This is an optimization exercise on Yosys and OpenROAD, whose aim is small area and a short achievable clock period, not a production implementation.
RTL that was checked went through simulation tests only; none was proved equivalent to the original.
The series may have gaps, and a smaller design here may also do less where the tests do not look.
The RTL of runs 1 to 3, 11 and 12 was laid out without a check of its function.

--- flow/design.v: outline only ---
// module crc: 2808 lines
// module crc_axo: 8 lines
// module crc_ax2: 9 lines
// module crc_x2: 7 lines
module crc #(
	parameter DATA_WIDTH = 32,
	parameter CRC_WIDTH = 32
)
(
	input wire clk,
	input wire resetn,
	input wire clear,
	input wire [CRC_WIDTH-1:0]init_in,
	input wire [CRC_WIDTH:0]poly_in,
	input wire data_reverse,
	input wire crc_reverse,
	input wire [CRC_WIDTH-1:0]xorout_in,
	input wire [DATA_WIDTH-1:0]data_in,
	input wire data_in_valid,
	output wire [CRC_WIDTH-1:0]crc_out
);
  // ...
==> flow/run.sh <==
#!/bin/bash
# synth_recipe.tcl (not shown) runs the flow's synth.tcl, then flattens the netlist and writes it again
# the make line also repeats each setting of config.mk as NAME=value (left out here)
make -C /OpenROAD-flow-scripts/flow DESIGN_CONFIG=/design/flow/config.mk WORK_HOME=/design/flow/orfs CLKGATE_MAP_FILE= SYNTH_SCRIPT=/design/flow/synth_recipe.tcl finish
==> flow/config.mk <==
export PLATFORM = sky130hd
export DESIGN_NAME = crc
export DESIGN_NICKNAME = crc
export VERILOG_FILES = /design/flow/design.v
export SDC_FILE = /design/flow/constraint.sdc
export NUM_CORES = 4
export LEC_CHECK = 0
export CAP_MARGIN = 20
export CORE_MARGIN = 2
export CORE_UTILIZATION = 55
export GPL_ROUTABILITY_DRIVEN = 1
export PLACE_DENSITY = 0.65
export SLEW_MARGIN = 20
export SYNTH_HIERARCHICAL = 1
==> flow/constraint.sdc <==
create_clock -name core_clock -period 120.0 [get_ports {clk}]
set_input_delay 24.0000 -clock core_clock [delete_from_list [all_inputs] [get_ports {clk}]]
set_output_delay 24.0000 -clock core_clock [all_outputs]
set_load 0.01 [all_outputs]
==> run_1/worst_path.png <==
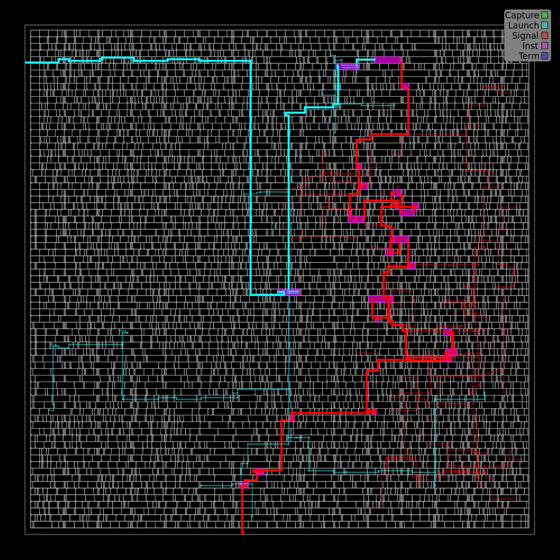
Tmin final: 32.38 ns
Layout Utilization: 63.8%
worst setup margin: 87.62 ns
Final Non-Filler Cells: 3,996
setup_tns: 0 ns

==> run_1/flops_by_reg.png <==
Bar = 50 um. Other sequential cells in the stronger grey, the rest of the logic in the fainter grey.
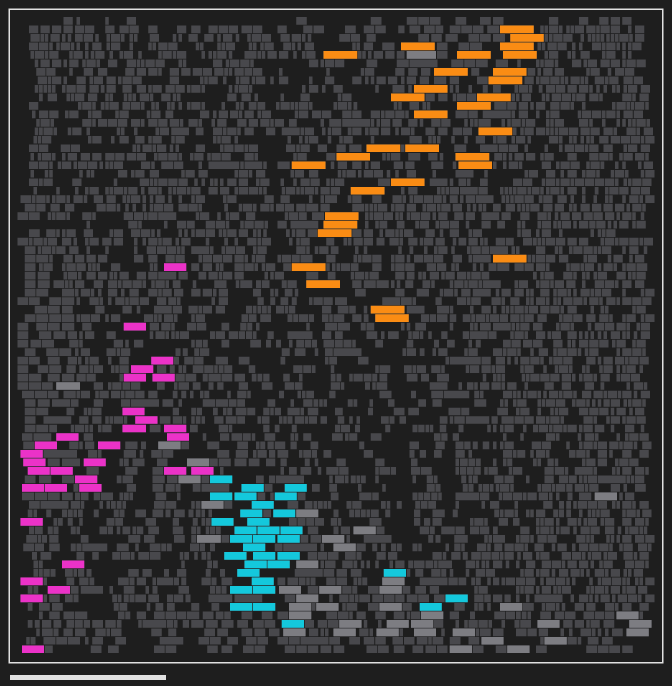
signal	colour	placed flops
`pn`	magenta	31
`r`	orange	32
`pl`	cyan	33

==> run_1/layer_met1.png <==
Cells faint in the background.
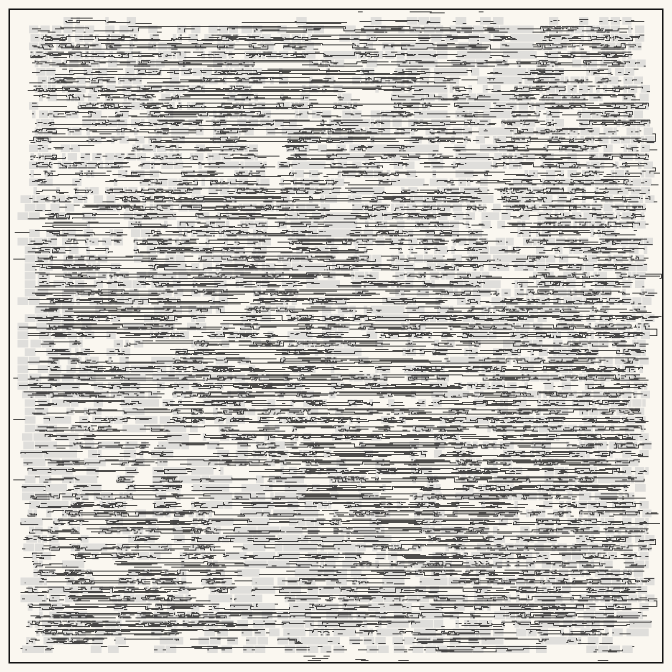
longest straight run	63.0 um
wire length on this layer	36.4 mm
main direction	horizontal
M1 GR Usage: 53.1%
routed wire length: 91.5 mm
via count: 24,130

==> run_results.csv, run 1 <==
group,metric,value,unit
clocking,post_cts_buffers,0,
finish,nNonClkInverters,16,
sta,worst_pin_slew,1.13,ns
logic_synthesis,yosysTopAreaCellShare,27.2,%
sta,maxSlewHeadroom,24.2,%
finish,fillCellCount,3789,
logic_synthesis,yosysSeqAreaShare,13.2,%
place,place_hpwl,65.9,mm
finish,multi_input_area_share,74.8,%
logic_synthesis,netlist_area,23100,sq um
sta,finalCritPeriodShare,27.0,%
setup_path,cp_num_cells,25,
min_path,hold_depth,4,
route,drtAntennaViolNets,0,
route,drt_iter0_drc,2991,
setup_path,critPathTopFamily,"XOR/XNOR gates",
finish,layout.nonclk_buf_share,8.73,%
global_route,busiest_layer,"met2",
clocking,cts_max_path_buffers,2,
finish,sh_seq_area,11.5,%
logic_synthesis,synth_area_per_cell,7.09,sq um
logic_synthesis,synthArstFlopShare,0.735,%
logic_synthesis,yosysUniqueCellTypes,86,
die,die_x,209,um
outcome,status,"finished clean",
setup_path,crit_path_end_kind,"primary output",
sta,clock_skew,0.0196,ns
setup_path,ff2ff_path_depth,53,
logic_synthesis,synth_edf_count,32,
finish,nets,3580,
clocking,clk_pin_slew_worst_paths,0.07,ns
setup_path,critPathKind,"reg -> out",
logic_synthesis,ys_ff_latch,136,
finish,numSequentialCells,136,
finish,largest_class,"multi-input gates",
finish,postLayoutCellArea,26600,sq um
clocking,hold_buffers,0,
global_route,grt_max_degree,60,
finish,multi_input_area,19900,sq um
global_route,track_usage,41.4,%
setup_path,cpPeakStageDelay,0.85,ns
setup_path,worst-path-max-fanout,33,
logic_synthesis,synth_cells,3255,
clocking,ctsHtreeMaxLevel,4,
place,post-place-ws,87.85,ns
clocking,clk-insertion-delay-late,0.48,ns
clocking,clockRootBuffer,"clkbuf_16",
global_route,use_met3,7.48,%
die,die_h,209,um
setup_path,worst_ep_arrival_time,8.38,ns
die,num_rows,75,
clocking,clkSinkCount,136,
sta,hold_ws,0.965,ns
die,taps,539,
die,die_area,43600,sq um
sta,rsz0062_at_grt,"no",
logic_synthesis,ys.flop_type,"dfxtp_1",
setup_path,start_kind,"register",
place,port_buffers,166,
finish,nClkBuffers,17,
sta,maxSlewViolCount,0,
finish,num_antenna_cells,0,
## run 1: layer usage
metal  part of all wire [%]  vias to the layer above
met5                      0                        -
met4                    5.7                        0
met3                    9.2                      362
met2                     45                     1407
met1                     40                    11354
li1                       -                    11007
## run 1: cells in the final DEF (no fill, tap or decap), types with 8 or more instances in the layout
cell type / n
a211oi_1: 18
a21oi_1: 71
a22oi_1: 8
a31oi_1: 15
and2_1: 12
and3_1: 9
buf_4: 86
clkbuf_16: 17
clkdlybuf4s50_1: 166
dfxtp_1: 100
edfxtp_1: 32
inv_1: 12
mux2_2: 98
mux2i_1: 78
nand2_1: 1167
nand3_1: 33
nor2_1: 95
nor3_1: 20
nor4_1: 14
o211ai_1: 12
o21ai_0: 68
o22ai_1: 17
o31ai_1: 12
or2_2: 8
or4_1: 9
xnor2_1: 390
xor2_1: 698
xor2_2: 17
## run 1: kinds of logic (layout without fill, tap and decap cells)
kind of cell | after synthesis | count (layout) | synth area share (%)
flip-flops | 136 | 136 | 13.2
AO/OA/AOI/OAI | 327 | 327 | 9.79
buffers and inverters | 98 | 300 | 1.71
XOR/XNOR | 1114 | 1114 | 42.3
AND/OR/NAND/NOR | 1401 | 1401 | 24.6
multiplexers | 179 | 179 | 8.46
## Run 2: what changed since run 1
--- a/flow/config.mk
+++ b/flow/config.mk
@@ -7,3 +7,3 @@
 export LEC_CHECK = 0
-export CAP_MARGIN = 20
+export CAP_MARGIN = 75
 export CORE_MARGIN = 2
@@ -12,3 +12,3 @@
 export PLACE_DENSITY = 0.65
-export SLEW_MARGIN = 20
+export SLEW_MARGIN = 75
 export SYNTH_HIERARCHICAL = 1
==> run_2/detail.png <==
Bar = 5 um. Region (42, 147) to (62, 167) um. Cells in grey, sequential cells in the stronger grey; small squares are vias.
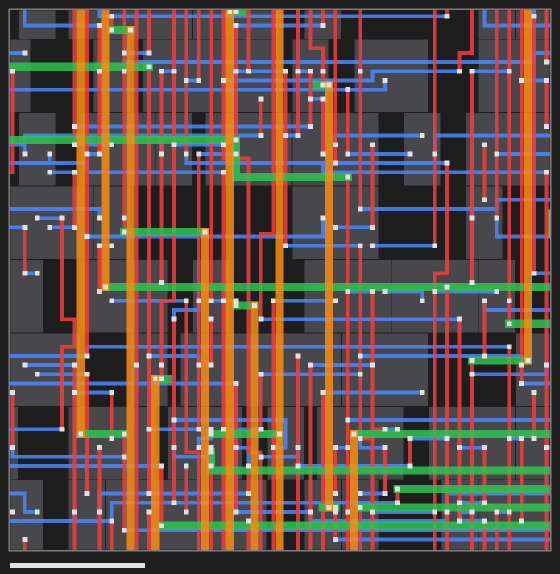
layer	colour
metal 1	blue
metal 2	red
metal 3	green
metal 4	orange
sequential cells in the window	0
cells with their middle in the window	40
most frequent	nand2_1 (19), xor2_1 (12), xnor2_1 (4)

==> run_2/metal_density.png <==
Bar = 50 um. 21 x 21 tiles, from dark purple (low) to yellow (high), scaled to the fullest tile. Values are wire area over tile area, all layers added.
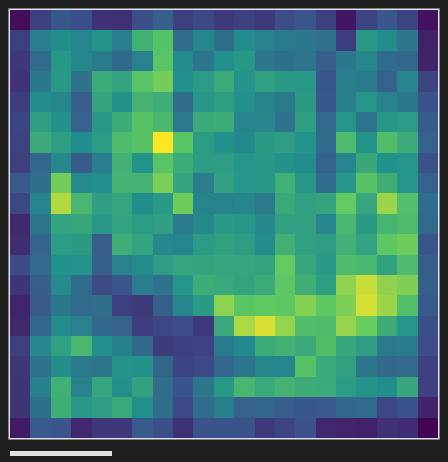
tiles over half the peak	45%
mean over tiles	0.37
nearly empty tiles	0.20%
fullest tile	0.81
drt wl/cell: 22.7 um
via count: 24,784
routed wire length: 93.3 mm
GRT Overall Usage: 42.2%

==> run_results.csv, run 2 <==
group,metric,value,unit
logic_synthesis,synth_top_family_by_area,"XOR/XNOR gates",
logic_synthesis,synthArstFlopShare,0.735,%
sta,worst_pin_slew,0.415,ns
place,place_inst,4067,
global_route,grt_max_degree,52,
clocking,clkSinkCount,136,
clocking,hold_buffers,0,
route,drc,0,
clocking,clockRootBuffer,"clkbuf_16",
logic_synthesis,synth_edf_count,32,
die,coreArea,41700,sq um
die,io_pins,167,
sta,rsz0062_at_grt,"no",
setup_path,cp_num_cells,28,
die,die_x,209,um
sta,hold_ws,0.862,ns
place,port_buffers,166,
sta,tns,0,ns
die,num_rows,75,
setup_path,critPathSlowestCell,"clkdlybuf4s50_1",
setup_path,start_kind,"register",
finish,fillCellCount,3565,
logic_synthesis,synth_simple_gate_area_share,24.6,%
logic_synthesis,synth_top_area_cell,"xor2_1",
sta,setup_slack,88.94,ns
sta,clock_skew,0.0210,ns
outcome,status,"finished clean",
logic_synthesis,netlist_area,23100,sq um
place,post-place-ws,89.00,ns
setup_path,ff2ff_path_depth,59,
setup_path,reg2reg_slack,106.76,ns
clocking,clk_pin_slew_worst_paths,0.07,ns
clocking,post_cts_buffers,0,
logic_synthesis,yosysUniqueCellTypes,86,
finish,num_antenna_cells,0,
setup_path,worst_ep_arrival_time,7.06,ns
logic_synthesis,synth_cells,3255,
logic_synthesis,synth.top_cells.by_count,"1,167 x nand2_1, 716 x xor2_1, 398 x xnor2_1, 103 x dfxtp_1, 98 x mux2_2",
setup_path,path_common_cell,"nand2_1",
sta,hold_violations,0,
die,die_h,209,um
logic_synthesis,yosys_warnings,7,
setup_path,critPathKind,"reg -> out",
min_path,hold_class,"reg -> reg",
finish,nets,3692,
setup_path,cpPeakStageDelay,0.58,ns
finish,multi_input_area,21000,sq um
sta,min_period,31.06,ns
logic_synthesis,synthAdderAreaFrac,0,%
global_route,grt_pass1_vias,24195,
finish,largest_reg_flops,33,
logic_synthesis,ys_ff_latch,136,
sta,maxSlewViolCount,0,
finish,regArea,3120,sq um
clocking,ctsHtreeMaxLevel,4,
place,place_hpwl,68.8,mm
finish,layout-drive-gt1-share,16.0,%
route,drtAntennaViolNets,0,
die,die_area,43600,sq um
logic_synthesis,ys.flop_type,"dfxtp_1",
setup_path,worst-path-max-fanout,33,
logic_synthesis,synth_area_per_cell,7.09,sq um
finish,syn_to_final_growth,24.3,%
finish,fin_util,68.8,%
logic_synthesis,yosysMostFrequentCell,"nand2_1",
logic_synthesis,synthMuxAreaShare,8.46,%
finish,mostFrequentLayoutCells,"1,164 x nand2_1, 674 x xor2_1, 335 x xnor2_1",
clocking,cts_max_path_buffers,2,
setup_path,worst-path-buf-inv,6,
sta,finalCritPeriodShare,25.9,%
setup_path,crit_path_end_kind,"primary output",
finish,postLayoutCellArea,28700,sq um
global_route,grt_pass1_wl,142,mm
min_path,hold_depth,3,
finish,final_cells,4109,
clocking,clk-insertion-delay-late,0.48,ns
logic_synthesis,synth_compound_area_share,9.79,%
place,gp_congestion,1.03,
logic_synthesis,synth-xor-area-share,42.3,%
setup_path,critPathTopFamily,"XOR/XNOR gates",
global_route,antenna_found_initial,1,
logic_synthesis,yosysSeqAreaShare,13.2,%
finish,final_common_cell,"nand2_1",
logic_synthesis,synthesis.nets,3390,
clocking,cts_buffers,17,
route,drt_iter0_drc,2907,
sta,maxSlewHeadroom,72.1,%
logic_synthesis,yosysTopAreaCellShare,27.2,%
clocking,cts_resized,0,
route,first_pass_iters,6,
route,drt-vias-per-instance,6.03,
## run 2: cell counts after synthesis
Identical to the previous run, type by type.
## run 2: tightest hold or removal path, cell delays in order (launching register included)
cell and delay (ns):
dfxtp_4 0.41, nand2_1 0.10, xnor2_1 0.11, mux2_2 0.14
## run 2: area by class of cell
class                           count  area share, %
Clock inverter                     12          0.358
Timing Repair Buffer              365           11.1
Inverter                           16          0.270
Tap cell                          539           2.35
Clock buffer                       20           1.67
Sequential cell                   136           10.9
Multi-Input combinational cell   3021           73.4
## run 2: kinds of logic (layout without fill, tap and decap cells)
logic type,count (synthesis),after routing
AND/OR/NAND/NOR,1401,1401
XOR/XNOR,1114,1114
AO/OA/AOI/OAI,327,327
multiplexers,179,179
flip-flops,136,136
buffers and inverters,98,413
## run 2: routing by layer
metal / share of wire, % / wire [um] / vias to the layer above / GRT usage [%]
li1: - / - / 11222 / -
met5: 0 / 0 / - / 0
met2: 45 / 42000 / 1487 / 66.2
met4: 6.4 / 5990 / 0 / 25.6
met3: 9.6 / 8990 / 397 / 8.58
met1: 39 / 36300 / 11678 / 53.3
## Run 3: what changed since run 2
--- a/flow/config.mk
+++ b/flow/config.mk
@@ -7,3 +7,3 @@
 export LEC_CHECK = 0
-export CAP_MARGIN = 75
+export CAP_MARGIN = 50
 export CORE_MARGIN = 2
@@ -12,3 +12,3 @@
 export PLACE_DENSITY = 0.65
-export SLEW_MARGIN = 75
+export SLEW_MARGIN = 50
 export SYNTH_HIERARCHICAL = 1
==> run_3/worst_path.png <==
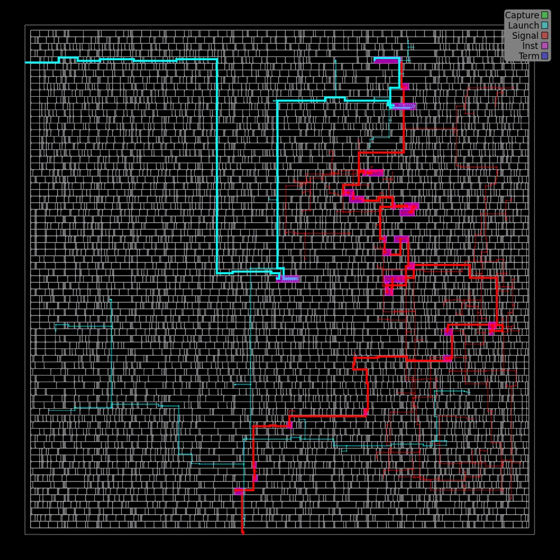
Layout Utilization: 64.4%
Tmin final: 31.71 ns
Final Non-Filler Cells: 4,008
worst setup margin: 88.29 ns

==> run_3/flops_by_reg.png <==
Bar = 50 um. Other sequential cells in the stronger grey, the rest of the logic in the fainter grey.
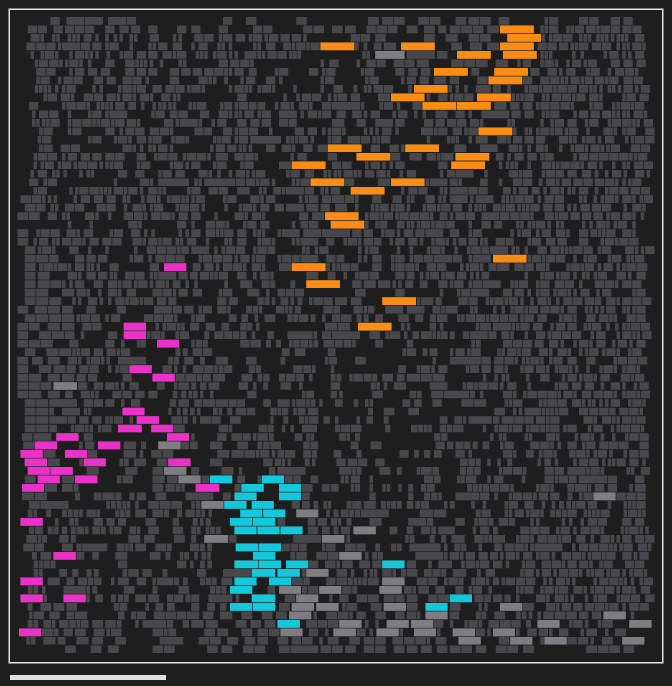
signal	colour	placed flops
`pn`	magenta	31
`pl`	cyan	33
`r`	orange	32

==> run_results.csv, run 3 <==
group,metric,value,unit
outcome,status,"finished clean",
route,drt_iter0_drc,2933,
finish,nets,3591,
finish,postLayoutCellArea,26800,sq um
route,drtAntennaViolNets,0,
route,met1Wirelength,35.9,mm
clocking,ctsHtreeMaxLevel,4,
logic_synthesis,synthMuxAreaShare,8.46,%
clocking,clockRootBuffer,"clkbuf_16",
min_path,hold_depth,3,
min_path,hold_class,"reg -> reg",
setup_path,ff2ff_path_depth,55,
setup_path,worst-path-buf-inv,5,
global_route,grt_max_degree,60,
global_route,grt_pass1_vias,23146,
finish,largest_reg_flops,33,
logic_synthesis,synth_top_family_by_area,"XOR/XNOR gates",
clocking,cts_resized,0,
global_route,antenna_found_initial,1,
logic_synthesis,synth.top_cells.by_count,"1,167 x nand2_1, 716 x xor2_1, 398 x xnor2_1, 103 x dfxtp_1, 98 x mux2_2",
logic_synthesis,synth_compound_area_share,9.79,%
route,routedWlPerCell,22.8,um
logic_synthesis,ys.flop_type,"dfxtp_1",
finish,final_common_cell,"nand2_1",
place,placed_area,26200,sq um
logic_synthesis,yosysUniqueCellTypes,86,
sta,maxSlewHeadroom,47.3,%
sta,maxSlewViolCount,0,
clocking,cts_max_path_buffers,2,
logic_synthesis,yosysMostFrequentCell,"nand2_1",
finish,layout-drive-gt1-share,9.40,%
setup_path,critPathTopFamily,"XOR/XNOR gates",
die,io_pins,167,
setup_path,crit_path_end_kind,"primary output",
logic_synthesis,synthAdderAreaFrac,0,%
logic_synthesis,synth_simple_gate_area_share,24.6,%
route,wl,91.4,mm
route,dr.max_layer_used,"met4",
setup_path,worst-path-max-fanout,33,
clocking,clkSinkCount,136,
clocking,post_cts_buffers,0,
route,met3_length,8.76,mm
finish,syn_to_final_growth,16.3,%
logic_synthesis,netlist_area,23100,sq um
logic_synthesis,ys_ff_latch,136,
sta,max_freq,31.5,MHz
route,drc,0,
place,port_buffers,166,
setup_path,cp_num_cells,27,
sta,clock_skew,0.0191,ns
die,num_rows,75,
setup_path,start_kind,"register",
place,post-place-ws,88.59,ns
logic_synthesis,synth_top_area_cell,"xor2_1",
die,coreArea,41700,sq um
setup_path,path_common_cell,"nand2_1",
route,wl_met2,41.1,mm
clocking,hold_buffers,0,
setup_path,critPathSlowestCell,"clkdlybuf4s50_1",
global_route,busiest_layer,"met2",
route,first_pass_iters,8,
global_route,grt_pass1_wl,138,mm
global_route,use_met1,52.0,%
setup_path,critPathKind,"reg -> out",
finish,mostFrequentLayoutCells,"1,167 x nand2_1, 695 x xor2_1, 378 x xnor2_1",
sta,hold_ws,0.950,ns
sta,rsz0062_at_grt,"no",
logic_synthesis,synth-xor-area-share,42.3,%
finish,num_antenna_cells,0,
sta,hold_violations,0,
route,num_vias,24275,
die,die_area,43600,sq um
sta,worst_pin_slew,0.782,ns
logic_synthesis,yosysTopAreaCellShare,27.2,%
place,place_inst,3971,
global_route,met2_usage,65.1,%
die,die_x,209,um
die,die_h,209,um
global_route,use_met3,7.36,%
logic_synthesis,synthesis.nets,3390,
place,gp_congestion,1.03,
logic_synthesis,synth_area_per_cell,7.09,sq um
clocking,clk-insertion-delay-late,0.48,ns
logic_synthesis,yosys_warnings,7,
place,place_hpwl,66.3,mm
clocking,clk_pin_slew_worst_paths,0.06,ns
logic_synthesis,yosysSeqAreaShare,13.2,%
logic_synthesis,synth_cells,3255,
sta,tns,0,ns
logic_synthesis,synthArstFlopShare,0.735,%
clocking,cts_buffers,17,
logic_synthesis,synth_edf_count,32,
route,drt-vias-per-instance,6.06,
setup_path,cpPeakStageDelay,0.58,ns
setup_path,reg2reg_slack,105.55,ns
setup_path,worst_ep_arrival_time,7.71,ns
global_route,track_usage,41.0,%
==> run 3: cell counts after synthesis <==
No cell type changed its count.
==> run 3: cell type report <==
cell class / instances / area [sq um]
inverters: 16 / 61.3
clock inverters: 13 / 111
clock buffers: 19 / 443
fillers: 3821 / 14800
repair buffers: 264 / 2450
multi-input cells: 3021 / 20000
flip-flops and latches: 136 / 3060
well taps: 539 / 674
==> run 3: logic make-up (layout without fill, tap and decap cells) <==
group	after synthesis	count (layout)
buffers and inverters	98	312
DFF	136	136
AOI/OAI and AO/OA	327	327
muxes	179	179
xor gates and xnor gates	1114	1114
and+or+nand+nor	1401	1401
## Run 4: what changed since run 3
--- a/flow/design.v
+++ b/flow/design.v
@@ -1724,10 +1724,132 @@
 assign prod[31] = pa31_6;
-wire [31:0] n = prod & mask;
-reg [31:0] nr;
-always @(*) begin
-	for (i = 0; i < 32; i = i + 1)
-		nr[i] = rv ? n[31-i] : n[i];
-end
-assign crc_out = (nr ^ xo) & {32{~raw}};
-wire [31:0] s = raw ? r : n;
+wire [31:0] ma, mb, xz;
+assign ma[0] = ~rv & mask[0] & ~raw;
+assign mb[0] = rv & mask[31] & ~raw;
+assign xz[0] = xo[0] & ~raw;
+crc_ob uo0 (.a(prod[0]), .b(ma[0]), .c(prod[31]), .d(mb[0]), .e(xz[0]), .y(crc_out[0]));
+assign ma[1] = ~rv & mask[1] & ~raw;
+assign mb[1] = rv & mask[30] & ~raw;
+assign xz[1] = xo[1] & ~raw;
+crc_ob uo1 (.a(prod[1]), .b(ma[1]), .c(prod[30]), .d(mb[1]), .e(xz[1]), .y(crc_out[1]));
+assign ma[2] = ~rv & mask[2] & ~raw;
+assign mb[2] = rv & mask[29] & ~raw;
+assign xz[2] = xo[2] & ~raw;
+crc_ob uo2 (.a(prod[2]), .b(ma[2]), .c(prod[29]), .d(mb[2]), .e(xz[2]), .y(crc_out[2]));
+assign ma[3] = ~rv & mask[3] & ~raw;
+assign mb[3] = rv & mask[28] & ~raw;
+assign xz[3] = xo[3] & ~raw;
+crc_ob uo3 (.a(prod[3]), .b(ma[3]), .c(prod[28]), .d(mb[3]), .e(xz[3]), .y(crc_out[3]));
+assign ma[4] = ~rv & mask[4] & ~raw;
+assign mb[4] = rv & mask[27] & ~raw;
+assign xz[4] = xo[4] & ~raw;
+crc_ob uo4 (.a(prod[4]), .b(ma[4]), .c(prod[27]), .d(mb[4]), .e(xz[4]), .y(crc_out[4]));
+assign ma[5] = ~rv & mask[5] & ~raw;
+assign mb[5] = rv & mask[26] & ~raw;
+assign xz[5] = xo[5] & ~raw;
+crc_ob uo5 (.a(prod[5]), .b(ma[5]), .c(prod[26]), .d(mb[5]), .e(xz[5]), .y(crc_out[5]));
+assign ma[6] = ~rv & mask[6] & ~raw;
+assign mb[6] = rv & mask[25] & ~raw;
+assign xz[6] = xo[6] & ~raw;
+crc_ob uo6 (.a(prod[6]), .b(ma[6]), .c(prod[25]), .d(mb[6]), .e(xz[6]), .y(crc_out[6]));
+assign ma[7] = ~rv & mask[7] & ~raw;
+assign mb[7] = rv & mask[24] & ~raw;
+assign xz[7] = xo[7] & ~raw;
+crc_ob uo7 (.a(prod[7]), .b(ma[7]), .c(prod[24]), .d(mb[7]), .e(xz[7]), .y(crc_out[7]));
+assign ma[8] = ~rv & mask[8] & ~raw;
+assign mb[8] = rv & mask[23] & ~raw;
+assign xz[8] = xo[8] & ~raw;
+crc_ob uo8 (.a(prod[8]), .b(ma[8]), .c(prod[23]), .d(mb[8]), .e(xz[8]), .y(crc_out[8]));
+assign ma[9] = ~rv & mask[9] & ~raw;
+assign mb[9] = rv & mask[22] & ~raw;
+assign xz[9] = xo[9] & ~raw;
+crc_ob uo9 (.a(prod[9]), .b(ma[9]), .c(prod[22]), .d(mb[9]), .e(xz[9]), .y(crc_out[9]));
+assign ma[10] = ~rv & mask[10] & ~raw;
+assign mb[10] = rv & mask[21] & ~raw;
+assign xz[10] = xo[10] & ~raw;
+crc_ob uo10 (.a(prod[10]), .b(ma[10]), .c(prod[21]), .d(mb[10]), .e(xz[10]), .y(crc_out[10]));
+assign ma[11] = ~rv & mask[11] & ~raw;
+assign mb[11] = rv & mask[20] & ~raw;
+assign xz[11] = xo[11] & ~raw;
+crc_ob uo11 (.a(prod[11]), .b(ma[11]), .c(prod[20]), .d(mb[11]), .e(xz[11]), .y(crc_out[11]));
+assign ma[12] = ~rv & mask[12] & ~raw;
+assign mb[12] = rv & mask[19] & ~raw;
+assign xz[12] = xo[12] & ~raw;
+crc_ob uo12 (.a(prod[12]), .b(ma[12]), .c(prod[19]), .d(mb[12]), .e(xz[12]), .y(crc_out[12]));
+assign ma[13] = ~rv & mask[13] & ~raw;
+assign mb[13] = rv & mask[18] & ~raw;
+assign xz[13] = xo[13] & ~raw;
+crc_ob uo13 (.a(prod[13]), .b(ma[13]), .c(prod[18]), .d(mb[13]), .e(xz[13]), .y(crc_out[13]));
+assign ma[14] = ~rv & mask[14] & ~raw;
+assign mb[14] = rv & mask[17] & ~raw;
+assign xz[14] = xo[14] & ~raw;
+crc_ob uo14 (.a(prod[14]), .b(ma[14]), .c(prod[17]), .d(mb[14]), .e(xz[14]), .y(crc_out[14]));
+assign ma[15] = ~rv & mask[15] & ~raw;
+assign mb[15] = rv & mask[16] & ~raw;
+assign xz[15] = xo[15] & ~raw;
+crc_ob uo15 (.a(prod[15]), .b(ma[15]), .c(prod[16]), .d(mb[15]), .e(xz[15]), .y(crc_out[15]));
+assign ma[16] = ~rv & mask[16] & ~raw;
+assign mb[16] = rv & mask[15] & ~raw;
+assign xz[16] = xo[16] & ~raw;
+crc_ob uo16 (.a(prod[16]), .b(ma[16]), .c(prod[15]), .d(mb[16]), .e(xz[16]), .y(crc_out[16]));
+assign ma[17] = ~rv & mask[17] & ~raw;
+assign mb[17] = rv & mask[14] & ~raw;
+assign xz[17] = xo[17] & ~raw;
+crc_ob uo17 (.a(prod[17]), .b(ma[17]), .c(prod[14]), .d(mb[17]), .e(xz[17]), .y(crc_out[17]));
+assign ma[18] = ~rv & mask[18] & ~raw;
+assign mb[18] = rv & mask[13] & ~raw;
+assign xz[18] = xo[18] & ~raw;
+crc_ob uo18 (.a(prod[18]), .b(ma[18]), .c(prod[13]), .d(mb[18]), .e(xz[18]), .y(crc_out[18]));
+assign ma[19] = ~rv & mask[19] & ~raw;
+assign mb[19] = rv & mask[12] & ~raw;
+assign xz[19] = xo[19] & ~raw;
+crc_ob uo19 (.a(prod[19]), .b(ma[19]), .c(prod[12]), .d(mb[19]), .e(xz[19]), .y(crc_out[19]));
+assign ma[20] = ~rv & mask[20] & ~raw;
+assign mb[20] = rv & mask[11] & ~raw;
+assign xz[20] = xo[20] & ~raw;
+crc_ob uo20 (.a(prod[20]), .b(ma[20]), .c(prod[11]), .d(mb[20]), .e(xz[20]), .y(crc_out[20]));
+assign ma[21] = ~rv & mask[21] & ~raw;
+assign mb[21] = rv & mask[10] & ~raw;
+assign xz[21] = xo[21] & ~raw;
+crc_ob uo21 (.a(prod[21]), .b(ma[21]), .c(prod[10]), .d(mb[21]), .e(xz[21]), .y(crc_out[21]));
+assign ma[22] = ~rv & mask[22] & ~raw;
+assign mb[22] = rv & mask[9] & ~raw;
+assign xz[22] = xo[22] & ~raw;
+crc_ob uo22 (.a(prod[22]), .b(ma[22]), .c(prod[9]), .d(mb[22]), .e(xz[22]), .y(crc_out[22]));
+assign ma[23] = ~rv & mask[23] & ~raw;
+assign mb[23] = rv & mask[8] & ~raw;
+assign xz[23] = xo[23] & ~raw;
+crc_ob uo23 (.a(prod[23]), .b(ma[23]), .c(prod[8]), .d(mb[23]), .e(xz[23]), .y(crc_out[23]));
+assign ma[24] = ~rv & mask[24] & ~raw;
+assign mb[24] = rv & mask[7] & ~raw;
+assign xz[24] = xo[24] & ~raw;
+crc_ob uo24 (.a(prod[24]), .b(ma[24]), .c(prod[7]), .d(mb[24]), .e(xz[24]), .y(crc_out[24]));
+assign ma[25] = ~rv & mask[25] & ~raw;
+assign mb[25] = rv & mask[6] & ~raw;
+assign xz[25] = xo[25] & ~raw;
+crc_ob uo25 (.a(prod[25]), .b(ma[25]), .c(prod[6]), .d(mb[25]), .e(xz[25]), .y(crc_out[25]));
+assign ma[26] = ~rv & mask[26] & ~raw;
+assign mb[26] = rv & mask[5] & ~raw;
+assign xz[26] = xo[26] & ~raw;
+crc_ob uo26 (.a(prod[26]), .b(ma[26]), .c(prod[5]), .d(mb[26]), .e(xz[26]), .y(crc_out[26]));
+assign ma[27] = ~rv & mask[27] & ~raw;
+assign mb[27] = rv & mask[4] & ~raw;
+assign xz[27] = xo[27] & ~raw;
+crc_ob uo27 (.a(prod[27]), .b(ma[27]), .c(prod[4]), .d(mb[27]), .e(xz[27]), .y(crc_out[27]));
+assign ma[28] = ~rv & mask[28] & ~raw;
+assign mb[28] = rv & mask[3] & ~raw;
+assign xz[28] = xo[28] & ~raw;
+crc_ob uo28 (.a(prod[28]), .b(ma[28]), .c(prod[3]), .d(mb[28]), .e(xz[28]), .y(crc_out[28]));
+assign ma[29] = ~rv & mask[29] & ~raw;
+assign mb[29] = rv & mask[2] & ~raw;
+assign xz[29] = xo[29] & ~raw;
+crc_ob uo29 (.a(prod[29]), .b(ma[29]), .c(prod[2]), .d(mb[29]), .e(xz[29]), .y(crc_out[29]));
+assign ma[30] = ~rv & mask[30] & ~raw;
+assign mb[30] = rv & mask[1] & ~raw;
+assign xz[30] = xo[30] & ~raw;
+crc_ob uo30 (.a(prod[30]), .b(ma[30]), .c(prod[1]), .d(mb[30]), .e(xz[30]), .y(crc_out[30]));
+assign ma[31] = ~rv & mask[31] & ~raw;
+assign mb[31] = rv & mask[0] & ~raw;
+assign xz[31] = xo[31] & ~raw;
+crc_ob uo31 (.a(prod[31]), .b(ma[31]), .c(prod[0]), .d(mb[31]), .e(xz[31]), .y(crc_out[31]));
+wire [31:0] s = raw ? r : prod;
 wire [31:0] t4 = s4 ? {s[15:0], 16'd0} : s;
@@ -2826,2 +2948,12 @@
 endmodule
+module crc_ob (
+	input wire a,
+	input wire b,
+	input wire c,
+	input wire d,
+	input wire e,
+	output wire y
+);
+assign y = ((a & b) | (c & d)) ^ e;
+endmodule
 module crc_x2 (
==> run_4/worst_path.png <==
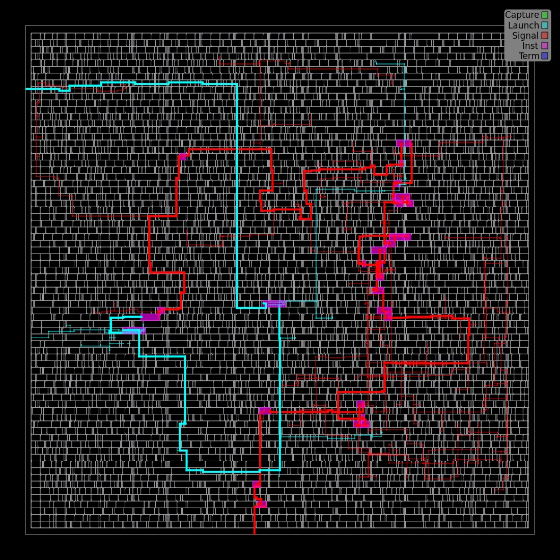
Layout Utilization: 64.9%
Tmin final: 32.10 ns
worst setup margin: 87.90 ns
Final Non-Filler Cells: 3,901

==> run_4/detail.png <==
Bar = 5 um. Region (42, 145) to (62, 165) um. Cells in grey, sequential cells in the stronger grey; small squares are vias.
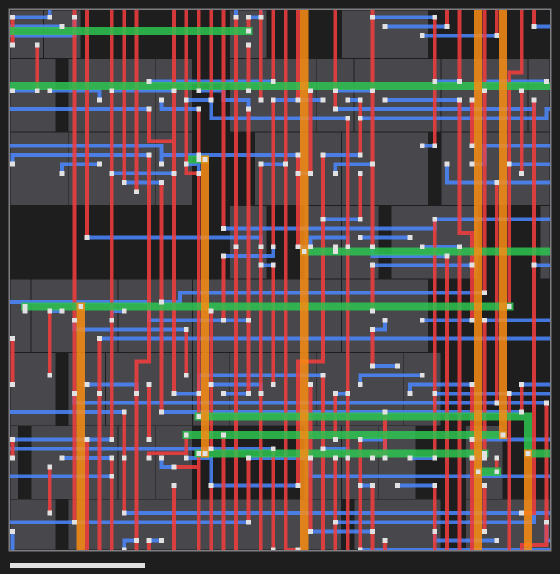
layer	colour
metal 2	red
metal 3	green
metal 1	blue
metal 4	orange
most frequent	nand2_1 (20), xor2_1 (15), xnor2_1 (7)
cells with their middle in the window	45
sequential cells in the window	0

==> run_results.csv, run 4 <==
group,metric,value,unit
finish,numSequentialCells,136,
die,io_pins,167,
route,routedWlPerCell,21.8,um
sta,tns,0,ns
clocking,cts_max_path_buffers,2,
sta,worst_pin_slew,0.763,ns
logic_synthesis,yosys_warnings,7,
finish,nets,3491,
route,drt_iter0_drc,2795,
place,place_inst,3866,
die,die_h,207,um
setup_path,start_kind,"register",
route,met1Wirelength,35.1,mm
place,port_buffers,166,
place,post-place-ws,88.48,ns
die,num_rows,74,
setup_path,crit_path_end_kind,"primary output",
setup_path,reg2reg_slack,105.10,ns
sta,rsz0062_at_grt,"no",
place,placed_area,25700,sq um
outcome,status,"finished clean",
clocking,clockRootBuffer,"clkbuf_16",
setup_path,critPathTopFamily,"buffers and inverters",
logic_synthesis,synthesis.nets,3280,
logic_synthesis,yosysSeqAreaShare,13.4,%
finish,multi_input_comb_cells,2930,
finish,largest_reg_flops,33,
global_route,busiest_layer,"met2",
setup_path,path_common_cell,"buf_4",
finish,final_common_cell,"nand2_1",
finish,fillCellCount,3676,
sta,clock_skew,0.0180,ns
setup_path,ff2ff_path_depth,60,
sta,maxSlewHeadroom,49.1,%
sta,max_freq,31.2,MHz
logic_synthesis,netlist_area,22700,sq um
clocking,hold_buffers,0,
place,place_hpwl,61.6,mm
setup_path,worst_ep_arrival_time,8.10,ns
finish,layout-drive-gt1-share,9.91,%
logic_synthesis,yosysMostFrequentCell,"nand2_1",
place,gp_congestion,0.956,
finish,multi_input_area,19700,sq um
==> run 4: cell types whose count changed in the layout (fill, tap and decap cells not counted), moves of 12 or more <==
| cell | previous run | this run |
|---|---|---|
| nand3_1 | 32 | 10 |
| a22oi_2 | 0 | 32 |
| nor2b_1 | 2 | 37 |
| mux2_2 | 98 | 86 |
| nand2_1 | 1167 | 1116 |
| a31oi_1 | 15 | 2 |
| o21ai_0 | 65 | 42 |
| nor2_1 | 94 | 139 |
| mux2i_1 | 78 | 115 |
==> run 4: cell families after synthesis <==
family | synth area share, %
AOI/OAI and AO/OA | 7.12
xor gates and xnor gates | 43.1
buffers and inverters | 1.53
DFF | 13.4
muxes | 10.3
and+or+nand+nor | 24.6
## Run 5: what changed since run 4
==> flow/flow/run.sh (new file) <==
#!/bin/bash
# The standard layout, with two changes: timing repair aims for a larger
# setup slack than the 120 ns clock needs (so that it shortens the paths
# that set the achieved period), and the port buffers are buf_2 cells.
set -euo pipefail
bash standard.sh synth > synth.log 2>&1
bash standard.sh SETUP_SLACK_MARGIN=90 \
  BUFFER_PORTS_ARGS="-buffer_cell sky130_fd_sc_hd__buf_2" finish > layout.log 2>&1
==> flow/standard.sh (new file) <==
#!/bin/bash
# synth_recipe.tcl (not shown) runs the flow's synth.tcl, then flattens the netlist and writes it again
# the make line also repeats each setting of config.mk as NAME=value (left out here)
make -C /OpenROAD-flow-scripts/flow DESIGN_CONFIG=/design/flow/config.mk WORK_HOME=/design/flow/orfs CLKGATE_MAP_FILE= SYNTH_SCRIPT=/design/flow/synth_recipe.tcl "${@:-finish}"
removed: flow/run.sh
==> run_5/flops_by_reg.png <==
Bar = 50 um. Other sequential cells in the stronger grey, the rest of the logic in the fainter grey.
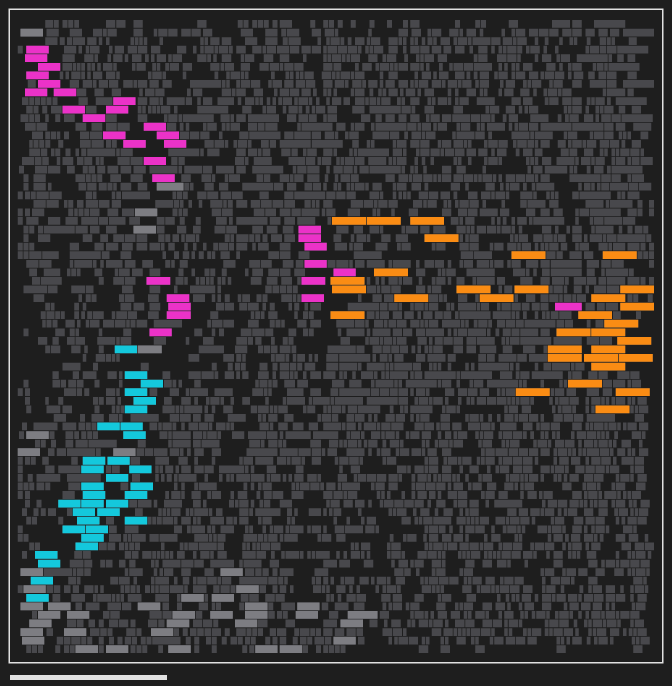
sequential portion of the cell area: 11.1%
Layout Utilization: 67.7%

==> run_5/worst_path.png <==
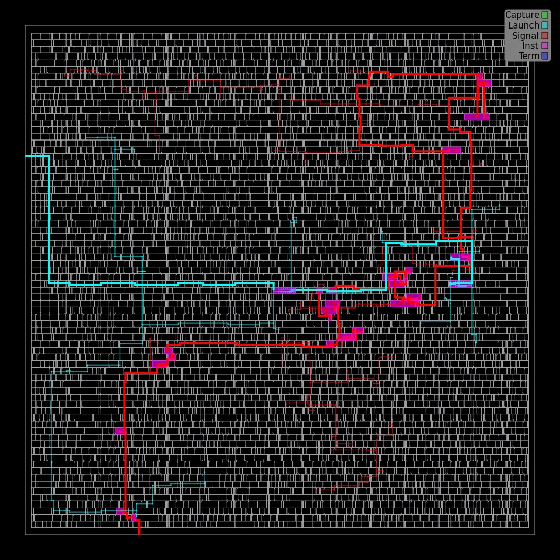
worst setup margin: 90.15 ns
Final Non-Filler Cells: 3,969
Tmin final: 29.85 ns

==> run_results.csv, run 5 <==
group,metric,value,unit
logic_synthesis,yosysTopAreaCellShare,27.5,%
logic_synthesis,yosysMostFrequentCell,"nand2_1",
place,gp_congestion,1.03,
place,post-place-ws,88.33,ns
finish,fillCellCount,3476,
clocking,cts_tree,"done",
sta,hold_violations,0,
sta,worst_pin_slew,0.768,ns
global_route,met2_usage,61.5,%
sta,maxSlewViolCount,0,
sta,finalSetupViolations,0,
setup_path,reg2reg_slack,107.67,ns
logic_synthesis,ys_ff_latch,136,
place,port_buffers,166,
logic_synthesis,yosys_warnings,7,
global_route,grt.overflow.total,0,
logic_synthesis,synthesis.nets,3280,
finish,largest_reg_flops,33,
route,drt_iter0_drc,3075,
sta,clock_skew,0.0150,ns
finish,multi_input_area,20900,sq um
global_route,use_met1,54.7,%
clocking,clockRootBuffer,"clkbuf_16",
place,place_inst,3861,
clocking,cts_max_path_buffers,2,
sta,tns,0,ns
logic_synthesis,yosysSeqAreaShare,13.4,%
clocking,cts_buffers,17,
logic_synthesis,yosysUniqueCellTypes,75,
logic_synthesis,synth_edf_count,32,
finish,nets,3557,
finish,regArea,3060,sq um
finish,final_common_cell,"nand2_1",
die,die_area,42900,sq um
setup_path,path_common_cell,"xor2_2",
setup_path,cp_num_cells,26,
sta,max_freq,33.5,MHz
sta,hold_ws,0.926,ns
finish,syn_to_final_growth,21.5,%
global_route,use_met3,9.07,%
die,die_x,207,um
route,routedWlPerCell,22.5,um
finish,layout-drive-gt1-share,19.5,%
logic_synthesis,synthTopCellsByArea,"xor2_1 27%, nand2_1 18%, xnor2_1 16%, dfxtp_1 9.1%, mux2i_1 5.1%",
clocking,post_cts_buffers,45,
clocking,hold_buffers,0,
finish,num_antenna_cells,2,
finish,largest_class,"multi-input gates",
finish,layout.nonclk_buf_share,8.10,%
clocking,clk_pin_slew_worst_paths,0.08,ns
finish,nClkBuffers,17,
global_route,busiest_layer,"met2",
logic_synthesis,synthArstFlopShare,0.735,%
finish,nNonClkInverters,14,
die,die_h,207,um
setup_path,crit_path_end_kind,"primary output",
setup_path,ff2ff_path_depth,56,
min_path,hold_class,"reg -> reg",
finish,multi_input_comb_cells,2934,
setup_path,worst-path-buf-inv,7,
finish,clock_area_share,2.26,%
route,met1Wirelength,35.9,mm
die,taps,532,
setup_path,cpPeakStageDelay,0.43,ns
setup_path,critPathTopFamily,"XOR/XNOR gates",
finish,numSequentialCells,136,
sta,maxSlewHeadroom,48.8,%
job,maxCapViolCount,0,
outcome,status,"finished clean",
setup_path,start_kind,"register",
clocking,clkSinkCount,136,
route,wl,89.4,mm
global_route,grt_pass1_wl,135,mm
setup_path,worst_ep_arrival_time,5.85,ns
sta,rsz0062_at_grt,"no",
logic_synthesis,netlist_area,22700,sq um
place,place_hpwl,63.9,mm
setup_path,critPathKind,"reg -> out",
global_route,grt_max_degree,45,
setup_path,worst-path-max-fanout,31,
die,num_rows,74,
die,start_util,55.7,%
die,io_pins,167,
## run 5: stage by stage
stage	cell area (sq um)	utilization [%]
after floorplan	23600	-
after global placement	25400	62.3
after detailed placement	25800	63.4
after CTS	27200	66.7
after global routing	27600	67.6
final	27600	67.7
## run 5: cell families (layout without fill, tap and decap cells)
| logic type | after synthesis | count (layout) | share of synthesized area [%] |
|---|---|---|---|
| AOI/OAI and AO/OA | 222 | 222 | 7.12 |
| xor gates and xnor gates | 1115 | 1119 | 43.1 |
| buffers and inverters | 79 | 365 | 1.53 |
| and+or+nand+nor | 1380 | 1380 | 24.6 |
| DFF | 136 | 136 | 13.4 |
| other | 0 | 2 | 0 |
| muxes | 213 | 213 | 10.3 |
## Run 6: what changed since run 5
==> flow/flow/run.sh (replaced) <==
#!/bin/bash
# The standard layout, with two changes: timing repair aims for a larger
# setup slack than the 120 ns clock needs (so that it shortens the paths
# that set the achieved period), and the port buffers are buf_1 cells.
set -euo pipefail
bash standard.sh synth > synth.log 2>&1
bash standard.sh SETUP_SLACK_MARGIN=94 \
  BUFFER_PORTS_ARGS="-buffer_cell sky130_fd_sc_hd__buf_1" finish > layout.log 2>&1
==> run_6/flops_by_reg.png <==
Bar = 50 um. Other sequential cells in the stronger grey, the rest of the logic in the fainter grey.
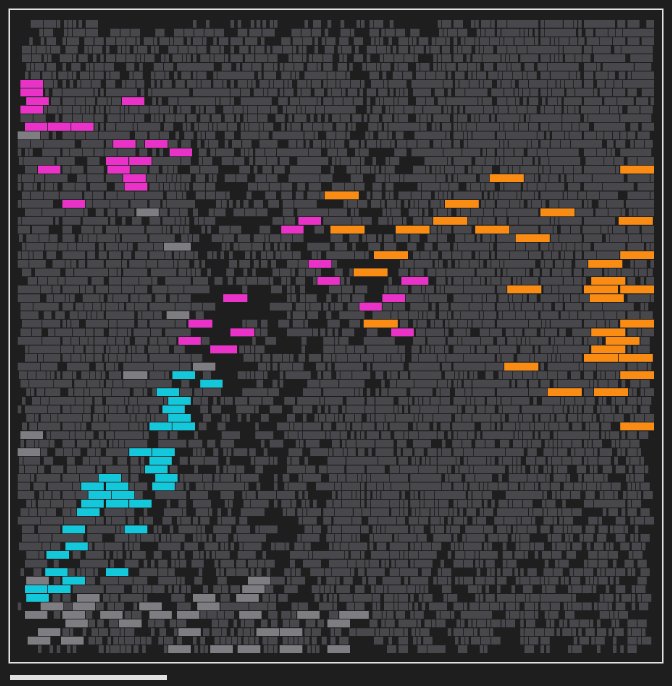
register area: 3070 sq um
sequential portion of the cell area: 9.24%
Layout Utilization: 81.4%

==> run_6/worst_path.png <==
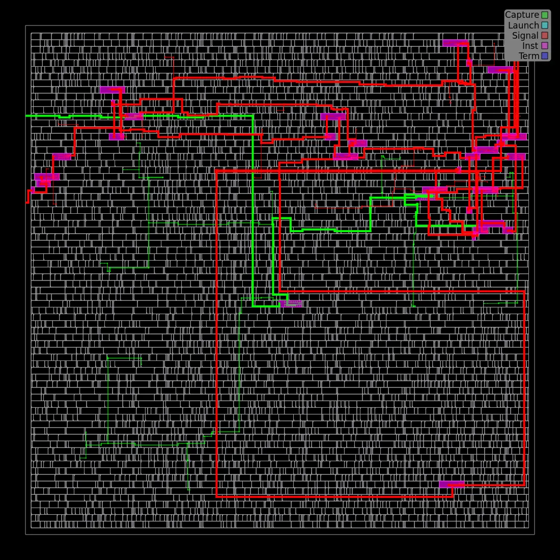
Final Non-Filler Cells: 4,250
Tmin final: 30.53 ns
worst setup margin: 89.47 ns

==> run_results.csv, run 6 <==
group,metric,value,unit
setup_path,worst-path-buf-inv,7,
logic_synthesis,netlist_area,22700,sq um
finish,layout-drive-gt1-share,30.4,%
sta,maxSlewViolCount,0,
sta,hold_ws,0.964,ns
sta,hold_violations,0,
finish,largest_reg_flops,33,
min_path,hold_class,"reg -> reg",
logic_synthesis,synth_top_family_by_area,"XOR/XNOR gates",
global_route,grt_pass1_wl,152,mm
logic_synthesis,synthArstFlopShare,0.735,%
sta,finalSetupViolations,0,
global_route,grt.overflow.total,0,
sta,tns,0,ns
outcome,status,"finished clean",
logic_synthesis,synth_edf_count,32,
logic_synthesis,synth_simple_gate_area_share,24.6,%
setup_path,worst-path-max-fanout,7,
clocking,clockRootBuffer,"clkbuf_16",
route,drt_iter0_drc,4490,
clocking,cts_tree,"done",
die,die_h,207,um
place,place_inst,3860,
sta,max_freq,32.8,MHz
finish,fillCellCount,2454,
setup_path,critPathTopFamily,"XOR/XNOR gates",
logic_synthesis,yosysTopAreaCellShare,27.5,%
setup_path,reg2reg_slack,106.34,ns
die,die_x,207,um
logic_synthesis,yosysSeqAreaShare,13.4,%
logic_synthesis,yosysMostFrequentCell,"nand2_1",
die,io_pins,167,
clocking,clk_pin_slew_worst_paths,0.08,ns
finish,multi_input_area,23400,sq um
die,die_area,42900,sq um
finish,mostFrequentLayoutCells,"1,012 x nand2_1, 592 x xor2_1, 282 x xnor2_1",
setup_path,crit_path_end_kind,"register",
place,port_buffers,166,
clocking,clkSinkCount,136,
clocking,cts_max_path_buffers,2,
place,post-place-ws,88.29,ns
setup_path,path_common_cell,"xor2_4",
die,start_util,55.7,%
setup_path,start_kind,"input pin",
sta,clock_skew,0.0188,ns
job,maxCapViolCount,0,
logic_synthesis,synth-xor-area-share,43.1,%
global_route,antenna_found_initial,4,
place,placed_area,25600,sq um
logic_synthesis,yosys_warnings,7,
setup_path,worst_ep_arrival_time,30.78,ns
logic_synthesis,synth_compound_area_share,7.12,%
logic_synthesis,synthAdderAreaFrac,0,%
logic_synthesis,synthesis.nets,3280,
global_route,grt_max_degree,45,
setup_path,cp_num_cells,30,
finish,postLayoutCellArea,33200,sq um
clocking,cts_buffers,17,
die,num_rows,74,
logic_synthesis,ys_ff_latch,136,
sta,rsz0062_at_grt,"yes",
setup_path,critPathKind,"in -> reg",
route,routedWlPerCell,27.3,um
run 6: cell counts after synthesis:
Identical to the previous run, type by type.
run 6: area by class of cell:
class / instances / area share [%]
clock buffer: 18 / 1.32
sequential: 136 / 9.24
inverter: 14 / 0.373
timing repair buffer: 588 / 15.9
timing repair inverter: 5 / 0.170
tap: 532 / 2.01
antenna: 5 / 0.0377
clock inverter: 14 / 0.449
multi-input combinational: 2938 / 70.5
run 6: per-layer routing:
metal	GRT usage, %	up-vias	routed length (um)
met3	13.4	885	18200
met4	25.0	2	10400
met2	69.2	2545	47800
met5	0	-	97
met1	59.1	12654	39600
li1	-	11144	-
run 6: worst reg2reg max path: cells and delay by family, from the launching register on:
kind / cells / cell delay [ns]
and+or+nand+nor: 15 / 1.79
xor gates and xnor gates: 25 / 7.03
buffers and inverters: 15 / 2.28
muxes: 3 / 1.13
DFF: 1 / 0.42
AOI/OAI and AO/OA: 4 / 0.78
run 6: cell families (layout without fill, tap and decap cells):
logic type | count (synthesis) | in the layout
muxes | 213 | 213
AOI/OAI and AO/OA | 222 | 225
DFF | 136 | 136
other | 0 | 5
xor gates and xnor gates | 1115 | 1119
buffers and inverters | 79 | 639
and+or+nand+nor | 1380 | 1381
## Run 7: what changed since run 6
--- a/flow/flow/run.sh
+++ b/flow/flow/run.sh
@@ -6,3 +6,3 @@
 bash standard.sh synth > synth.log 2>&1
-bash standard.sh SETUP_SLACK_MARGIN=94 \
+bash standard.sh SETUP_SLACK_MARGIN=88 \
   BUFFER_PORTS_ARGS="-buffer_cell sky130_fd_sc_hd__buf_1" finish > layout.log 2>&1
--- a/flow/config.mk
+++ b/flow/config.mk
@@ -11,2 +11,3 @@
 export GPL_ROUTABILITY_DRIVEN = 1
+export GPL_TIMING_DRIVEN = 1
 export PLACE_DENSITY = 0.65
==> run_7/metal_density.png <==
Bar = 50 um. 21 x 21 tiles, from dark purple (low) to yellow (high), scaled to the fullest tile. Values are wire area over tile area, all layers added.
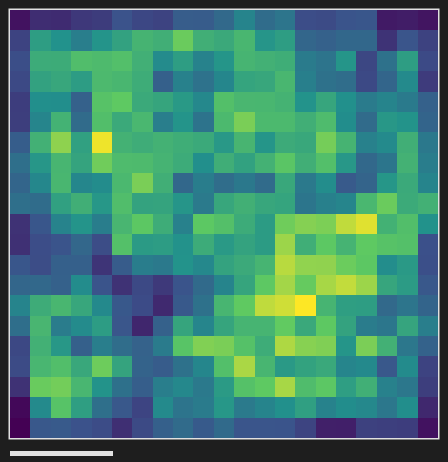
routed wire length: 84.3 mm
via count: 22,705
GRT Overall Usage: 38.2%
drt wl/cell: 21.5 um

==> run_7/layer_met1.png <==
Cells faint in the background.
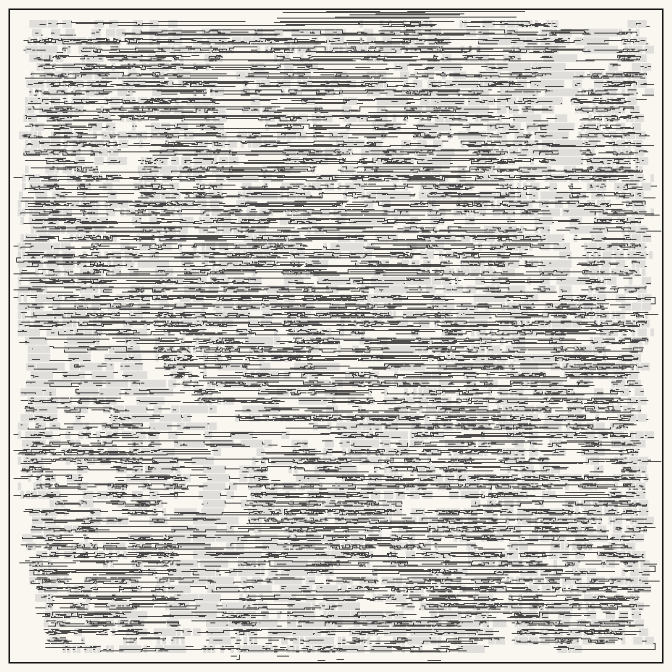
share of all routed wire	42%
longest straight run	81.4 um
wire length on this layer	35.8 mm
main direction	horizontal
nets with wire on the layer	3,121

==> run_results.csv, run 7 <==
group,metric,value,unit
clocking,cts_resized,0,
route,drt-vias-per-instance,5.80,
sta,setup_slack,88.66,ns
finish,largest_class,"multi-input gates",
setup_path,ff2ff_path_depth,57,
logic_synthesis,yosysTopAreaCellShare,27.5,%
clocking,hold_buffers,0,
route,wl_met2,37.5,mm
finish,fillCellCount,3731,
route,first_pass_iters,8,
setup_path,crit_path_end_kind,"primary output",
finish,clock_area_share,2.44,%
die,die_area,42900,sq um
clocking,clockRootBuffer,"clkbuf_16",
route,met1Wirelength,35.8,mm
logic_synthesis,synth_cells,3145,
job,maxCapViolCount,0,
sta,min_period,31.34,ns
route,dr.max_layer_used,"met4",
clocking,clk_pin_slew_worst_paths,0.08,ns
finish,numSequentialCells,136,
setup_path,reg2reg_slack,105.26,ns
global_route,grt_pass1_wl,128,mm
die,die_x,207,um
finish,mostFrequentLayoutCells,"1,116 x nand2_1, 688 x xor2_1, 381 x xnor2_1",
logic_synthesis,synth_edf_count,32,
die,start_util,55.7,%
die,num_rows,74,
clocking,ctsHtreeMaxLevel,4,
sta,max_freq,31.9,MHz
finish,nClkBuffers,17,
setup_path,worst_ep_arrival_time,7.34,ns
setup_path,worst-path-buf-inv,7,
finish,multi_input_area,19800,sq um
setup_path,worst-path-max-fanout,41,
setup_path,critPathKind,"reg -> out",
finish,largest_reg_flops,33,
sta,finalSetupViolations,0,
place,gp_congestion,0.934,
finish,final_common_cell,"nand2_1",
setup_path,critPathSlowestCell,"xnor2_1",
global_route,grt_max_degree,76,
logic_synthesis,synthesis.nets,3280,
finish,layout.nonclk_buf_share,5.55,%
clocking,clkSinkCount,136,
clocking,cts_max_path_buffers,2,
logic_synthesis,netlist_area,22700,sq um
finish,nets,3502,
logic_synthesis,synthArstFlopShare,0.735,%
logic_synthesis,yosysMostFrequentCell,"nand2_1",
sta,tns,0,ns
finish,multi_input_area_share,77.2,%
clocking,cts_tree,"done",
place,port_buffers,166,
logic_synthesis,yosysSeqAreaShare,13.4,%
finish,multi_input_comb_cells,2930,
global_route,use_met1,53.4,%
route,met3_length,7.57,mm
die,coreArea,40700,sq um
global_route,met2_usage,59.5,%
finish,sh_seq_area,12.0,%
global_route,use_met3,4.87,%
logic_synthesis,yosysUniqueCellTypes,75,
sta,rsz0062_at_grt,"no",
sta,hold_violations,0,
finish,regArea,3060,sq um
setup_path,critPathTopFamily,"XOR/XNOR gates",
logic_synthesis,yosys_warnings,7,
setup_path,path_common_cell,"nand2_1",
die,taps,532,
die,io_pins,167,
min_path,hold_class,"reg -> reg",
sta,clock_skew,0.0185,ns
finish,nNonClkInverters,14,
logic_synthesis,ys_ff_latch,136,
setup_path,cp_num_cells,26,
die,die_h,207,um
global_route,grt.overflow.total,0,
finish,num_antenna_cells,0,
outcome,status,"finished clean",
route,drtAntennaViolNets,0,
global_route,antenna_found_initial,0,
finish,layout-drive-gt1-share,10.3,%
sta,finalCritPeriodShare,26.1,%
place,post-place-ws,88.41,ns
global_route,busiest_layer,"met2",
setup_path,start_kind,"register",
sta,worst_pin_slew,0.817,ns
clocking,cts_buffers,17,
sta,maxSlewViolCount,0,
finish,n_all_buffers,268,
route,drt_iter0_drc,2809,
setup_path,cpPeakStageDelay,0.63,ns
route,drc,0,
-- run 7: cell types whose count changed in the layout (fill, tap and decap cells not counted), moves of 40 or more --
cell	delta
buf_4	-171
nand2_1	+104
xnor2_1	+99
xor2_1	+96
buf_6	-88
xnor2_2	-76
nand2_2	-67
buf_1	+55
xor2_2	-55
xor2_4	-45
buf_12	-40
-- run 7: through the flow --
step / cells / hold slack, ns / area [sq um] / util, %
after floorplan: 3145 / 0.790 / 22800 / -
after global placement: 3867 / 0.919 / 24600 / 60.3
after detailed placement: 3876 / 0.891 / 24800 / 60.9
after CTS: 3908 / 0.901 / 25400 / 62.5
after global routing: 3912 / 0.957 / 25600 / 62.8
final: 3912 / 0.901 / 25600 / 62.8
-- run 7: cell families after synthesis --
logic type,synth area share (%)
AO/OA/AOI/OAI,7.12
multiplexers,10.3
XOR/XNOR,43.1
AND/OR/NAND/NOR,24.6
buffers and inverters,1.53
flip-flops,13.4
## Run 8: what changed since run 7
--- a/flow/config.mk
+++ b/flow/config.mk
@@ -11,3 +11,2 @@
 export GPL_ROUTABILITY_DRIVEN = 1
-export GPL_TIMING_DRIVEN = 1
 export PLACE_DENSITY = 0.65
==> run_8/flops_by_reg.png <==
Bar = 50 um. Other sequential cells in the stronger grey, the rest of the logic in the fainter grey.
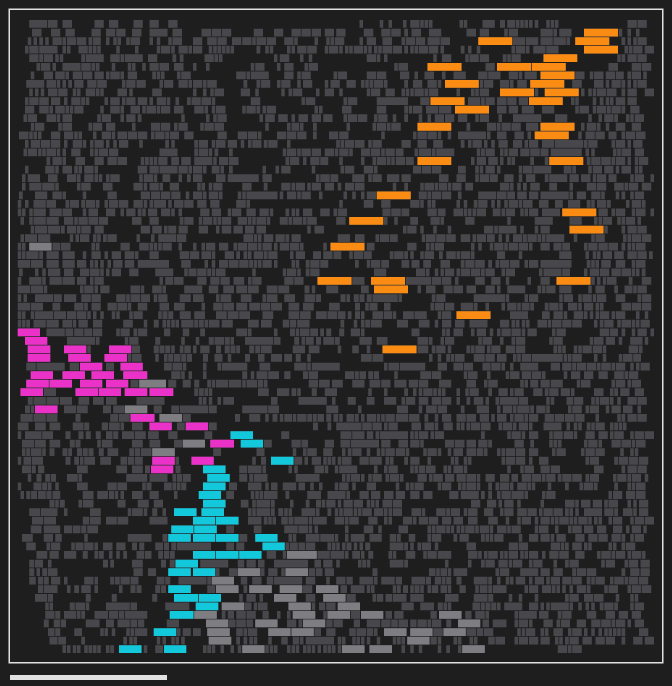
signal	colour	placed flops
`pn`	magenta	31
`pl`	cyan	33
`r`	orange	32

==> run_8/detail.png <==
Bar = 5 um. Region (42, 145) to (62, 165) um. Cells in grey, sequential cells in the stronger grey; small squares are vias.
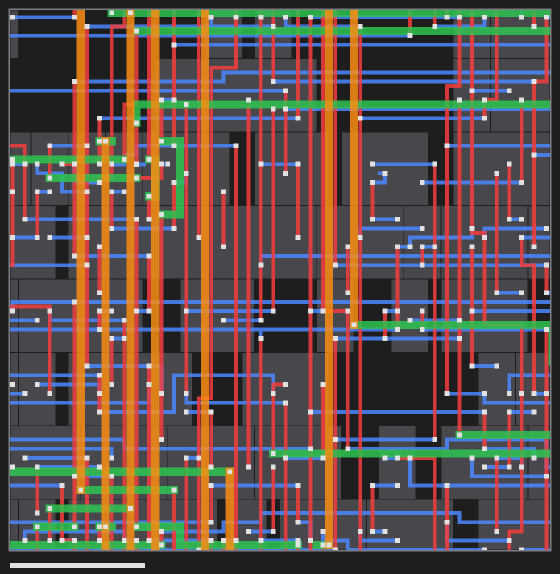
layer	colour
metal 2	red
metal 1	blue
metal 4	orange
metal 3	green
sequential cells in the window	0
cells with their middle in the window	48
most frequent	nand2_1 (22), xor2_1 (13), xnor2_1 (7)

==> run_results.csv, run 8 <==
group,metric,value,unit
finish,fin_util,62.8,%
global_route,grt_max_degree,76,
setup_path,crit_path_end_kind,"primary output",
finish,largest_reg_flops,33,
route,drt-vias-per-instance,5.80,
setup_path,path_common_cell,"nand2_1",
setup_path,worst_ep_arrival_time,7.34,ns
clocking,hold_buffers,0,
sta,maxSlewViolCount,0,
setup_path,worst-path-max-fanout,41,
min_path,hold_class,"reg -> reg",
job,maxCapViolCount,0,
logic_synthesis,synth_edf_count,32,
finish,mostFrequentLayoutCells,"1,116 x nand2_1, 688 x xor2_1, 381 x xnor2_1",
finish,postLayoutCellArea,25600,sq um
route,num_vias,22705,
sta,setup_slack,88.66,ns
sta,worst_pin_slew,0.817,ns
sta,hold_violations,0,
clocking,cts_tree,"done",
clocking,cts_resized,0,
global_route,grt_pass1_wl,128,mm
clocking,ctsHtreeMaxLevel,4,
place,placed_area,24800,sq um
sta,tns,0,ns
global_route,antenna_found_initial,0,
setup_path,cp_num_cells,26,
place,post-place-ws,88.41,ns
setup_path,cpPeakStageDelay,0.63,ns
logic_synthesis,synthTopCellsByArea,"xor2_1 27%, nand2_1 18%, xnor2_1 16%, dfxtp_1 9.1%, mux2i_1 5.1%",
sta,max_freq,31.9,MHz
setup_path,worst-path-buf-inv,7,
logic_synthesis,synth_area_per_cell,7.21,sq um
finish,nets,3502,
outcome,status,"finished clean",
die,io_pins,167,
global_route,grt.overflow.total,0,
setup_path,ff2ff_path_depth,57,
clocking,clockRootBuffer,"clkbuf_16",
die,start_util,55.7,%
logic_synthesis,yosysSeqAreaShare,13.4,%
die,coreArea,40700,sq um
die,num_rows,74,
sta,clock_skew,0.0185,ns
logic_synthesis,synth_cells,3145,
logic_synthesis,synthesis.nets,3280,
finish,final_cells,3912,
place,place_inst,3876,
logic_synthesis,yosys_warnings,7,
logic_synthesis,netlist_area,22700,sq um
sta,finalCritPeriodShare,26.1,%
route,routedWlPerCell,21.5,um
setup_path,critPathKind,"reg -> out",
setup_path,critPathSlowestCell,"xnor2_1",
route,wl,84.3,mm
clocking,clkSinkCount,136,
die,die_h,207,um
route,drc,0,
setup_path,critPathTopFamily,"XOR/XNOR gates",
route,drtAntennaViolNets,0,
place,port_buffers,166,
logic_synthesis,ys.flop_type,"dfxtp_1",
clocking,cts_buffers,17,
finish,num_antenna_cells,0,
sta,rsz0062_at_grt,"no",
clocking,cts_max_path_buffers,2,
die,die_area,42900,sq um
clocking,clk_pin_slew_worst_paths,0.08,ns
logic_synthesis,yosysUniqueCellTypes,75,
setup_path,crit_required,96.00,ns
route,first_pass_iters,8,
sta,maxSlewHeadroom,45.1,%
sta,finalSetupViolations,0,
finish,final_common_cell,"nand2_1",
global_route,track_usage,38.2,%
logic_synthesis,yosysMostFrequentCell,"nand2_1",
setup_path,start_kind,"register",
route,drt_iter0_drc,2809,
logic_synthesis,synthArstFlopShare,0.735,%
die,die_x,207,um
sta,hold_ws,0.901,ns
setup_path,reg2reg_slack,105.26,ns
logic_synthesis,ys_ff_latch,136,
logic_synthesis,yosysTopAreaCellShare,27.5,%
finish,layout-drive-gt1-share,10.3,%
place,gp_congestion,0.934,
sta,min_period,31.34,ns
-- run 8: cell counts after synthesis --
No cell type changed its count.
-- run 8: metal layers --
metal	share of wire, %	wire [um]	track usage [%]	up-vias
met5	0	0	0	-
met4	4.1	3440	15.3	0
met3	9.0	7570	4.87	226
met2	44	37500	59.5	1225
met1	42	35800	53.4	10739
li1	-	-	-	10515
-- run 8: final cells by class --
type | instances | area, sq um
fillers | 3731 | 15200
clock inverters | 15 | 199
multi-input cells | 2930 | 19800
clock buffers | 17 | 425
well taps | 532 | 666
inverters | 14 | 58.8
flip-flops and latches | 136 | 3060
repair buffers | 268 | 1420
-- run 8: cells by family (layout without fill, tap and decap cells) --
kind of cell | Yosys count | count (layout) | share of synthesized area [%]
AOI/OAI and AO/OA | 222 | 222 | 7.12
xor gates and xnor gates | 1115 | 1115 | 43.1
buffers and inverters | 79 | 314 | 1.53
DFF | 136 | 136 | 13.4
muxes | 213 | 213 | 10.3
and+or+nand+nor | 1380 | 1380 | 24.6
## Run 9: what changed since run 8
--- a/flow/config.mk
+++ b/flow/config.mk
@@ -9,5 +9,5 @@
 export CORE_MARGIN = 2
-export CORE_UTILIZATION = 55
+export CORE_UTILIZATION = 70
 export GPL_ROUTABILITY_DRIVEN = 1
-export PLACE_DENSITY = 0.65
+export PLACE_DENSITY = 0.8
 export SLEW_MARGIN = 50
==> run_9/worst_path.png <==
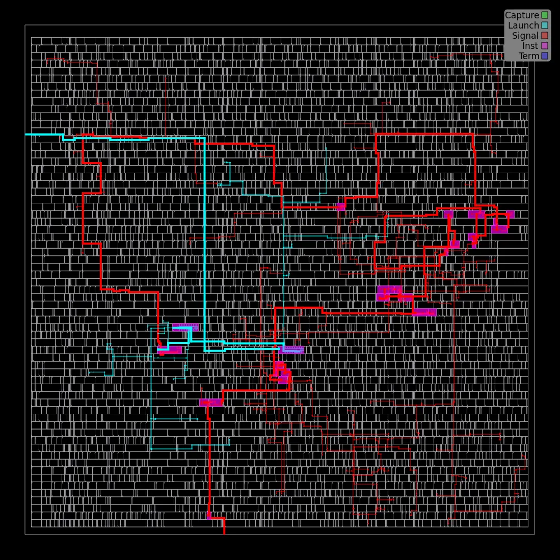
Final Non-Filler Cells: 3,777
worst setup margin: 88.24 ns

==> run_9/layer_met1.png <==
Cells faint in the background.
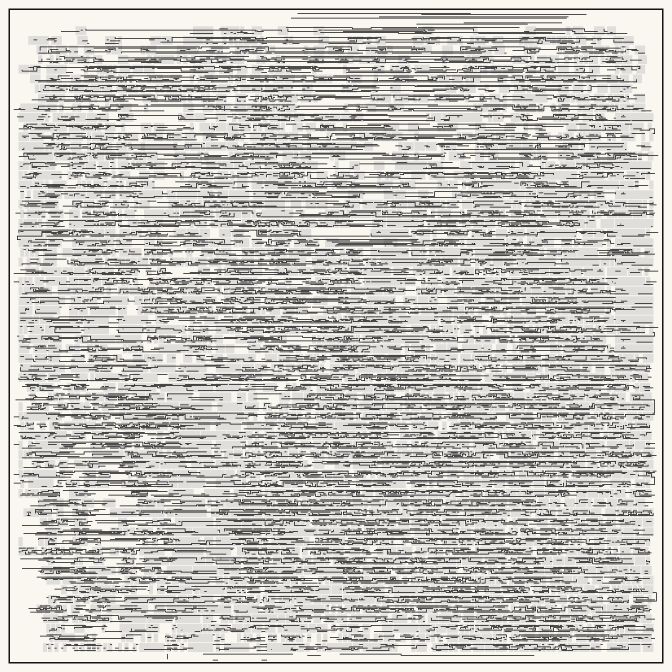
share of all routed wire	36%
longest straight run	77.7 um
routed wire length: 85.9 mm
M1 GR Usage: 64.4%
via count: 24,301

==> run_results.csv, run 9 <==
group,metric,value,unit
outcome,status,"finished clean",
place,place_inst,3742,
global_route,grt_pass1_wl,129,mm
logic_synthesis,synthArstFlopShare,0.735,%
die,num_rows,65,
route,met1Wirelength,31.0,mm
sta,finalCritPeriodShare,26.5,%
sta,min_period,31.76,ns
finish,largest_reg_flops,33,
route,drtAntennaViolNets,0,
sta,max_freq,31.5,MHz
clocking,cts_tree,"done",
finish,nets,3495,
setup_path,crit_required,96.00,ns
clocking,cts_max_path_buffers,2,
sta,hold_violations,0,
place,placed_area,24600,sq um
clocking,clkSinkCount,136,
clocking,post_cts_buffers,0,
setup_path,reg2reg_slack,104.41,ns
setup_path,critPathSlowestCell,"xnor2_1",
route,drt-vias-per-instance,6.43,
sta,clock_skew,0.0279,ns
sta,tns,0,ns
logic_synthesis,synth_edf_count,32,
clocking,cts_resized,0,
job,maxCapViolCount,0,
sta,finalSetupViolations,0,
die,die_area,33900,sq um
finish,layout-drive-gt1-share,10.2,%
route,routedWlPerCell,22.8,um
logic_synthesis,yosysTopAreaCellShare,27.5,%
clocking,clk_pin_slew_worst_paths,0.07,ns
sta,worst_pin_slew,0.823,ns
global_route,antenna_found_initial,3,
place,post-place-ws,88.45,ns
logic_synthesis,yosys_warnings,7,
logic_synthesis,synth_area_per_cell,7.21,sq um
global_route,grt_max_degree,75,
route,met3_length,13.9,mm
setup_path,start_kind,"register",
global_route,track_usage,49.4,%
die,start_util,71.5,%
finish,fillCellCount,2115,
setup_path,path_common_cell,"nand2_1",
route,drt_iter0_drc,4386,
logic_synthesis,yosysSeqAreaShare,13.4,%
logic_synthesis,yosysUniqueCellTypes,75,
setup_path,cpPeakStageDelay,0.68,ns
place,gp_congestion,0.992,
logic_synthesis,yosysMostFrequentCell,"nand2_1",
route,wl_met2,35.1,mm
logic_synthesis,synthTopCellsByArea,"xor2_1 27%, nand2_1 18%, xnor2_1 16%, dfxtp_1 9.1%, mux2i_1 5.1%",
clocking,hold_buffers,0,
finish,fin_util,79.7,%
clocking,clockRootBuffer,"clkbuf_16",
sta,maxSlewViolCount,0,
sta,hold_ws,0.941,ns
setup_path,worst-path-max-fanout,36,
logic_synthesis,ys_ff_latch,136,
finish,postLayoutCellArea,25300,sq um
die,die_x,184,um
global_route,grt.overflow.total,0,
setup_path,critPathKind,"reg -> out",
logic_synthesis,synth_cells,3145,
logic_synthesis,synthesis.nets,3280,
route,drc,0,
place,port_buffers,166,
setup_path,ff2ff_path_depth,56,
die,io_pins,167,
die,coreArea,31700,sq um
route,first_pass_iters,7,
setup_path,crit_path_end_kind,"primary output",
finish,final_common_cell,"nand2_1",
## run 9: cell counts after synthesis
No cell type changed its count.
## run 9: layer usage
metal	vias to the layer above	global-route usage [%]
li1	10517	-
met1	11052	64.4
met2	2202	73.6
met3	526	15.0
met4	4	25.4
met5	-	0.444
## run 9: final cells by class
class / instances / area, sq um / area share, %
Multi-Input combinational cell: 2930 / 19700 / 78.0
Sequential cell: 136 / 3070 / 12.1
Timing Repair Buffer: 261 / 1350 / 5.32
Tap cell: 402 / 503 / 1.99
Clock buffer: 17 / 425 / 1.68
Clock inverter: 15 / 160 / 0.633
Inverter: 14 / 58.8 / 0.233
Antenna cell: 2 / 5.00 / 0.0198
## run 9: cell families after synthesis
kind of cell | Yosys count | share of synthesized area [%]
flops | 136 | 13.4
compound gates | 222 | 7.12
buf+inv | 79 | 1.53
mux | 213 | 10.3
simple gates | 1380 | 24.6
xor+xnor | 1115 | 43.1
## run 9: worst max-delay path, delay by kind of cell, from the launching register on
kind / cells / cell delay (ns)
and+or+nand+nor: 6 / 0.82
buffers and inverters: 5 / 1.82
DFF: 1 / 0.61
AOI/OAI and AO/OA: 1 / 0.18
xor gates and xnor gates: 13 / 3.79
## Run 10: what changed since run 9
--- a/flow/config.mk
+++ b/flow/config.mk
@@ -7,8 +7,8 @@
 export LEC_CHECK = 0
-export CAP_MARGIN = 50
+export CAP_MARGIN = 20
 export CORE_MARGIN = 2
-export CORE_UTILIZATION = 70
+export CORE_UTILIZATION = 55
 export GPL_ROUTABILITY_DRIVEN = 1
-export PLACE_DENSITY = 0.8
-export SLEW_MARGIN = 50
+export PLACE_DENSITY = 0.65
+export SLEW_MARGIN = 20
 export SYNTH_HIERARCHICAL = 1
==> run_10/metal_density.png <==
Bar = 50 um. 21 x 21 tiles, from dark purple (low) to yellow (high), scaled to the fullest tile. Values are wire area over tile area, all layers added.
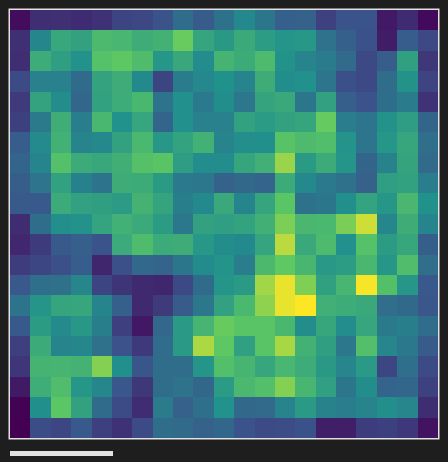
fullest tile	0.72
tiles over half the peak	44%
nearly empty tiles	0.50%
mean over tiles	0.33

==> run_10/worst_path.png <==
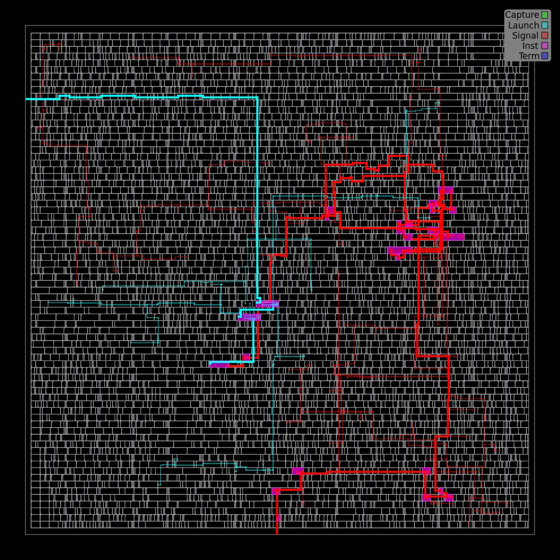
worst setup margin: 88.22 ns
Layout Utilization: 62.2%

==> run_results.csv, run 10 <==
group,metric,value,unit
outcome,status,"finished clean",
finish,multi_input_comb_cells,2931,
clocking,clockRootBuffer,"clkbuf_16",
global_route,busiest_layer,"met2",
die,num_rows,74,
sta,max_freq,31.5,MHz
route,drc,0,
die,coreArea,40700,sq um
global_route,track_usage,38.0,%
logic_synthesis,synthArstFlopShare,0.735,%
sta,worst_pin_slew,1.13,ns
die,start_util,55.7,%
clocking,post_cts_buffers,0,
setup_path,critPathKind,"reg -> out",
route,wl_met2,37.2,mm
finish,numSequentialCells,136,
finish,final_cells,3902,
logic_synthesis,synth_cells,3145,
logic_synthesis,synth_top_family_by_area,"XOR/XNOR gates",
finish,nNonClkInverters,14,
finish,num_antenna_cells,2,
setup_path,reg2reg_slack,104.32,ns
die,taps,532,
finish,n_all_buffers,255,
clocking,cts_tree,"done",
route,drt_iter0_drc,2611,
clocking,clkSinkCount,136,
sta,finalCritPeriodShare,26.5,%
setup_path,crit_required,96.00,ns
logic_synthesis,ys_ff_latch,136,
global_route,grt.overflow.total,0,
finish,clock_area_share,2.48,%
global_route,grt_pass1_wl,128,mm
sta,min_period,31.78,ns
logic_synthesis,yosysSeqAreaShare,13.4,%
logic_synthesis,synth_simple_gate_area_share,24.6,%
logic_synthesis,yosysUniqueCellTypes,75,
place,place_inst,3867,
route,drt-vias-per-instance,5.81,
logic_synthesis,synth-xor-area-share,43.1,%
finish,regArea,3050,sq um
-- run 10: worst max-delay path, stage by stage (launching register included) --
cell and delay (ns):
dfxtp_2 0.33, buf_4 0.35, nand2_1 0.22, xnor2_4 0.30, buf_4 0.55, nand2_1 0.14, xnor2_1 0.48, nand2_1 0.12
xor2_1 0.25, xor2_2 0.15, buf_4 0.38, nand2_1 0.12, xor2_1 0.17, xor2_1 0.53, nand2_1 0.19, xor2_2 0.58
xor2_4 0.59, nand2_1 0.15, xnor2_1 0.18, xor2_1 0.18, xnor2_1 0.71, a22oi_2 0.20, xnor2_1 0.18, buf_1 0.17
-- run 10: metrics by stage --
step	setup slack, ns
6_report	88.22
5_1_grt	87.99
4_1_cts	88.04
3_5_place_dp	87.57
3_3_place_gp	87.81
2_1_floorplan	88.05
--- run 11: outline of the changes from run 10 ---
flow/design.v: 2965 -> 2958 lines; modules unchanged: 4
  crc: edited, 2930 -> 2923 lines
--- a/flow/config.mk
+++ b/flow/config.mk
@@ -6,9 +6,9 @@
 export NUM_CORES = 4
 export LEC_CHECK = 0
-export CAP_MARGIN = 20
+export CAP_MARGIN = 50
 export CORE_MARGIN = 2
 export CORE_UTILIZATION = 55
 export GPL_ROUTABILITY_DRIVEN = 1
 export PLACE_DENSITY = 0.65
-export SLEW_MARGIN = 20
+export SLEW_MARGIN = 50
 export SYNTH_HIERARCHICAL = 1
==> run_11/detail.png <==
Bar = 5 um. Region (42, 145) to (62, 165) um. Cells in grey, sequential cells in the stronger grey; small squares are vias.
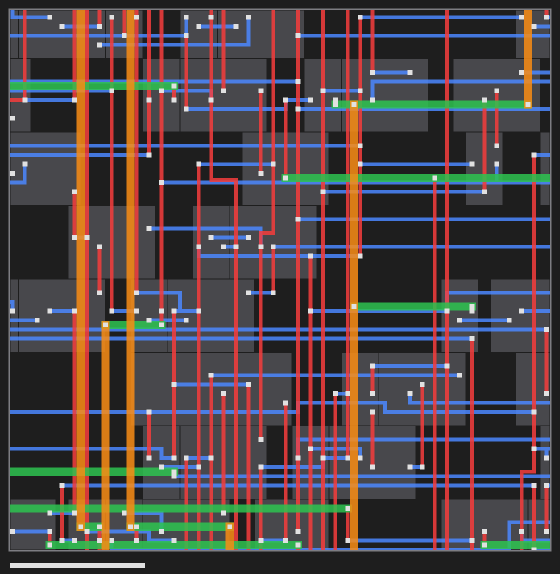
layer	colour
metal 4	orange
metal 1	blue
metal 3	green
metal 2	red
most frequent	nand2_1 (15), xor2_1 (10), xnor2_1 (8)
sequential cells in the window	0
cells with their middle in the window	35

==> run_11/metal_density.png <==
Bar = 50 um. 21 x 21 tiles, from dark purple (low) to yellow (high), scaled to the fullest tile. Values are wire area over tile area, all layers added.
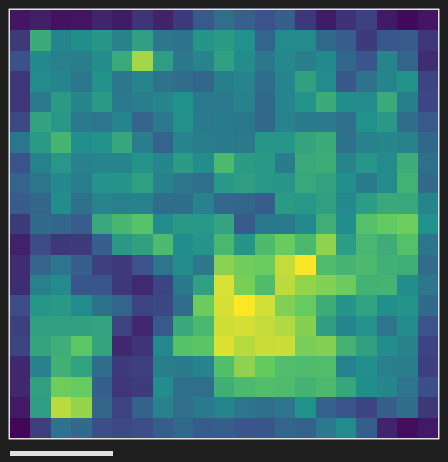
nearly empty tiles	0.20%
fullest tile	0.76
tiles over half the peak	37%

==> run_results.csv, run 11 <==
group,metric,value,unit
outcome,status,"finished clean",
logic_synthesis,synth_top_family_by_area,"XOR/XNOR gates",
setup_path,critPathSlowestCell,"xor2_1",
route,num_vias,22716,
global_route,use_met1,52.1,%
finish,final_cells,3904,
route,routedWlPerCell,22.2,um
clocking,cts_resized,0,
logic_synthesis,netlist_area,22700,sq um
logic_synthesis,yosysTopAreaCellShare,27.5,%
logic_synthesis,synth.top_cells.by_count,"1,116 x nand2_1, 711 x xor2_1, 404 x xnor2_1, 139 x nor2_1, 115 x mux2i_1",
route,drt_iter0_drc,2829,
logic_synthesis,yosysUniqueCellTypes,75,
logic_synthesis,synth_compound_area_share,7.12,%
global_route,grt_max_degree,46,
finish,num_antenna_cells,0,
setup_path,reg2reg_slack,105.09,ns
place,post-place-ws,88.65,ns
clocking,cts_max_path_buffers,2,
sta,finalSetupViolations,0,
finish,nets,3495,
clocking,post_cts_buffers,0,
setup_path,critPathKind,"reg -> out",
setup_path,worst_ep_arrival_time,7.44,ns
setup_path,worst-path-max-fanout,32,
logic_synthesis,synth_area_per_cell,7.21,sq um
place,place_hpwl,63.1,mm
clocking,clkSinkCount,136,
finish,layout-drive-gt1-share,9.76,%
clocking,clk-insertion-delay-late,0.47,ns
clocking,clockRootBuffer,"clkbuf_16",
logic_synthesis,synthesis.nets,3280,
sta,hold_violations,0,
sta,rsz0062_at_grt,"no",
setup_path,cpPeakStageDelay,0.58,ns
logic_synthesis,synth_top_area_cell,"xor2_1",
logic_synthesis,synthAdderAreaFrac,0,%
route,met1Wirelength,35.6,mm
logic_synthesis,yosysSeqAreaShare,13.4,%
logic_synthesis,synth-xor-area-share,43.1,%
clocking,cts_tree,"done",
logic_synthesis,synthMuxAreaShare,10.3,%
setup_path,start_kind,"register",
route,drc,0,
sta,maxSlewHeadroom,51.4,%
sta,hold_ws,0.932,ns
sta,finalCritPeriodShare,26.2,%
sta,worst_pin_slew,0.709,ns
sta,setup_slack,88.56,ns
route,met3_length,7.88,mm
die,num_rows,74,
setup_path,ff2ff_path_depth,58,
route,wl_met2,38.7,mm
clocking,cts_buffers,17,
logic_synthesis,ys.flop_type,"dfxtp_1",
logic_synthesis,synth_edf_count,32,
global_route,grt.overflow.total,0,
setup_path,crit_path_end_kind,"primary output",
logic_synthesis,synth_simple_gate_area_share,24.6,%
clocking,ctsHtreeMaxLevel,4,
min_path,hold_depth,3,
clocking,hold_buffers,0,
sta,maxSlewViolCount,0,
global_route,met2_usage,61.9,%
die,die_h,207,um
global_route,busiest_layer,"met2",
die,coreArea,40700,sq um
finish,final_common_cell,"nand2_1",
logic_synthesis,ys_ff_latch,136,
logic_synthesis,yosys_warnings,7,
place,place_inst,3871,
finish,fillCellCount,3763,
sta,max_freq,31.8,MHz
place,port_buffers,166,
place,gp_congestion,0.976,
logic_synthesis,synthArstFlopShare,0.735,%
sta,min_period,31.44,ns
route,dr.max_layer_used,"met5",
die,io_pins,167,
global_route,grt_pass1_wl,131,mm
global_route,antenna_found_initial,2,
job,maxCapViolCount,0,
global_route,track_usage,39.2,%
logic_synthesis,yosysMostFrequentCell,"nand2_1",
die,start_util,55.7,%
global_route,grt_pass1_vias,21787,
setup_path,crit_required,96.00,ns
sta,tns,0,ns
route,drt-vias-per-instance,5.82,
logic_synthesis,synth_cells,3145,
die,die_area,42900,sq um
logic_synthesis,synthTopCellsByArea,"xor2_1 27%, nand2_1 18%, xnor2_1 16%, dfxtp_1 9.1%, mux2i_1 5.1%",
min_path,hold_class,"reg -> reg",
route,wl,86.6,mm
route,drtAntennaViolNets,0,
run 11: changes by cell type in the layout (fill, tap and decap cells not counted), moves of 3 or more:
cell	delta
dfxtp_2	+9
dfxtp_1	-9
xor2_2	-4
xor2_1	+5
buf_6	+3
run 11: final cells by class:
cell class	instances	area (sq um)	share of cell area (%)
Timing Repair Buffer	261	1360	5.35
Sequential cell	136	3060	12.1
Clock inverter	14	201	0.794
Inverter	14	58.8	0.232
Clock buffer	17	425	1.68
Multi-Input combinational cell	2930	19600	77.3
Tap cell	532	666	2.62
run 11: logic make-up (layout without fill, tap and decap cells):
group	after synthesis	after routing
buf+inv	79	306
flops	136	136
xor+xnor	1115	1115
mux	213	213
compound gates	222	222
simple gates	1380	1380
run 11: stage by stage:
stage	area, sq um	util [%]
global route	25400	62.3
detailed placement	24700	60.6
floorplan	22900	-
finish	25400	62.3
global placement	24600	60.3
CTS	25300	62.2
run 11: critical path, delay by kind of cell (launching register included):
kind / cells / cell delay, ns
flops: 1 / 0.31
xor+xnor: 13 / 4.08
buf+inv: 5 / 1.37
compound gates: 1 / 0.19
simple gates: 7 / 0.97
## Run 12: large edit since run 11, in outline
flow/design.v: 2958 -> 2975 lines; modules unchanged: 4
  crc: edited, 2923 -> 2940 lines
==> run_12/layer_met1.png <==
Cells faint in the background.
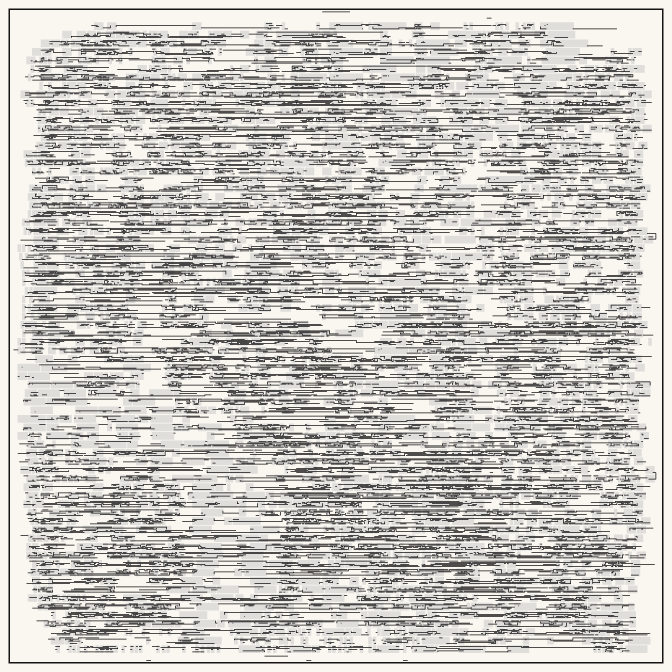
nets with wire on the layer	3,132
share of all routed wire	40%
wire length on this layer	33.6 mm
main direction	horizontal
longest straight run	62.6 um
routed wire length: 83.4 mm
M1 GR Usage: 47.8%
via count: 22,684

==> run_12/worst_path.png <==
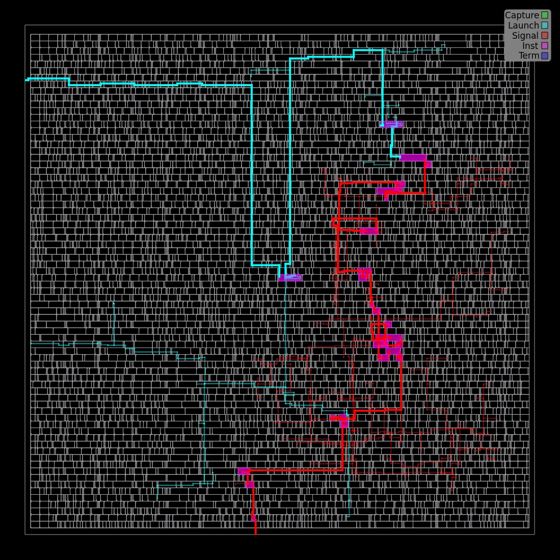
Tmin final: 31.52 ns
Layout Utilization: 62.3%
worst setup margin: 88.48 ns
Final Non-Filler Cells: 3,930

==> run_results.csv, run 12 <==
group,metric,value,unit
die,num_rows,74,
logic_synthesis,ys.flop_type,"dfxtp_1",
logic_synthesis,synthesis.nets,3306,
logic_synthesis,yosysSeqAreaShare,13.3,%
logic_synthesis,netlist_area,22800,sq um
clocking,ctsHtreeMaxLevel,4,
logic_synthesis,synth_top_area_cell,"xor2_1",
setup_path,critPathSlowestCell,"xor2_1",
sta,maxSlewHeadroom,47.8,%
global_route,grt_max_degree,75,
sta,hold_violations,0,
setup_path,start_kind,"register",
global_route,antenna_found_initial,2,
global_route,track_usage,37.7,%
logic_synthesis,synthArstFlopShare,0.735,%
clocking,clkSinkCount,136,
place,gp_congestion,0.982,
clocking,clockRootBuffer,"clkbuf_16",
place,place_hpwl,60.9,mm
finish,regArea,3060,sq um
setup_path,cp_num_cells,27,
place,place_inst,3895,
die,io_pins,167,
logic_synthesis,synth.top_cells.by_count,"1,129 x nand2_1, 737 x xor2_1, 391 x xnor2_1, 139 x nor2_1, 115 x mux2i_1",
logic_synthesis,ys_ff_latch,136,
setup_path,critPathKind,"reg -> out",
finish,fillCellCount,3780,
outcome,status,"finished clean",
clocking,cts_max_path_buffers,2,
clocking,clk-insertion-delay-late,0.47,ns
min_path,hold_depth,2,
die,coreArea,40900,sq um
place,placed_area,24800,sq um
finish,nets,3518,
logic_synthesis,synth_edf_count,32,
route,drc,0,
sta,finalCritPeriodShare,26.3,%
logic_synthesis,synthTopCellsByArea,"xor2_1 28%, nand2_1 19%, xnor2_1 15%, dfxtp_1 9.0%, mux2i_1 5.0%",
route,drt-vias-per-instance,5.77,
clocking,cts_tree,"done",
finish,final_common_cell,"nand2_1",
route,drt_iter0_drc,2157,
setup_path,reg2reg_slack,105.47,ns
clocking,cts_buffers,17,
sta,worst_pin_slew,0.783,ns
route,routedWlPerCell,21.2,um
sta,max_freq,31.7,MHz
finish,multi_input_area,19800,sq um
setup_path,ff2ff_path_depth,57,
logic_synthesis,synth_area_per_cell,7.20,sq um
setup_path,crit_path_end_kind,"primary output",
die,die_area,43200,sq um
place,post-place-ws,89.05,ns
logic_synthesis,yosysMostFrequentCell,"nand2_1",
setup_path,worst_ep_arrival_time,7.52,ns
logic_synthesis,synth_cells,3171,
logic_synthesis,yosysUniqueCellTypes,75,
min_path,hold_class,"reg -> reg",
finish,postLayoutCellArea,25500,sq um
sta,tns,0,ns
run 12: cell types whose count changed after synthesis:
cell     change
xnor2_1     -13
nand2_1     +13
xor2_1      +26
run 12: kinds of logic (layout without fill, tap and decap cells):
family                    count (synthesis)  count (layout)  share of synthesized area (%)
and+or+nand+nor                        1393            1393                           24.6
DFF                                     136             136                           13.3
muxes                                   213             213                           10.2
other                                     0               2                              0
buffers and inverters                    79             304                           1.52
xor gates and xnor gates               1128            1128                           43.2
AOI/OAI and AO/OA                       222             222                           7.07
run 12: final cells by class:
class	instances	share of cell area, %
antenna	2	0.0196
clock buffer	19	1.74
clock inverter	13	0.417
inverter	14	0.231
multi-input combinational	2956	77.7
sequential	136	12.0
tap	532	2.61
timing repair buffer	258	5.26
run 12: repair_timing:
item                       CTS  global route
setup buffers                0             0
gates resized for setup      0             1
setup endpoints to repair    0             1
run 12: routing by layer:
metal / wire (um) / GRT usage (%) / vias to the layer above
met5: 0 / 0 / -
met1: 33600 / 47.8 / 10719
met3: 6690 / 5.87 / 235
li1: - / - / 10583
met2: 38600 / 61.6 / 1147
met4: 4490 / 20.3 / 0
==> run 13: too many edits to list; what changed since run 12 <==
flow/design.v: 2975 -> 2982 lines; modules unchanged: 4
  crc: edited, 2940 -> 2947 lines
--- a/flow/config.mk
+++ b/flow/config.mk
@@ -9,4 +9,6 @@
 export CORE_MARGIN = 2
 export CORE_UTILIZATION = 55
+export CTS_BUF_LIST = sky130_fd_sc_hd__clkbuf_8
+export CTS_CLUSTER_SIZE = 30
 export GPL_ROUTABILITY_DRIVEN = 1
 export PLACE_DENSITY = 0.65
==> run_13/layer_met1.png <==
Cells faint in the background.
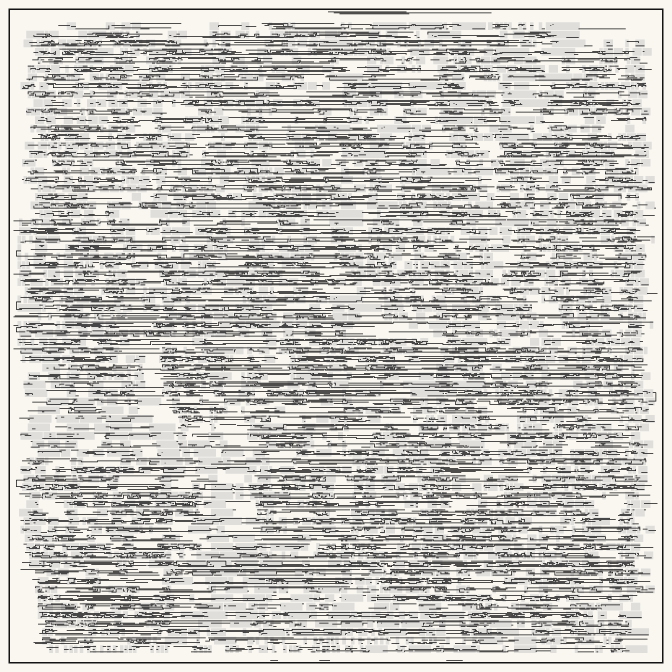
longest straight run	104 um
main direction	horizontal

==> run_13/detail.png <==
Bar = 5 um. Region (42, 146) to (62, 166) um. Cells in grey, sequential cells in the stronger grey; small squares are vias.
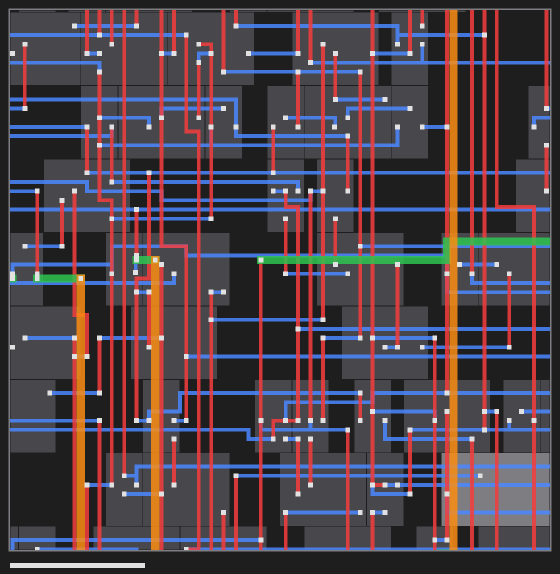
layer	colour
metal 3	green
metal 1	blue
metal 4	orange
metal 2	red
cells with their middle in the window	36
most frequent	nand2_1 (18), xor2_1 (12), xnor2_1 (5)
sequential cells in the window	1

==> run_results.csv, run 13 <==
group,metric,value,unit
clocking,clk_pin_slew_worst_paths,0.11,ns
logic_synthesis,synthMuxAreaShare,10.2,%
die,coreArea,40900,sq um
min_path,hold_class,"reg -> reg",
logic_synthesis,netlist_area,22800,sq um
sta,tns,0,ns
place,gp_congestion,0.941,
setup_path,cp_num_cells,26,
logic_synthesis,synthArstFlopShare,0.735,%
clocking,hold_buffers,0,
place,place_hpwl,60.8,mm
die,io_pins,167,
clocking,cts_buffers,17,
global_route,track_usage,37.8,%
setup_path,crit_path_end_kind,"primary output",
clocking,clk-insertion-delay-late,0.53,ns
die,num_rows,74,
setup_path,worst_ep_arrival_time,7.16,ns
sta,max_freq,32.1,MHz
logic_synthesis,synthAdderAreaFrac,0,%
clocking,cts_tree,"done",
sta,min_period,31.16,ns
setup_path,critPathTopFamily,"XOR/XNOR gates",
setup_path,reg2reg_slack,105.91,ns
logic_synthesis,yosysSeqAreaShare,13.3,%
logic_synthesis,yosysMostFrequentCell,"nand2_1",
clocking,ctsHtreeMaxLevel,4,
finish,largest_reg_flops,33,
finish,mostFrequentLayoutCells,"1,129 x nand2_1, 716 x xor2_1, 375 x xnor2_1",
min_path,hold_depth,4,
logic_synthesis,yosysUniqueCellTypes,75,
clocking,cts_max_path_buffers,2,
logic_synthesis,yosysTopAreaCellShare,28.3,%
die,die_area,43200,sq um
route,met1Wirelength,35.4,mm
sta,rsz0062_at_grt,"no",
logic_synthesis,synth_top_family_by_area,"XOR/XNOR gates",
logic_synthesis,synthTopCellsByArea,"xor2_1 28%, nand2_1 19%, xnor2_1 15%, dfxtp_1 9.0%, mux2i_1 5.0%",
setup_path,critPathKind,"reg -> out",
route,drc,0,
die,die_x,208,um
clocking,post_cts_buffers,0,
setup_path,cpPeakStageDelay,0.67,ns
logic_synthesis,synth-xor-area-share,43.2,%
setup_path,path_common_cell,"nand2_1",
finish,postLayoutCellArea,25300,sq um
sta,hold_ws,1.09,ns
logic_synthesis,synth.top_cells.by_count,"1,129 x nand2_1, 737 x xor2_1, 391 x xnor2_1, 139 x nor2_1, 115 x mux2i_1",
setup_path,start_kind,"register",
setup_path,critPathSlowestCell,"xnor2_1",
finish,final_common_cell,"nand2_1",
clocking,cts_resized,0,
global_route,antenna_found_initial,3,
sta,maxSlewHeadroom,45.1,%
route,drtAntennaViolNets,0,
clocking,clkSinkCount,136,
route,met3_length,6.52,mm
logic_synthesis,synth_edf_count,32,
logic_synthesis,ys.flop_type,"dfxtp_1",
global_route,grt.overflow.total,0,
global_route,grt_max_degree,49,
route,wl,84.1,mm
finish,layout-drive-gt1-share,9.80,%
job,maxCapViolCount,0,
finish,fin_util,61.8,%
route,drt_iter0_drc,2153,
finish,nets,3519,
sta,finalCritPeriodShare,26.0,%
sta,hold_violations,0,
setup_path,crit_required,96.00,ns
sta,worst_pin_slew,0.817,ns
route,drt-vias-per-instance,5.81,
finish,syn_to_final_growth,10.7,%
outcome,status,"finished clean",
route,routedWlPerCell,21.4,um
route,wl_met2,38.7,mm
logic_synthesis,synth_simple_gate_area_share,24.6,%
die,die_h,208,um
logic_synthesis,synth_cells,3171,
clocking,clockRootBuffer,"clkbuf_8",
route,num_vias,22827,
global_route,grt_pass1_vias,21672,
logic_synthesis,synth_compound_area_share,7.07,%
setup_path,ff2ff_path_depth,57,
logic_synthesis,synth_area_per_cell,7.20,sq um
route,dr.max_layer_used,"met4",
logic_synthesis,ys_ff_latch,136,
logic_synthesis,synth_top_area_cell,"xor2_1",
global_route,grt_pass1_wl,128,mm
logic_synthesis,synthesis.nets,3306,
place,placed_area,24800,sq um
sta,finalSetupViolations,0,
-- run 13: metal layers --
metal | track usage [%] | vias to the layer above
li1 | - | 10580
met1 | 51.0 | 10930
met2 | 60.5 | 1102
met3 | 4.98 | 215
met4 | 16.5 | 0
met5 | 0 | -
-- run 13: stage by stage --
stage / cells / worst slack (ns)
after floorplan: 3171 / 88.10
after CTS: 3925 / 88.79
after global placement: 3888 / 88.90
after detailed placement: 3893 / 89.26
final: 3931 / 88.84
after global routing: 3929 / 88.46
-- run 13: cell type report --
class,instances,area (sq um)
repair buffers,259,1340
clock buffers,18,248
well taps,532,666
flip-flops and latches,136,3060
fillers,3890,15600
clock inverters,14,124
inverters,14,58.8
multi-input cells,2956,19800
diodes,2,5.00
## Run 14: what changed since run 13
--- a/flow/flow/run.sh
+++ b/flow/flow/run.sh
@@ -6,3 +6,3 @@
 bash standard.sh synth > synth.log 2>&1
-bash standard.sh SETUP_SLACK_MARGIN=88 \
+bash standard.sh SETUP_SLACK_MARGIN=89 \
   BUFFER_PORTS_ARGS="-buffer_cell sky130_fd_sc_hd__buf_1" finish > layout.log 2>&1
==> run_14/detail.png <==
Bar = 5 um. Region (42, 146) to (62, 166) um. Cells in grey, sequential cells in the stronger grey; small squares are vias.
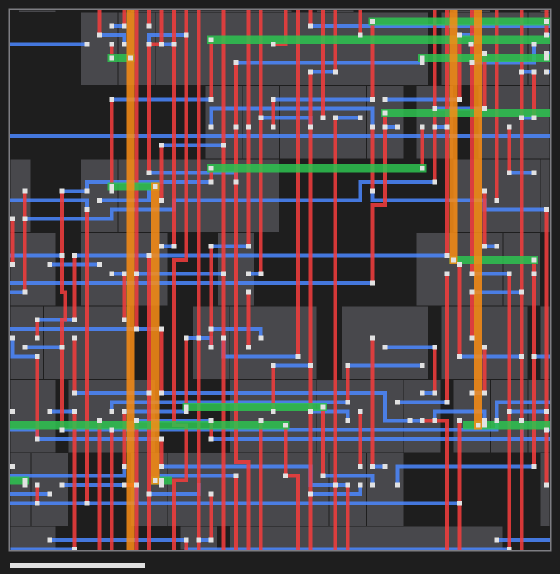
layer	colour
metal 2	red
metal 1	blue
metal 4	orange
metal 3	green
most frequent	nand2_1 (21), xor2_1 (12), xnor2_1 (3)
sequential cells in the window	0
cells with their middle in the window	39

==> run_14/flops_by_reg.png <==
Bar = 50 um. Other sequential cells in the stronger grey, the rest of the logic in the fainter grey.
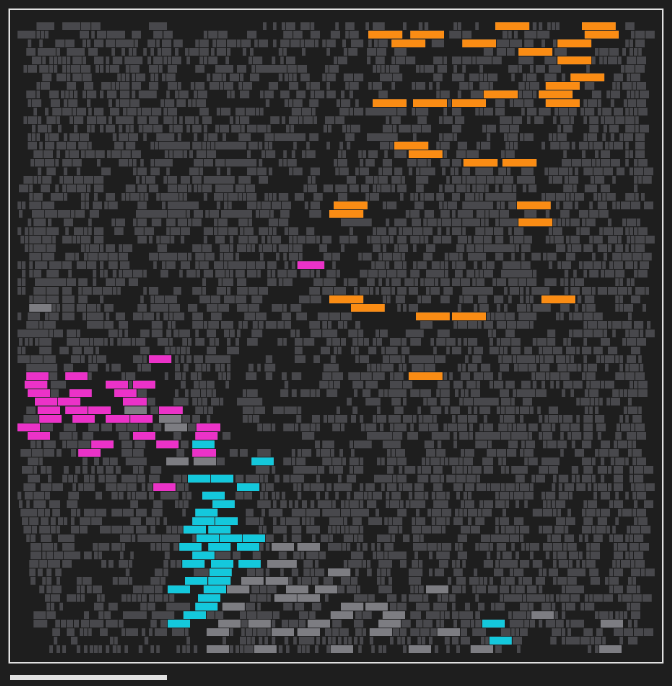
signal	colour	placed flops
`pn`	magenta	31
`r`	orange	32
`pl`	cyan	33
not coloured	40

==> run_results.csv, run 14 <==
group,metric,value,unit
die,die_x,208,um
place,place_hpwl,61.9,mm
global_route,antenna_found_initial,1,
global_route,track_usage,37.9,%
clocking,post_cts_buffers,0,
setup_path,reg2reg_slack,106.20,ns
route,drt_iter0_drc,2725,
die,io_pins,167,
setup_path,path_common_cell,"nand2_1",
setup_path,ff2ff_path_depth,50,
global_route,grt.overflow.total,0,
finish,fin_util,63.1,%
finish,largest_reg_flops,33,
outcome,status,"finished clean",
clocking,clk-insertion-delay-late,0.54,ns
logic_synthesis,ys.flop_type,"dfxtp_1",
finish,mostFrequentLayoutCells,"1,129 x nand2_1, 706 x xor2_1, 356 x xnor2_1",
sta,min_period,30.65,ns
die,coreArea,40900,sq um
finish,layout-drive-gt1-share,10.7,%
route,met1Wirelength,35.7,mm
global_route,grt_pass1_vias,21462,
global_route,met2_usage,59.4,%
logic_synthesis,yosysSeqAreaShare,13.3,%
setup_path,start_kind,"register",
logic_synthesis,synthTopCellsByArea,"xor2_1 28%, nand2_1 19%, xnor2_1 15%, dfxtp_1 9.0%, mux2i_1 5.0%",
finish,regArea,3060,sq um
logic_synthesis,synth.top_cells.by_count,"1,129 x nand2_1, 737 x xor2_1, 391 x xnor2_1, 139 x nor2_1, 115 x mux2i_1",
finish,syn_to_final_growth,13.0,%
sta,setup_slack,89.35,ns
global_route,use_met1,51.3,%
setup_path,critPathSlowestCell,"xnor2_1",
die,die_h,208,um
setup_path,critPathKind,"reg -> out",
logic_synthesis,netlist_area,22800,sq um
sta,hold_violations,0,
clocking,clk_pin_slew_worst_paths,0.09,ns
-- run 14: cell counts after synthesis --
Identical to the previous run, type by type.
-- run 14: critical path: cells and delay by family, from the launching register on --
kind                      cells  cell delay (ns)
DFF                           1             0.33
and+or+nand+nor               6             0.77
buffers and inverters         4             1.12
xor gates and xnor gates     13             3.69
AOI/OAI and AO/OA             1             0.18
-- run 14: layout make-up --
| class | instances | area share [%] |
|---|---|---|
| multi-input combinational | 2959 | 78.4 |
| sequential | 136 | 11.8 |
| tap | 532 | 2.58 |
| timing repair buffer | 266 | 5.54 |
| clock inverter | 15 | 0.465 |
| inverter | 14 | 0.228 |
| clock buffer | 17 | 0.906 |
-- run 14: cells by family (layout without fill, tap and decap cells) --
| logic type | count (synthesis) | in the layout | synth area share, % |
|---|---|---|---|
| xor gates and xnor gates | 1128 | 1131 | 43.2 |
| AOI/OAI and AO/OA | 222 | 222 | 7.07 |
| buffers and inverters | 79 | 312 | 1.52 |
| muxes | 213 | 213 | 10.2 |
| DFF | 136 | 136 | 13.3 |
| and+or+nand+nor | 1393 | 1393 | 24.6 |
## Run 15: what changed since run 14
--- a/flow/flow/run.sh
+++ b/flow/flow/run.sh
@@ -6,3 +6,3 @@
 bash standard.sh synth > synth.log 2>&1
-bash standard.sh SETUP_SLACK_MARGIN=89 \
+bash standard.sh SETUP_SLACK_MARGIN=88 \
   BUFFER_PORTS_ARGS="-buffer_cell sky130_fd_sc_hd__buf_1" finish > layout.log 2>&1
--- a/flow/config.mk
+++ b/flow/config.mk
@@ -10,6 +10,4 @@
 export CORE_UTILIZATION = 55
-export CTS_BUF_LIST = sky130_fd_sc_hd__clkbuf_8
-export CTS_CLUSTER_SIZE = 30
 export GPL_ROUTABILITY_DRIVEN = 1
-export PLACE_DENSITY = 0.65
+export PLACE_DENSITY = 0.75
 export SLEW_MARGIN = 50
==> run_15/worst_path.png <==
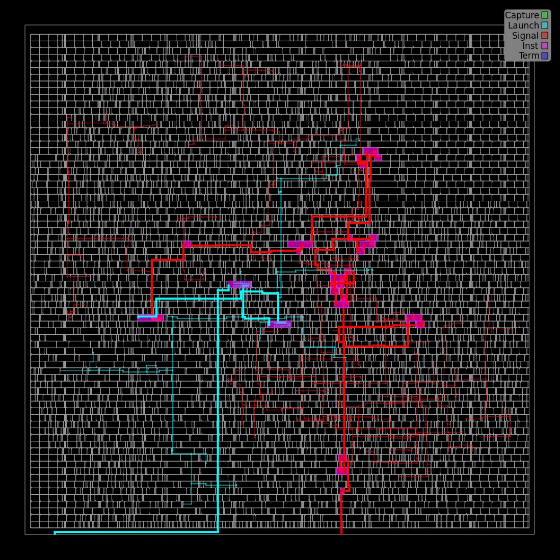
Final Non-Filler Cells: 3,933
Tmin final: 31.42 ns
worst setup margin: 88.58 ns
Layout Utilization: 62.4%

==> run_15/flops_by_reg.png <==
Bar = 50 um. Other sequential cells in the stronger grey, the rest of the logic in the fainter grey.
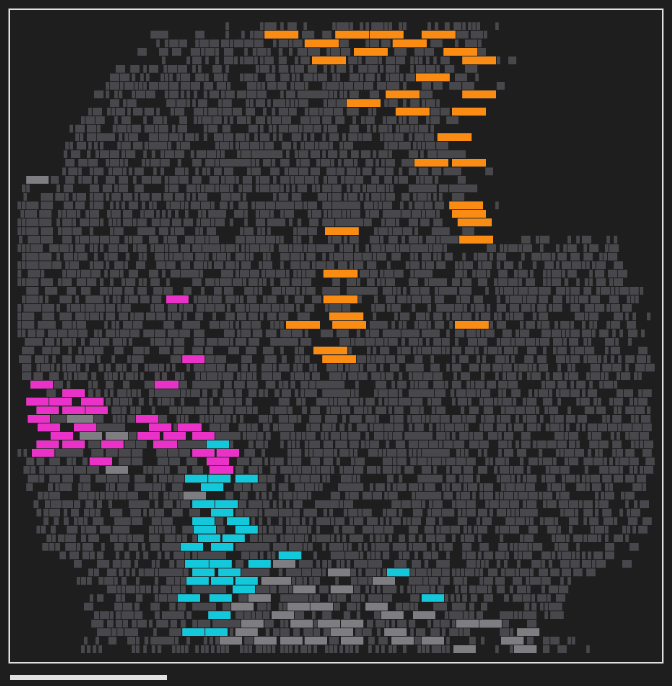
sequential portion of the cell area: 12.0%
register area: 3060 sq um

==> run_results.csv, run 15 <==
group,metric,value,unit
outcome,status,"finished clean",
sta,rsz0062_at_grt,"no",
sta,hold_ws,1.05,ns
setup_path,critPathKind,"reg -> out",
setup_path,worst-path-max-fanout,40,
die,coreArea,40900,sq um
setup_path,ff2ff_path_depth,57,
sta,max_freq,31.8,MHz
route,wl,78.2,mm
die,die_x,208,um
logic_synthesis,synth.top_cells.by_count,"1,129 x nand2_1, 737 x xor2_1, 391 x xnor2_1, 139 x nor2_1, 115 x mux2i_1",
logic_synthesis,netlist_area,22800,sq um
sta,clock_skew,0.0210,ns
clocking,cts_tree,"done",
die,num_rows,74,
finish,mostFrequentLayoutCells,"1,129 x nand2_1, 716 x xor2_1, 377 x xnor2_1",
setup_path,reg2reg_slack,105.59,ns
global_route,grt_pass1_wl,121,mm
logic_synthesis,yosysUniqueCellTypes,75,
logic_synthesis,synth_edf_count,32,
die,die_area,43200,sq um
logic_synthesis,yosysTopAreaCellShare,28.3,%
place,port_buffers,166,
route,drt_iter0_drc,2647,
clocking,clk_pin_slew_worst_paths,0.07,ns
clocking,cts_resized,0,
sta,finalSetupViolations,0,
clocking,ctsHtreeMaxLevel,4,
finish,final_common_cell,"nand2_1",
min_path,hold_depth,2,
clocking,post_cts_buffers,0,
clocking,clk-insertion-delay-late,0.45,ns
route,first_pass_iters,6,
logic_synthesis,yosysSeqAreaShare,13.3,%
sta,hold_violations,0,
finish,nets,3522,
logic_synthesis,synthTopCellsByArea,"xor2_1 28%, nand2_1 19%, xnor2_1 15%, dfxtp_1 9.0%, mux2i_1 5.0%",
setup_path,crit_path_end_kind,"primary output",
clocking,cts_max_path_buffers,2,
die,die_h,208,um
logic_synthesis,ys.flop_type,"dfxtp_1",
global_route,grt.overflow.total,0,
finish,largest_reg_flops,33,
sta,maxSlewHeadroom,46.2,%
setup_path,start_kind,"register",
finish,layout-drive-gt1-share,9.65,%
logic_synthesis,synthArstFlopShare,0.735,%
place,post-place-ws,89.15,ns
place,placed_area,24900,sq um
logic_synthesis,yosys_warnings,7,
setup_path,critPathSlowestCell,"xnor2_1",
global_route,antenna_found_initial,3,
die,io_pins,167,
place,place_hpwl,56.0,mm
place,gp_congestion,0.997,
global_route,grt_pass1_vias,21221,
finish,syn_to_final_growth,11.9,%
global_route,track_usage,35.3,%
-- run 15: cell count changes in the layout (fill, tap and decap cells not counted), moves of 10 or more --
cell	change
xnor2_1	+21
xnor2_2	-19
clkbuf_16	+18
clkbuf_8	-14
xor2_4	-14
xor2_1	+10
-- run 15: area by class of cell --
type                       instances  area (sq um)
multi-input combinational       2956         19800
timing repair buffer             262          1370
tap                              532           666
clock inverter                    12           150
sequential                       136          3060
fill                            3734         15400
antenna                            1          2.50
clock buffer                      20           468
inverter                          14          58.8
-- run 15: per-layer routing --
metal,share of wire (%),routed length (um),track usage [%],vias up
met5,0,0,0,-
met4,5.4,4240,18.2,0
met3,10,8190,7.28,270
met2,45,35300,56.1,1318
met1,39,30500,45.0,10514
li1,-,-,-,10580
-- run 15: worst max-delay path, delay by kind of cell, from the launching register on --
| kind | cells | cell delay, ns |
|---|---|---|
| flops | 1 | 0.31 |
| xor+xnor | 13 | 3.11 |
| simple gates | 6 | 0.85 |
| buf+inv | 7 | 2.43 |
| compound gates | 1 | 0.18 |
-- run 15: cells by family after synthesis --
logic type,synth area share [%]
flops,13.3
buf+inv,1.52
compound gates,7.07
mux,10.2
xor+xnor,43.2
simple gates,24.6

==> screenshots <==
A small window of the routed layout.
picture 1
Bar = 5 um. Region (42, 146) to (62, 166) um. Cells in grey, sequential cells in the stronger grey; small squares are vias.
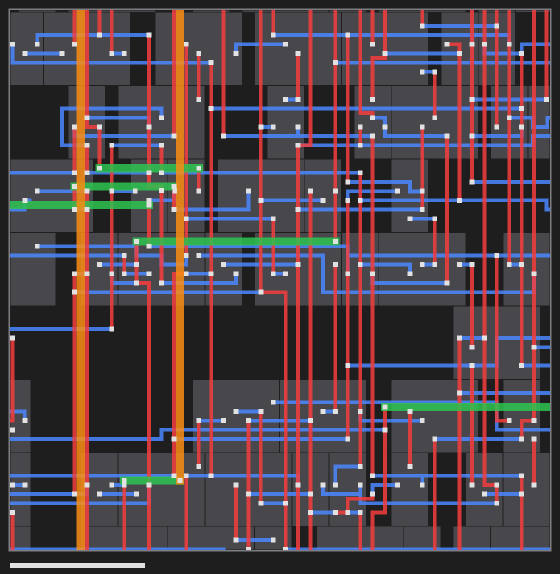
picture 2
Bar = 5 um. Region (42, 145) to (62, 165) um. Cells in grey, sequential cells in the stronger grey; small squares are vias.
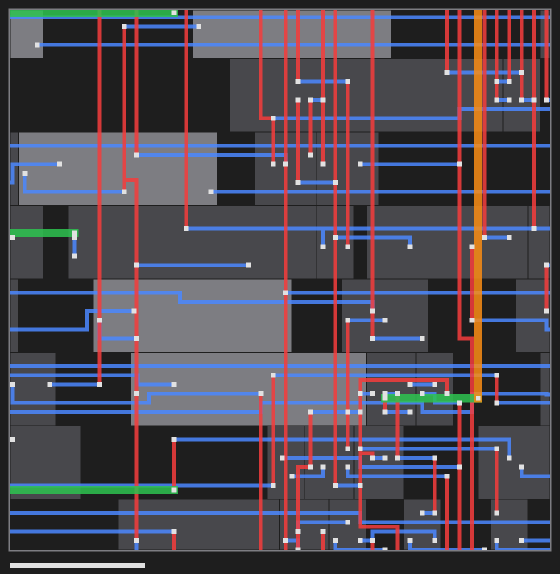
picture 3
Bar = 5 um. Region (42, 146) to (62, 166) um. Cells in grey, sequential cells in the stronger grey; small squares are vias.
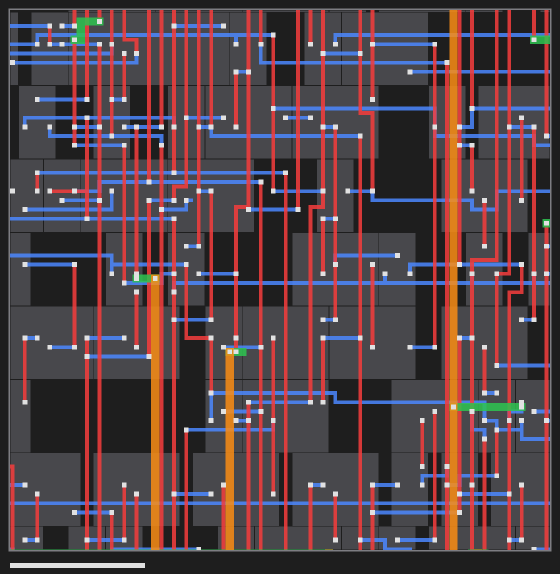
picture 4
Bar = 5 um. Region (42, 145) to (62, 165) um. Cells in grey, sequential cells in the stronger grey; small squares are vias.
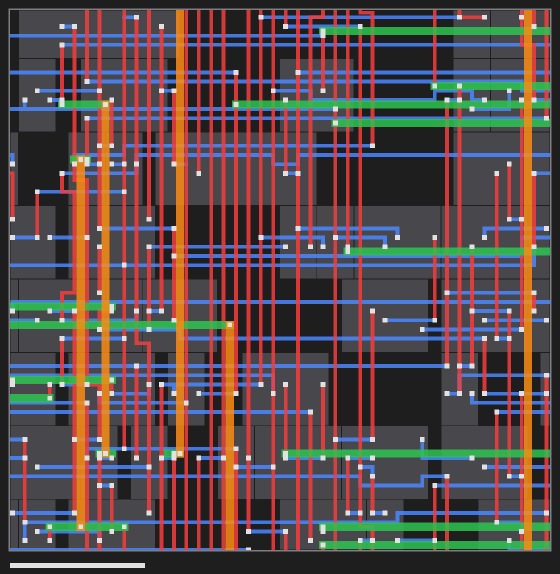
picture 5
Bar = 5 um. Region (42, 145) to (62, 165) um. Cells in grey, sequential cells in the stronger grey; small squares are vias.
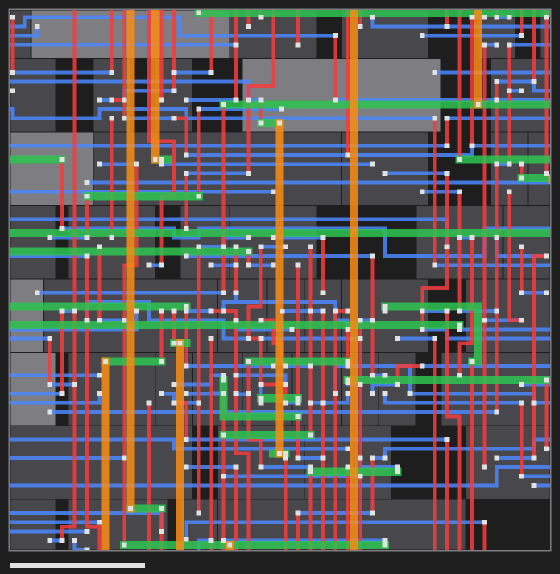
picture 6
Bar = 5 um. Region (42, 147) to (62, 167) um. Cells in grey, sequential cells in the stronger grey; small squares are vias.
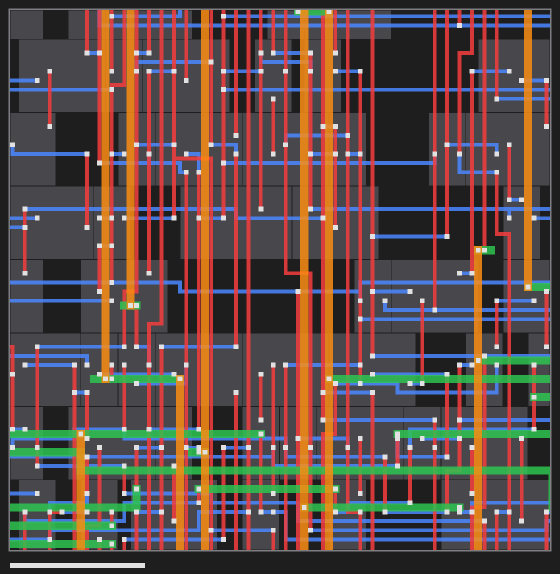
For run 12, see picture 1.
For run 10, see picture 4.
For run 6, see picture 5.
For run 15, see picture 3.
For run 5, see picture 2.
For run 1, see picture 6.

Key to picture 2:
layer	colour
metal 4	orange
metal 3	green
metal 1	blue
metal 2	red
sequential cells in the window	4
most frequent	nand2_1 (5)
cells with their middle in the window	24

port drivers added, routing unchanged:
The results above use ideal ports. As a check the final layouts listed here were re-extracted and re-timed, cells and wires unchanged.
Step 1 sets driving cells, clkbuf_16 on the clock port and buf_2 on the other inputs (assumed; they add their load-dependent delay and slew).
Step 2 moves the port delays by t, midway between the first and last clock arrival at a register: inputs arrive t later, outputs are due t later. That takes back most of the time a late clock gives input paths.
a / b / c = ideal / step 1 / step 2; a / b = the first two.
run | shift t [ns] | slack for setup (ns) | worst setup path at the end | clock arrival spread, ns | cell pins on the clock port's net
run 1 | 0.533 | 87.619 / 87.556 / 88.019 | input to register | 0.019 / 0.020 | 1
run 2 | 0.532 | 88.935 / 88.874 / 88.883 | input to register | 0.021 / 0.021 | 1
run 3 | 0.534 | 88.291 / 88.231 / 88.569 | input to register | 0.019 / 0.019 | 1
run 4 | 0.508 | 87.901 / 87.841 / 88.349 | register to output | 0.018 / 0.018 | 1
run 5 | 0.522 | 90.154 / 90.101 / 89.671 | input to register | 0.019 / 0.018 | 1
run 6 | 0.542 | 89.470 / 89.495 / 88.953 | input to register | 0.018 / 0.019 | 1
run 7 | 0.506 | 88.664 / 88.609 / 88.713 | input to register | 0.019 / 0.019 | 1
run 8 | 0.506 | 88.664 / 88.609 / 88.713 | input to register | 0.019 / 0.019 | 1
run 9 | 0.504 | 88.238 / 88.181 / 88.344 | input to register | 0.030 / 0.030 | 1
run 10 | 0.508 | 88.221 / 88.165 / 88.161 | input to register | 0.024 / 0.023 | 1
run 11 | 0.515 | 88.561 / 88.506 / 88.543 | input to register | 0.016 / 0.016 | 1
run 12 | 0.522 | 88.479 / 88.421 / 88.942 | register to output | 0.019 / 0.019 | 1
run 13 | 0.564 | 88.842 / 88.790 / 89.192 | input to register | 0.035 / 0.035 | 1
run 14 | 0.570 | 89.350 / 89.295 / 88.976 | input to register | 0.045 / 0.044 | 1
run 15 | 0.491 | 88.576 / 88.525 / 89.016 | register to output | 0.021 / 0.021 | 1
After both steps setup and hold are still met in every run listed. For run 6, which loses most, drivers alone change the setup slack by +0.025 ns; drivers and shift together by -0.517 ns.
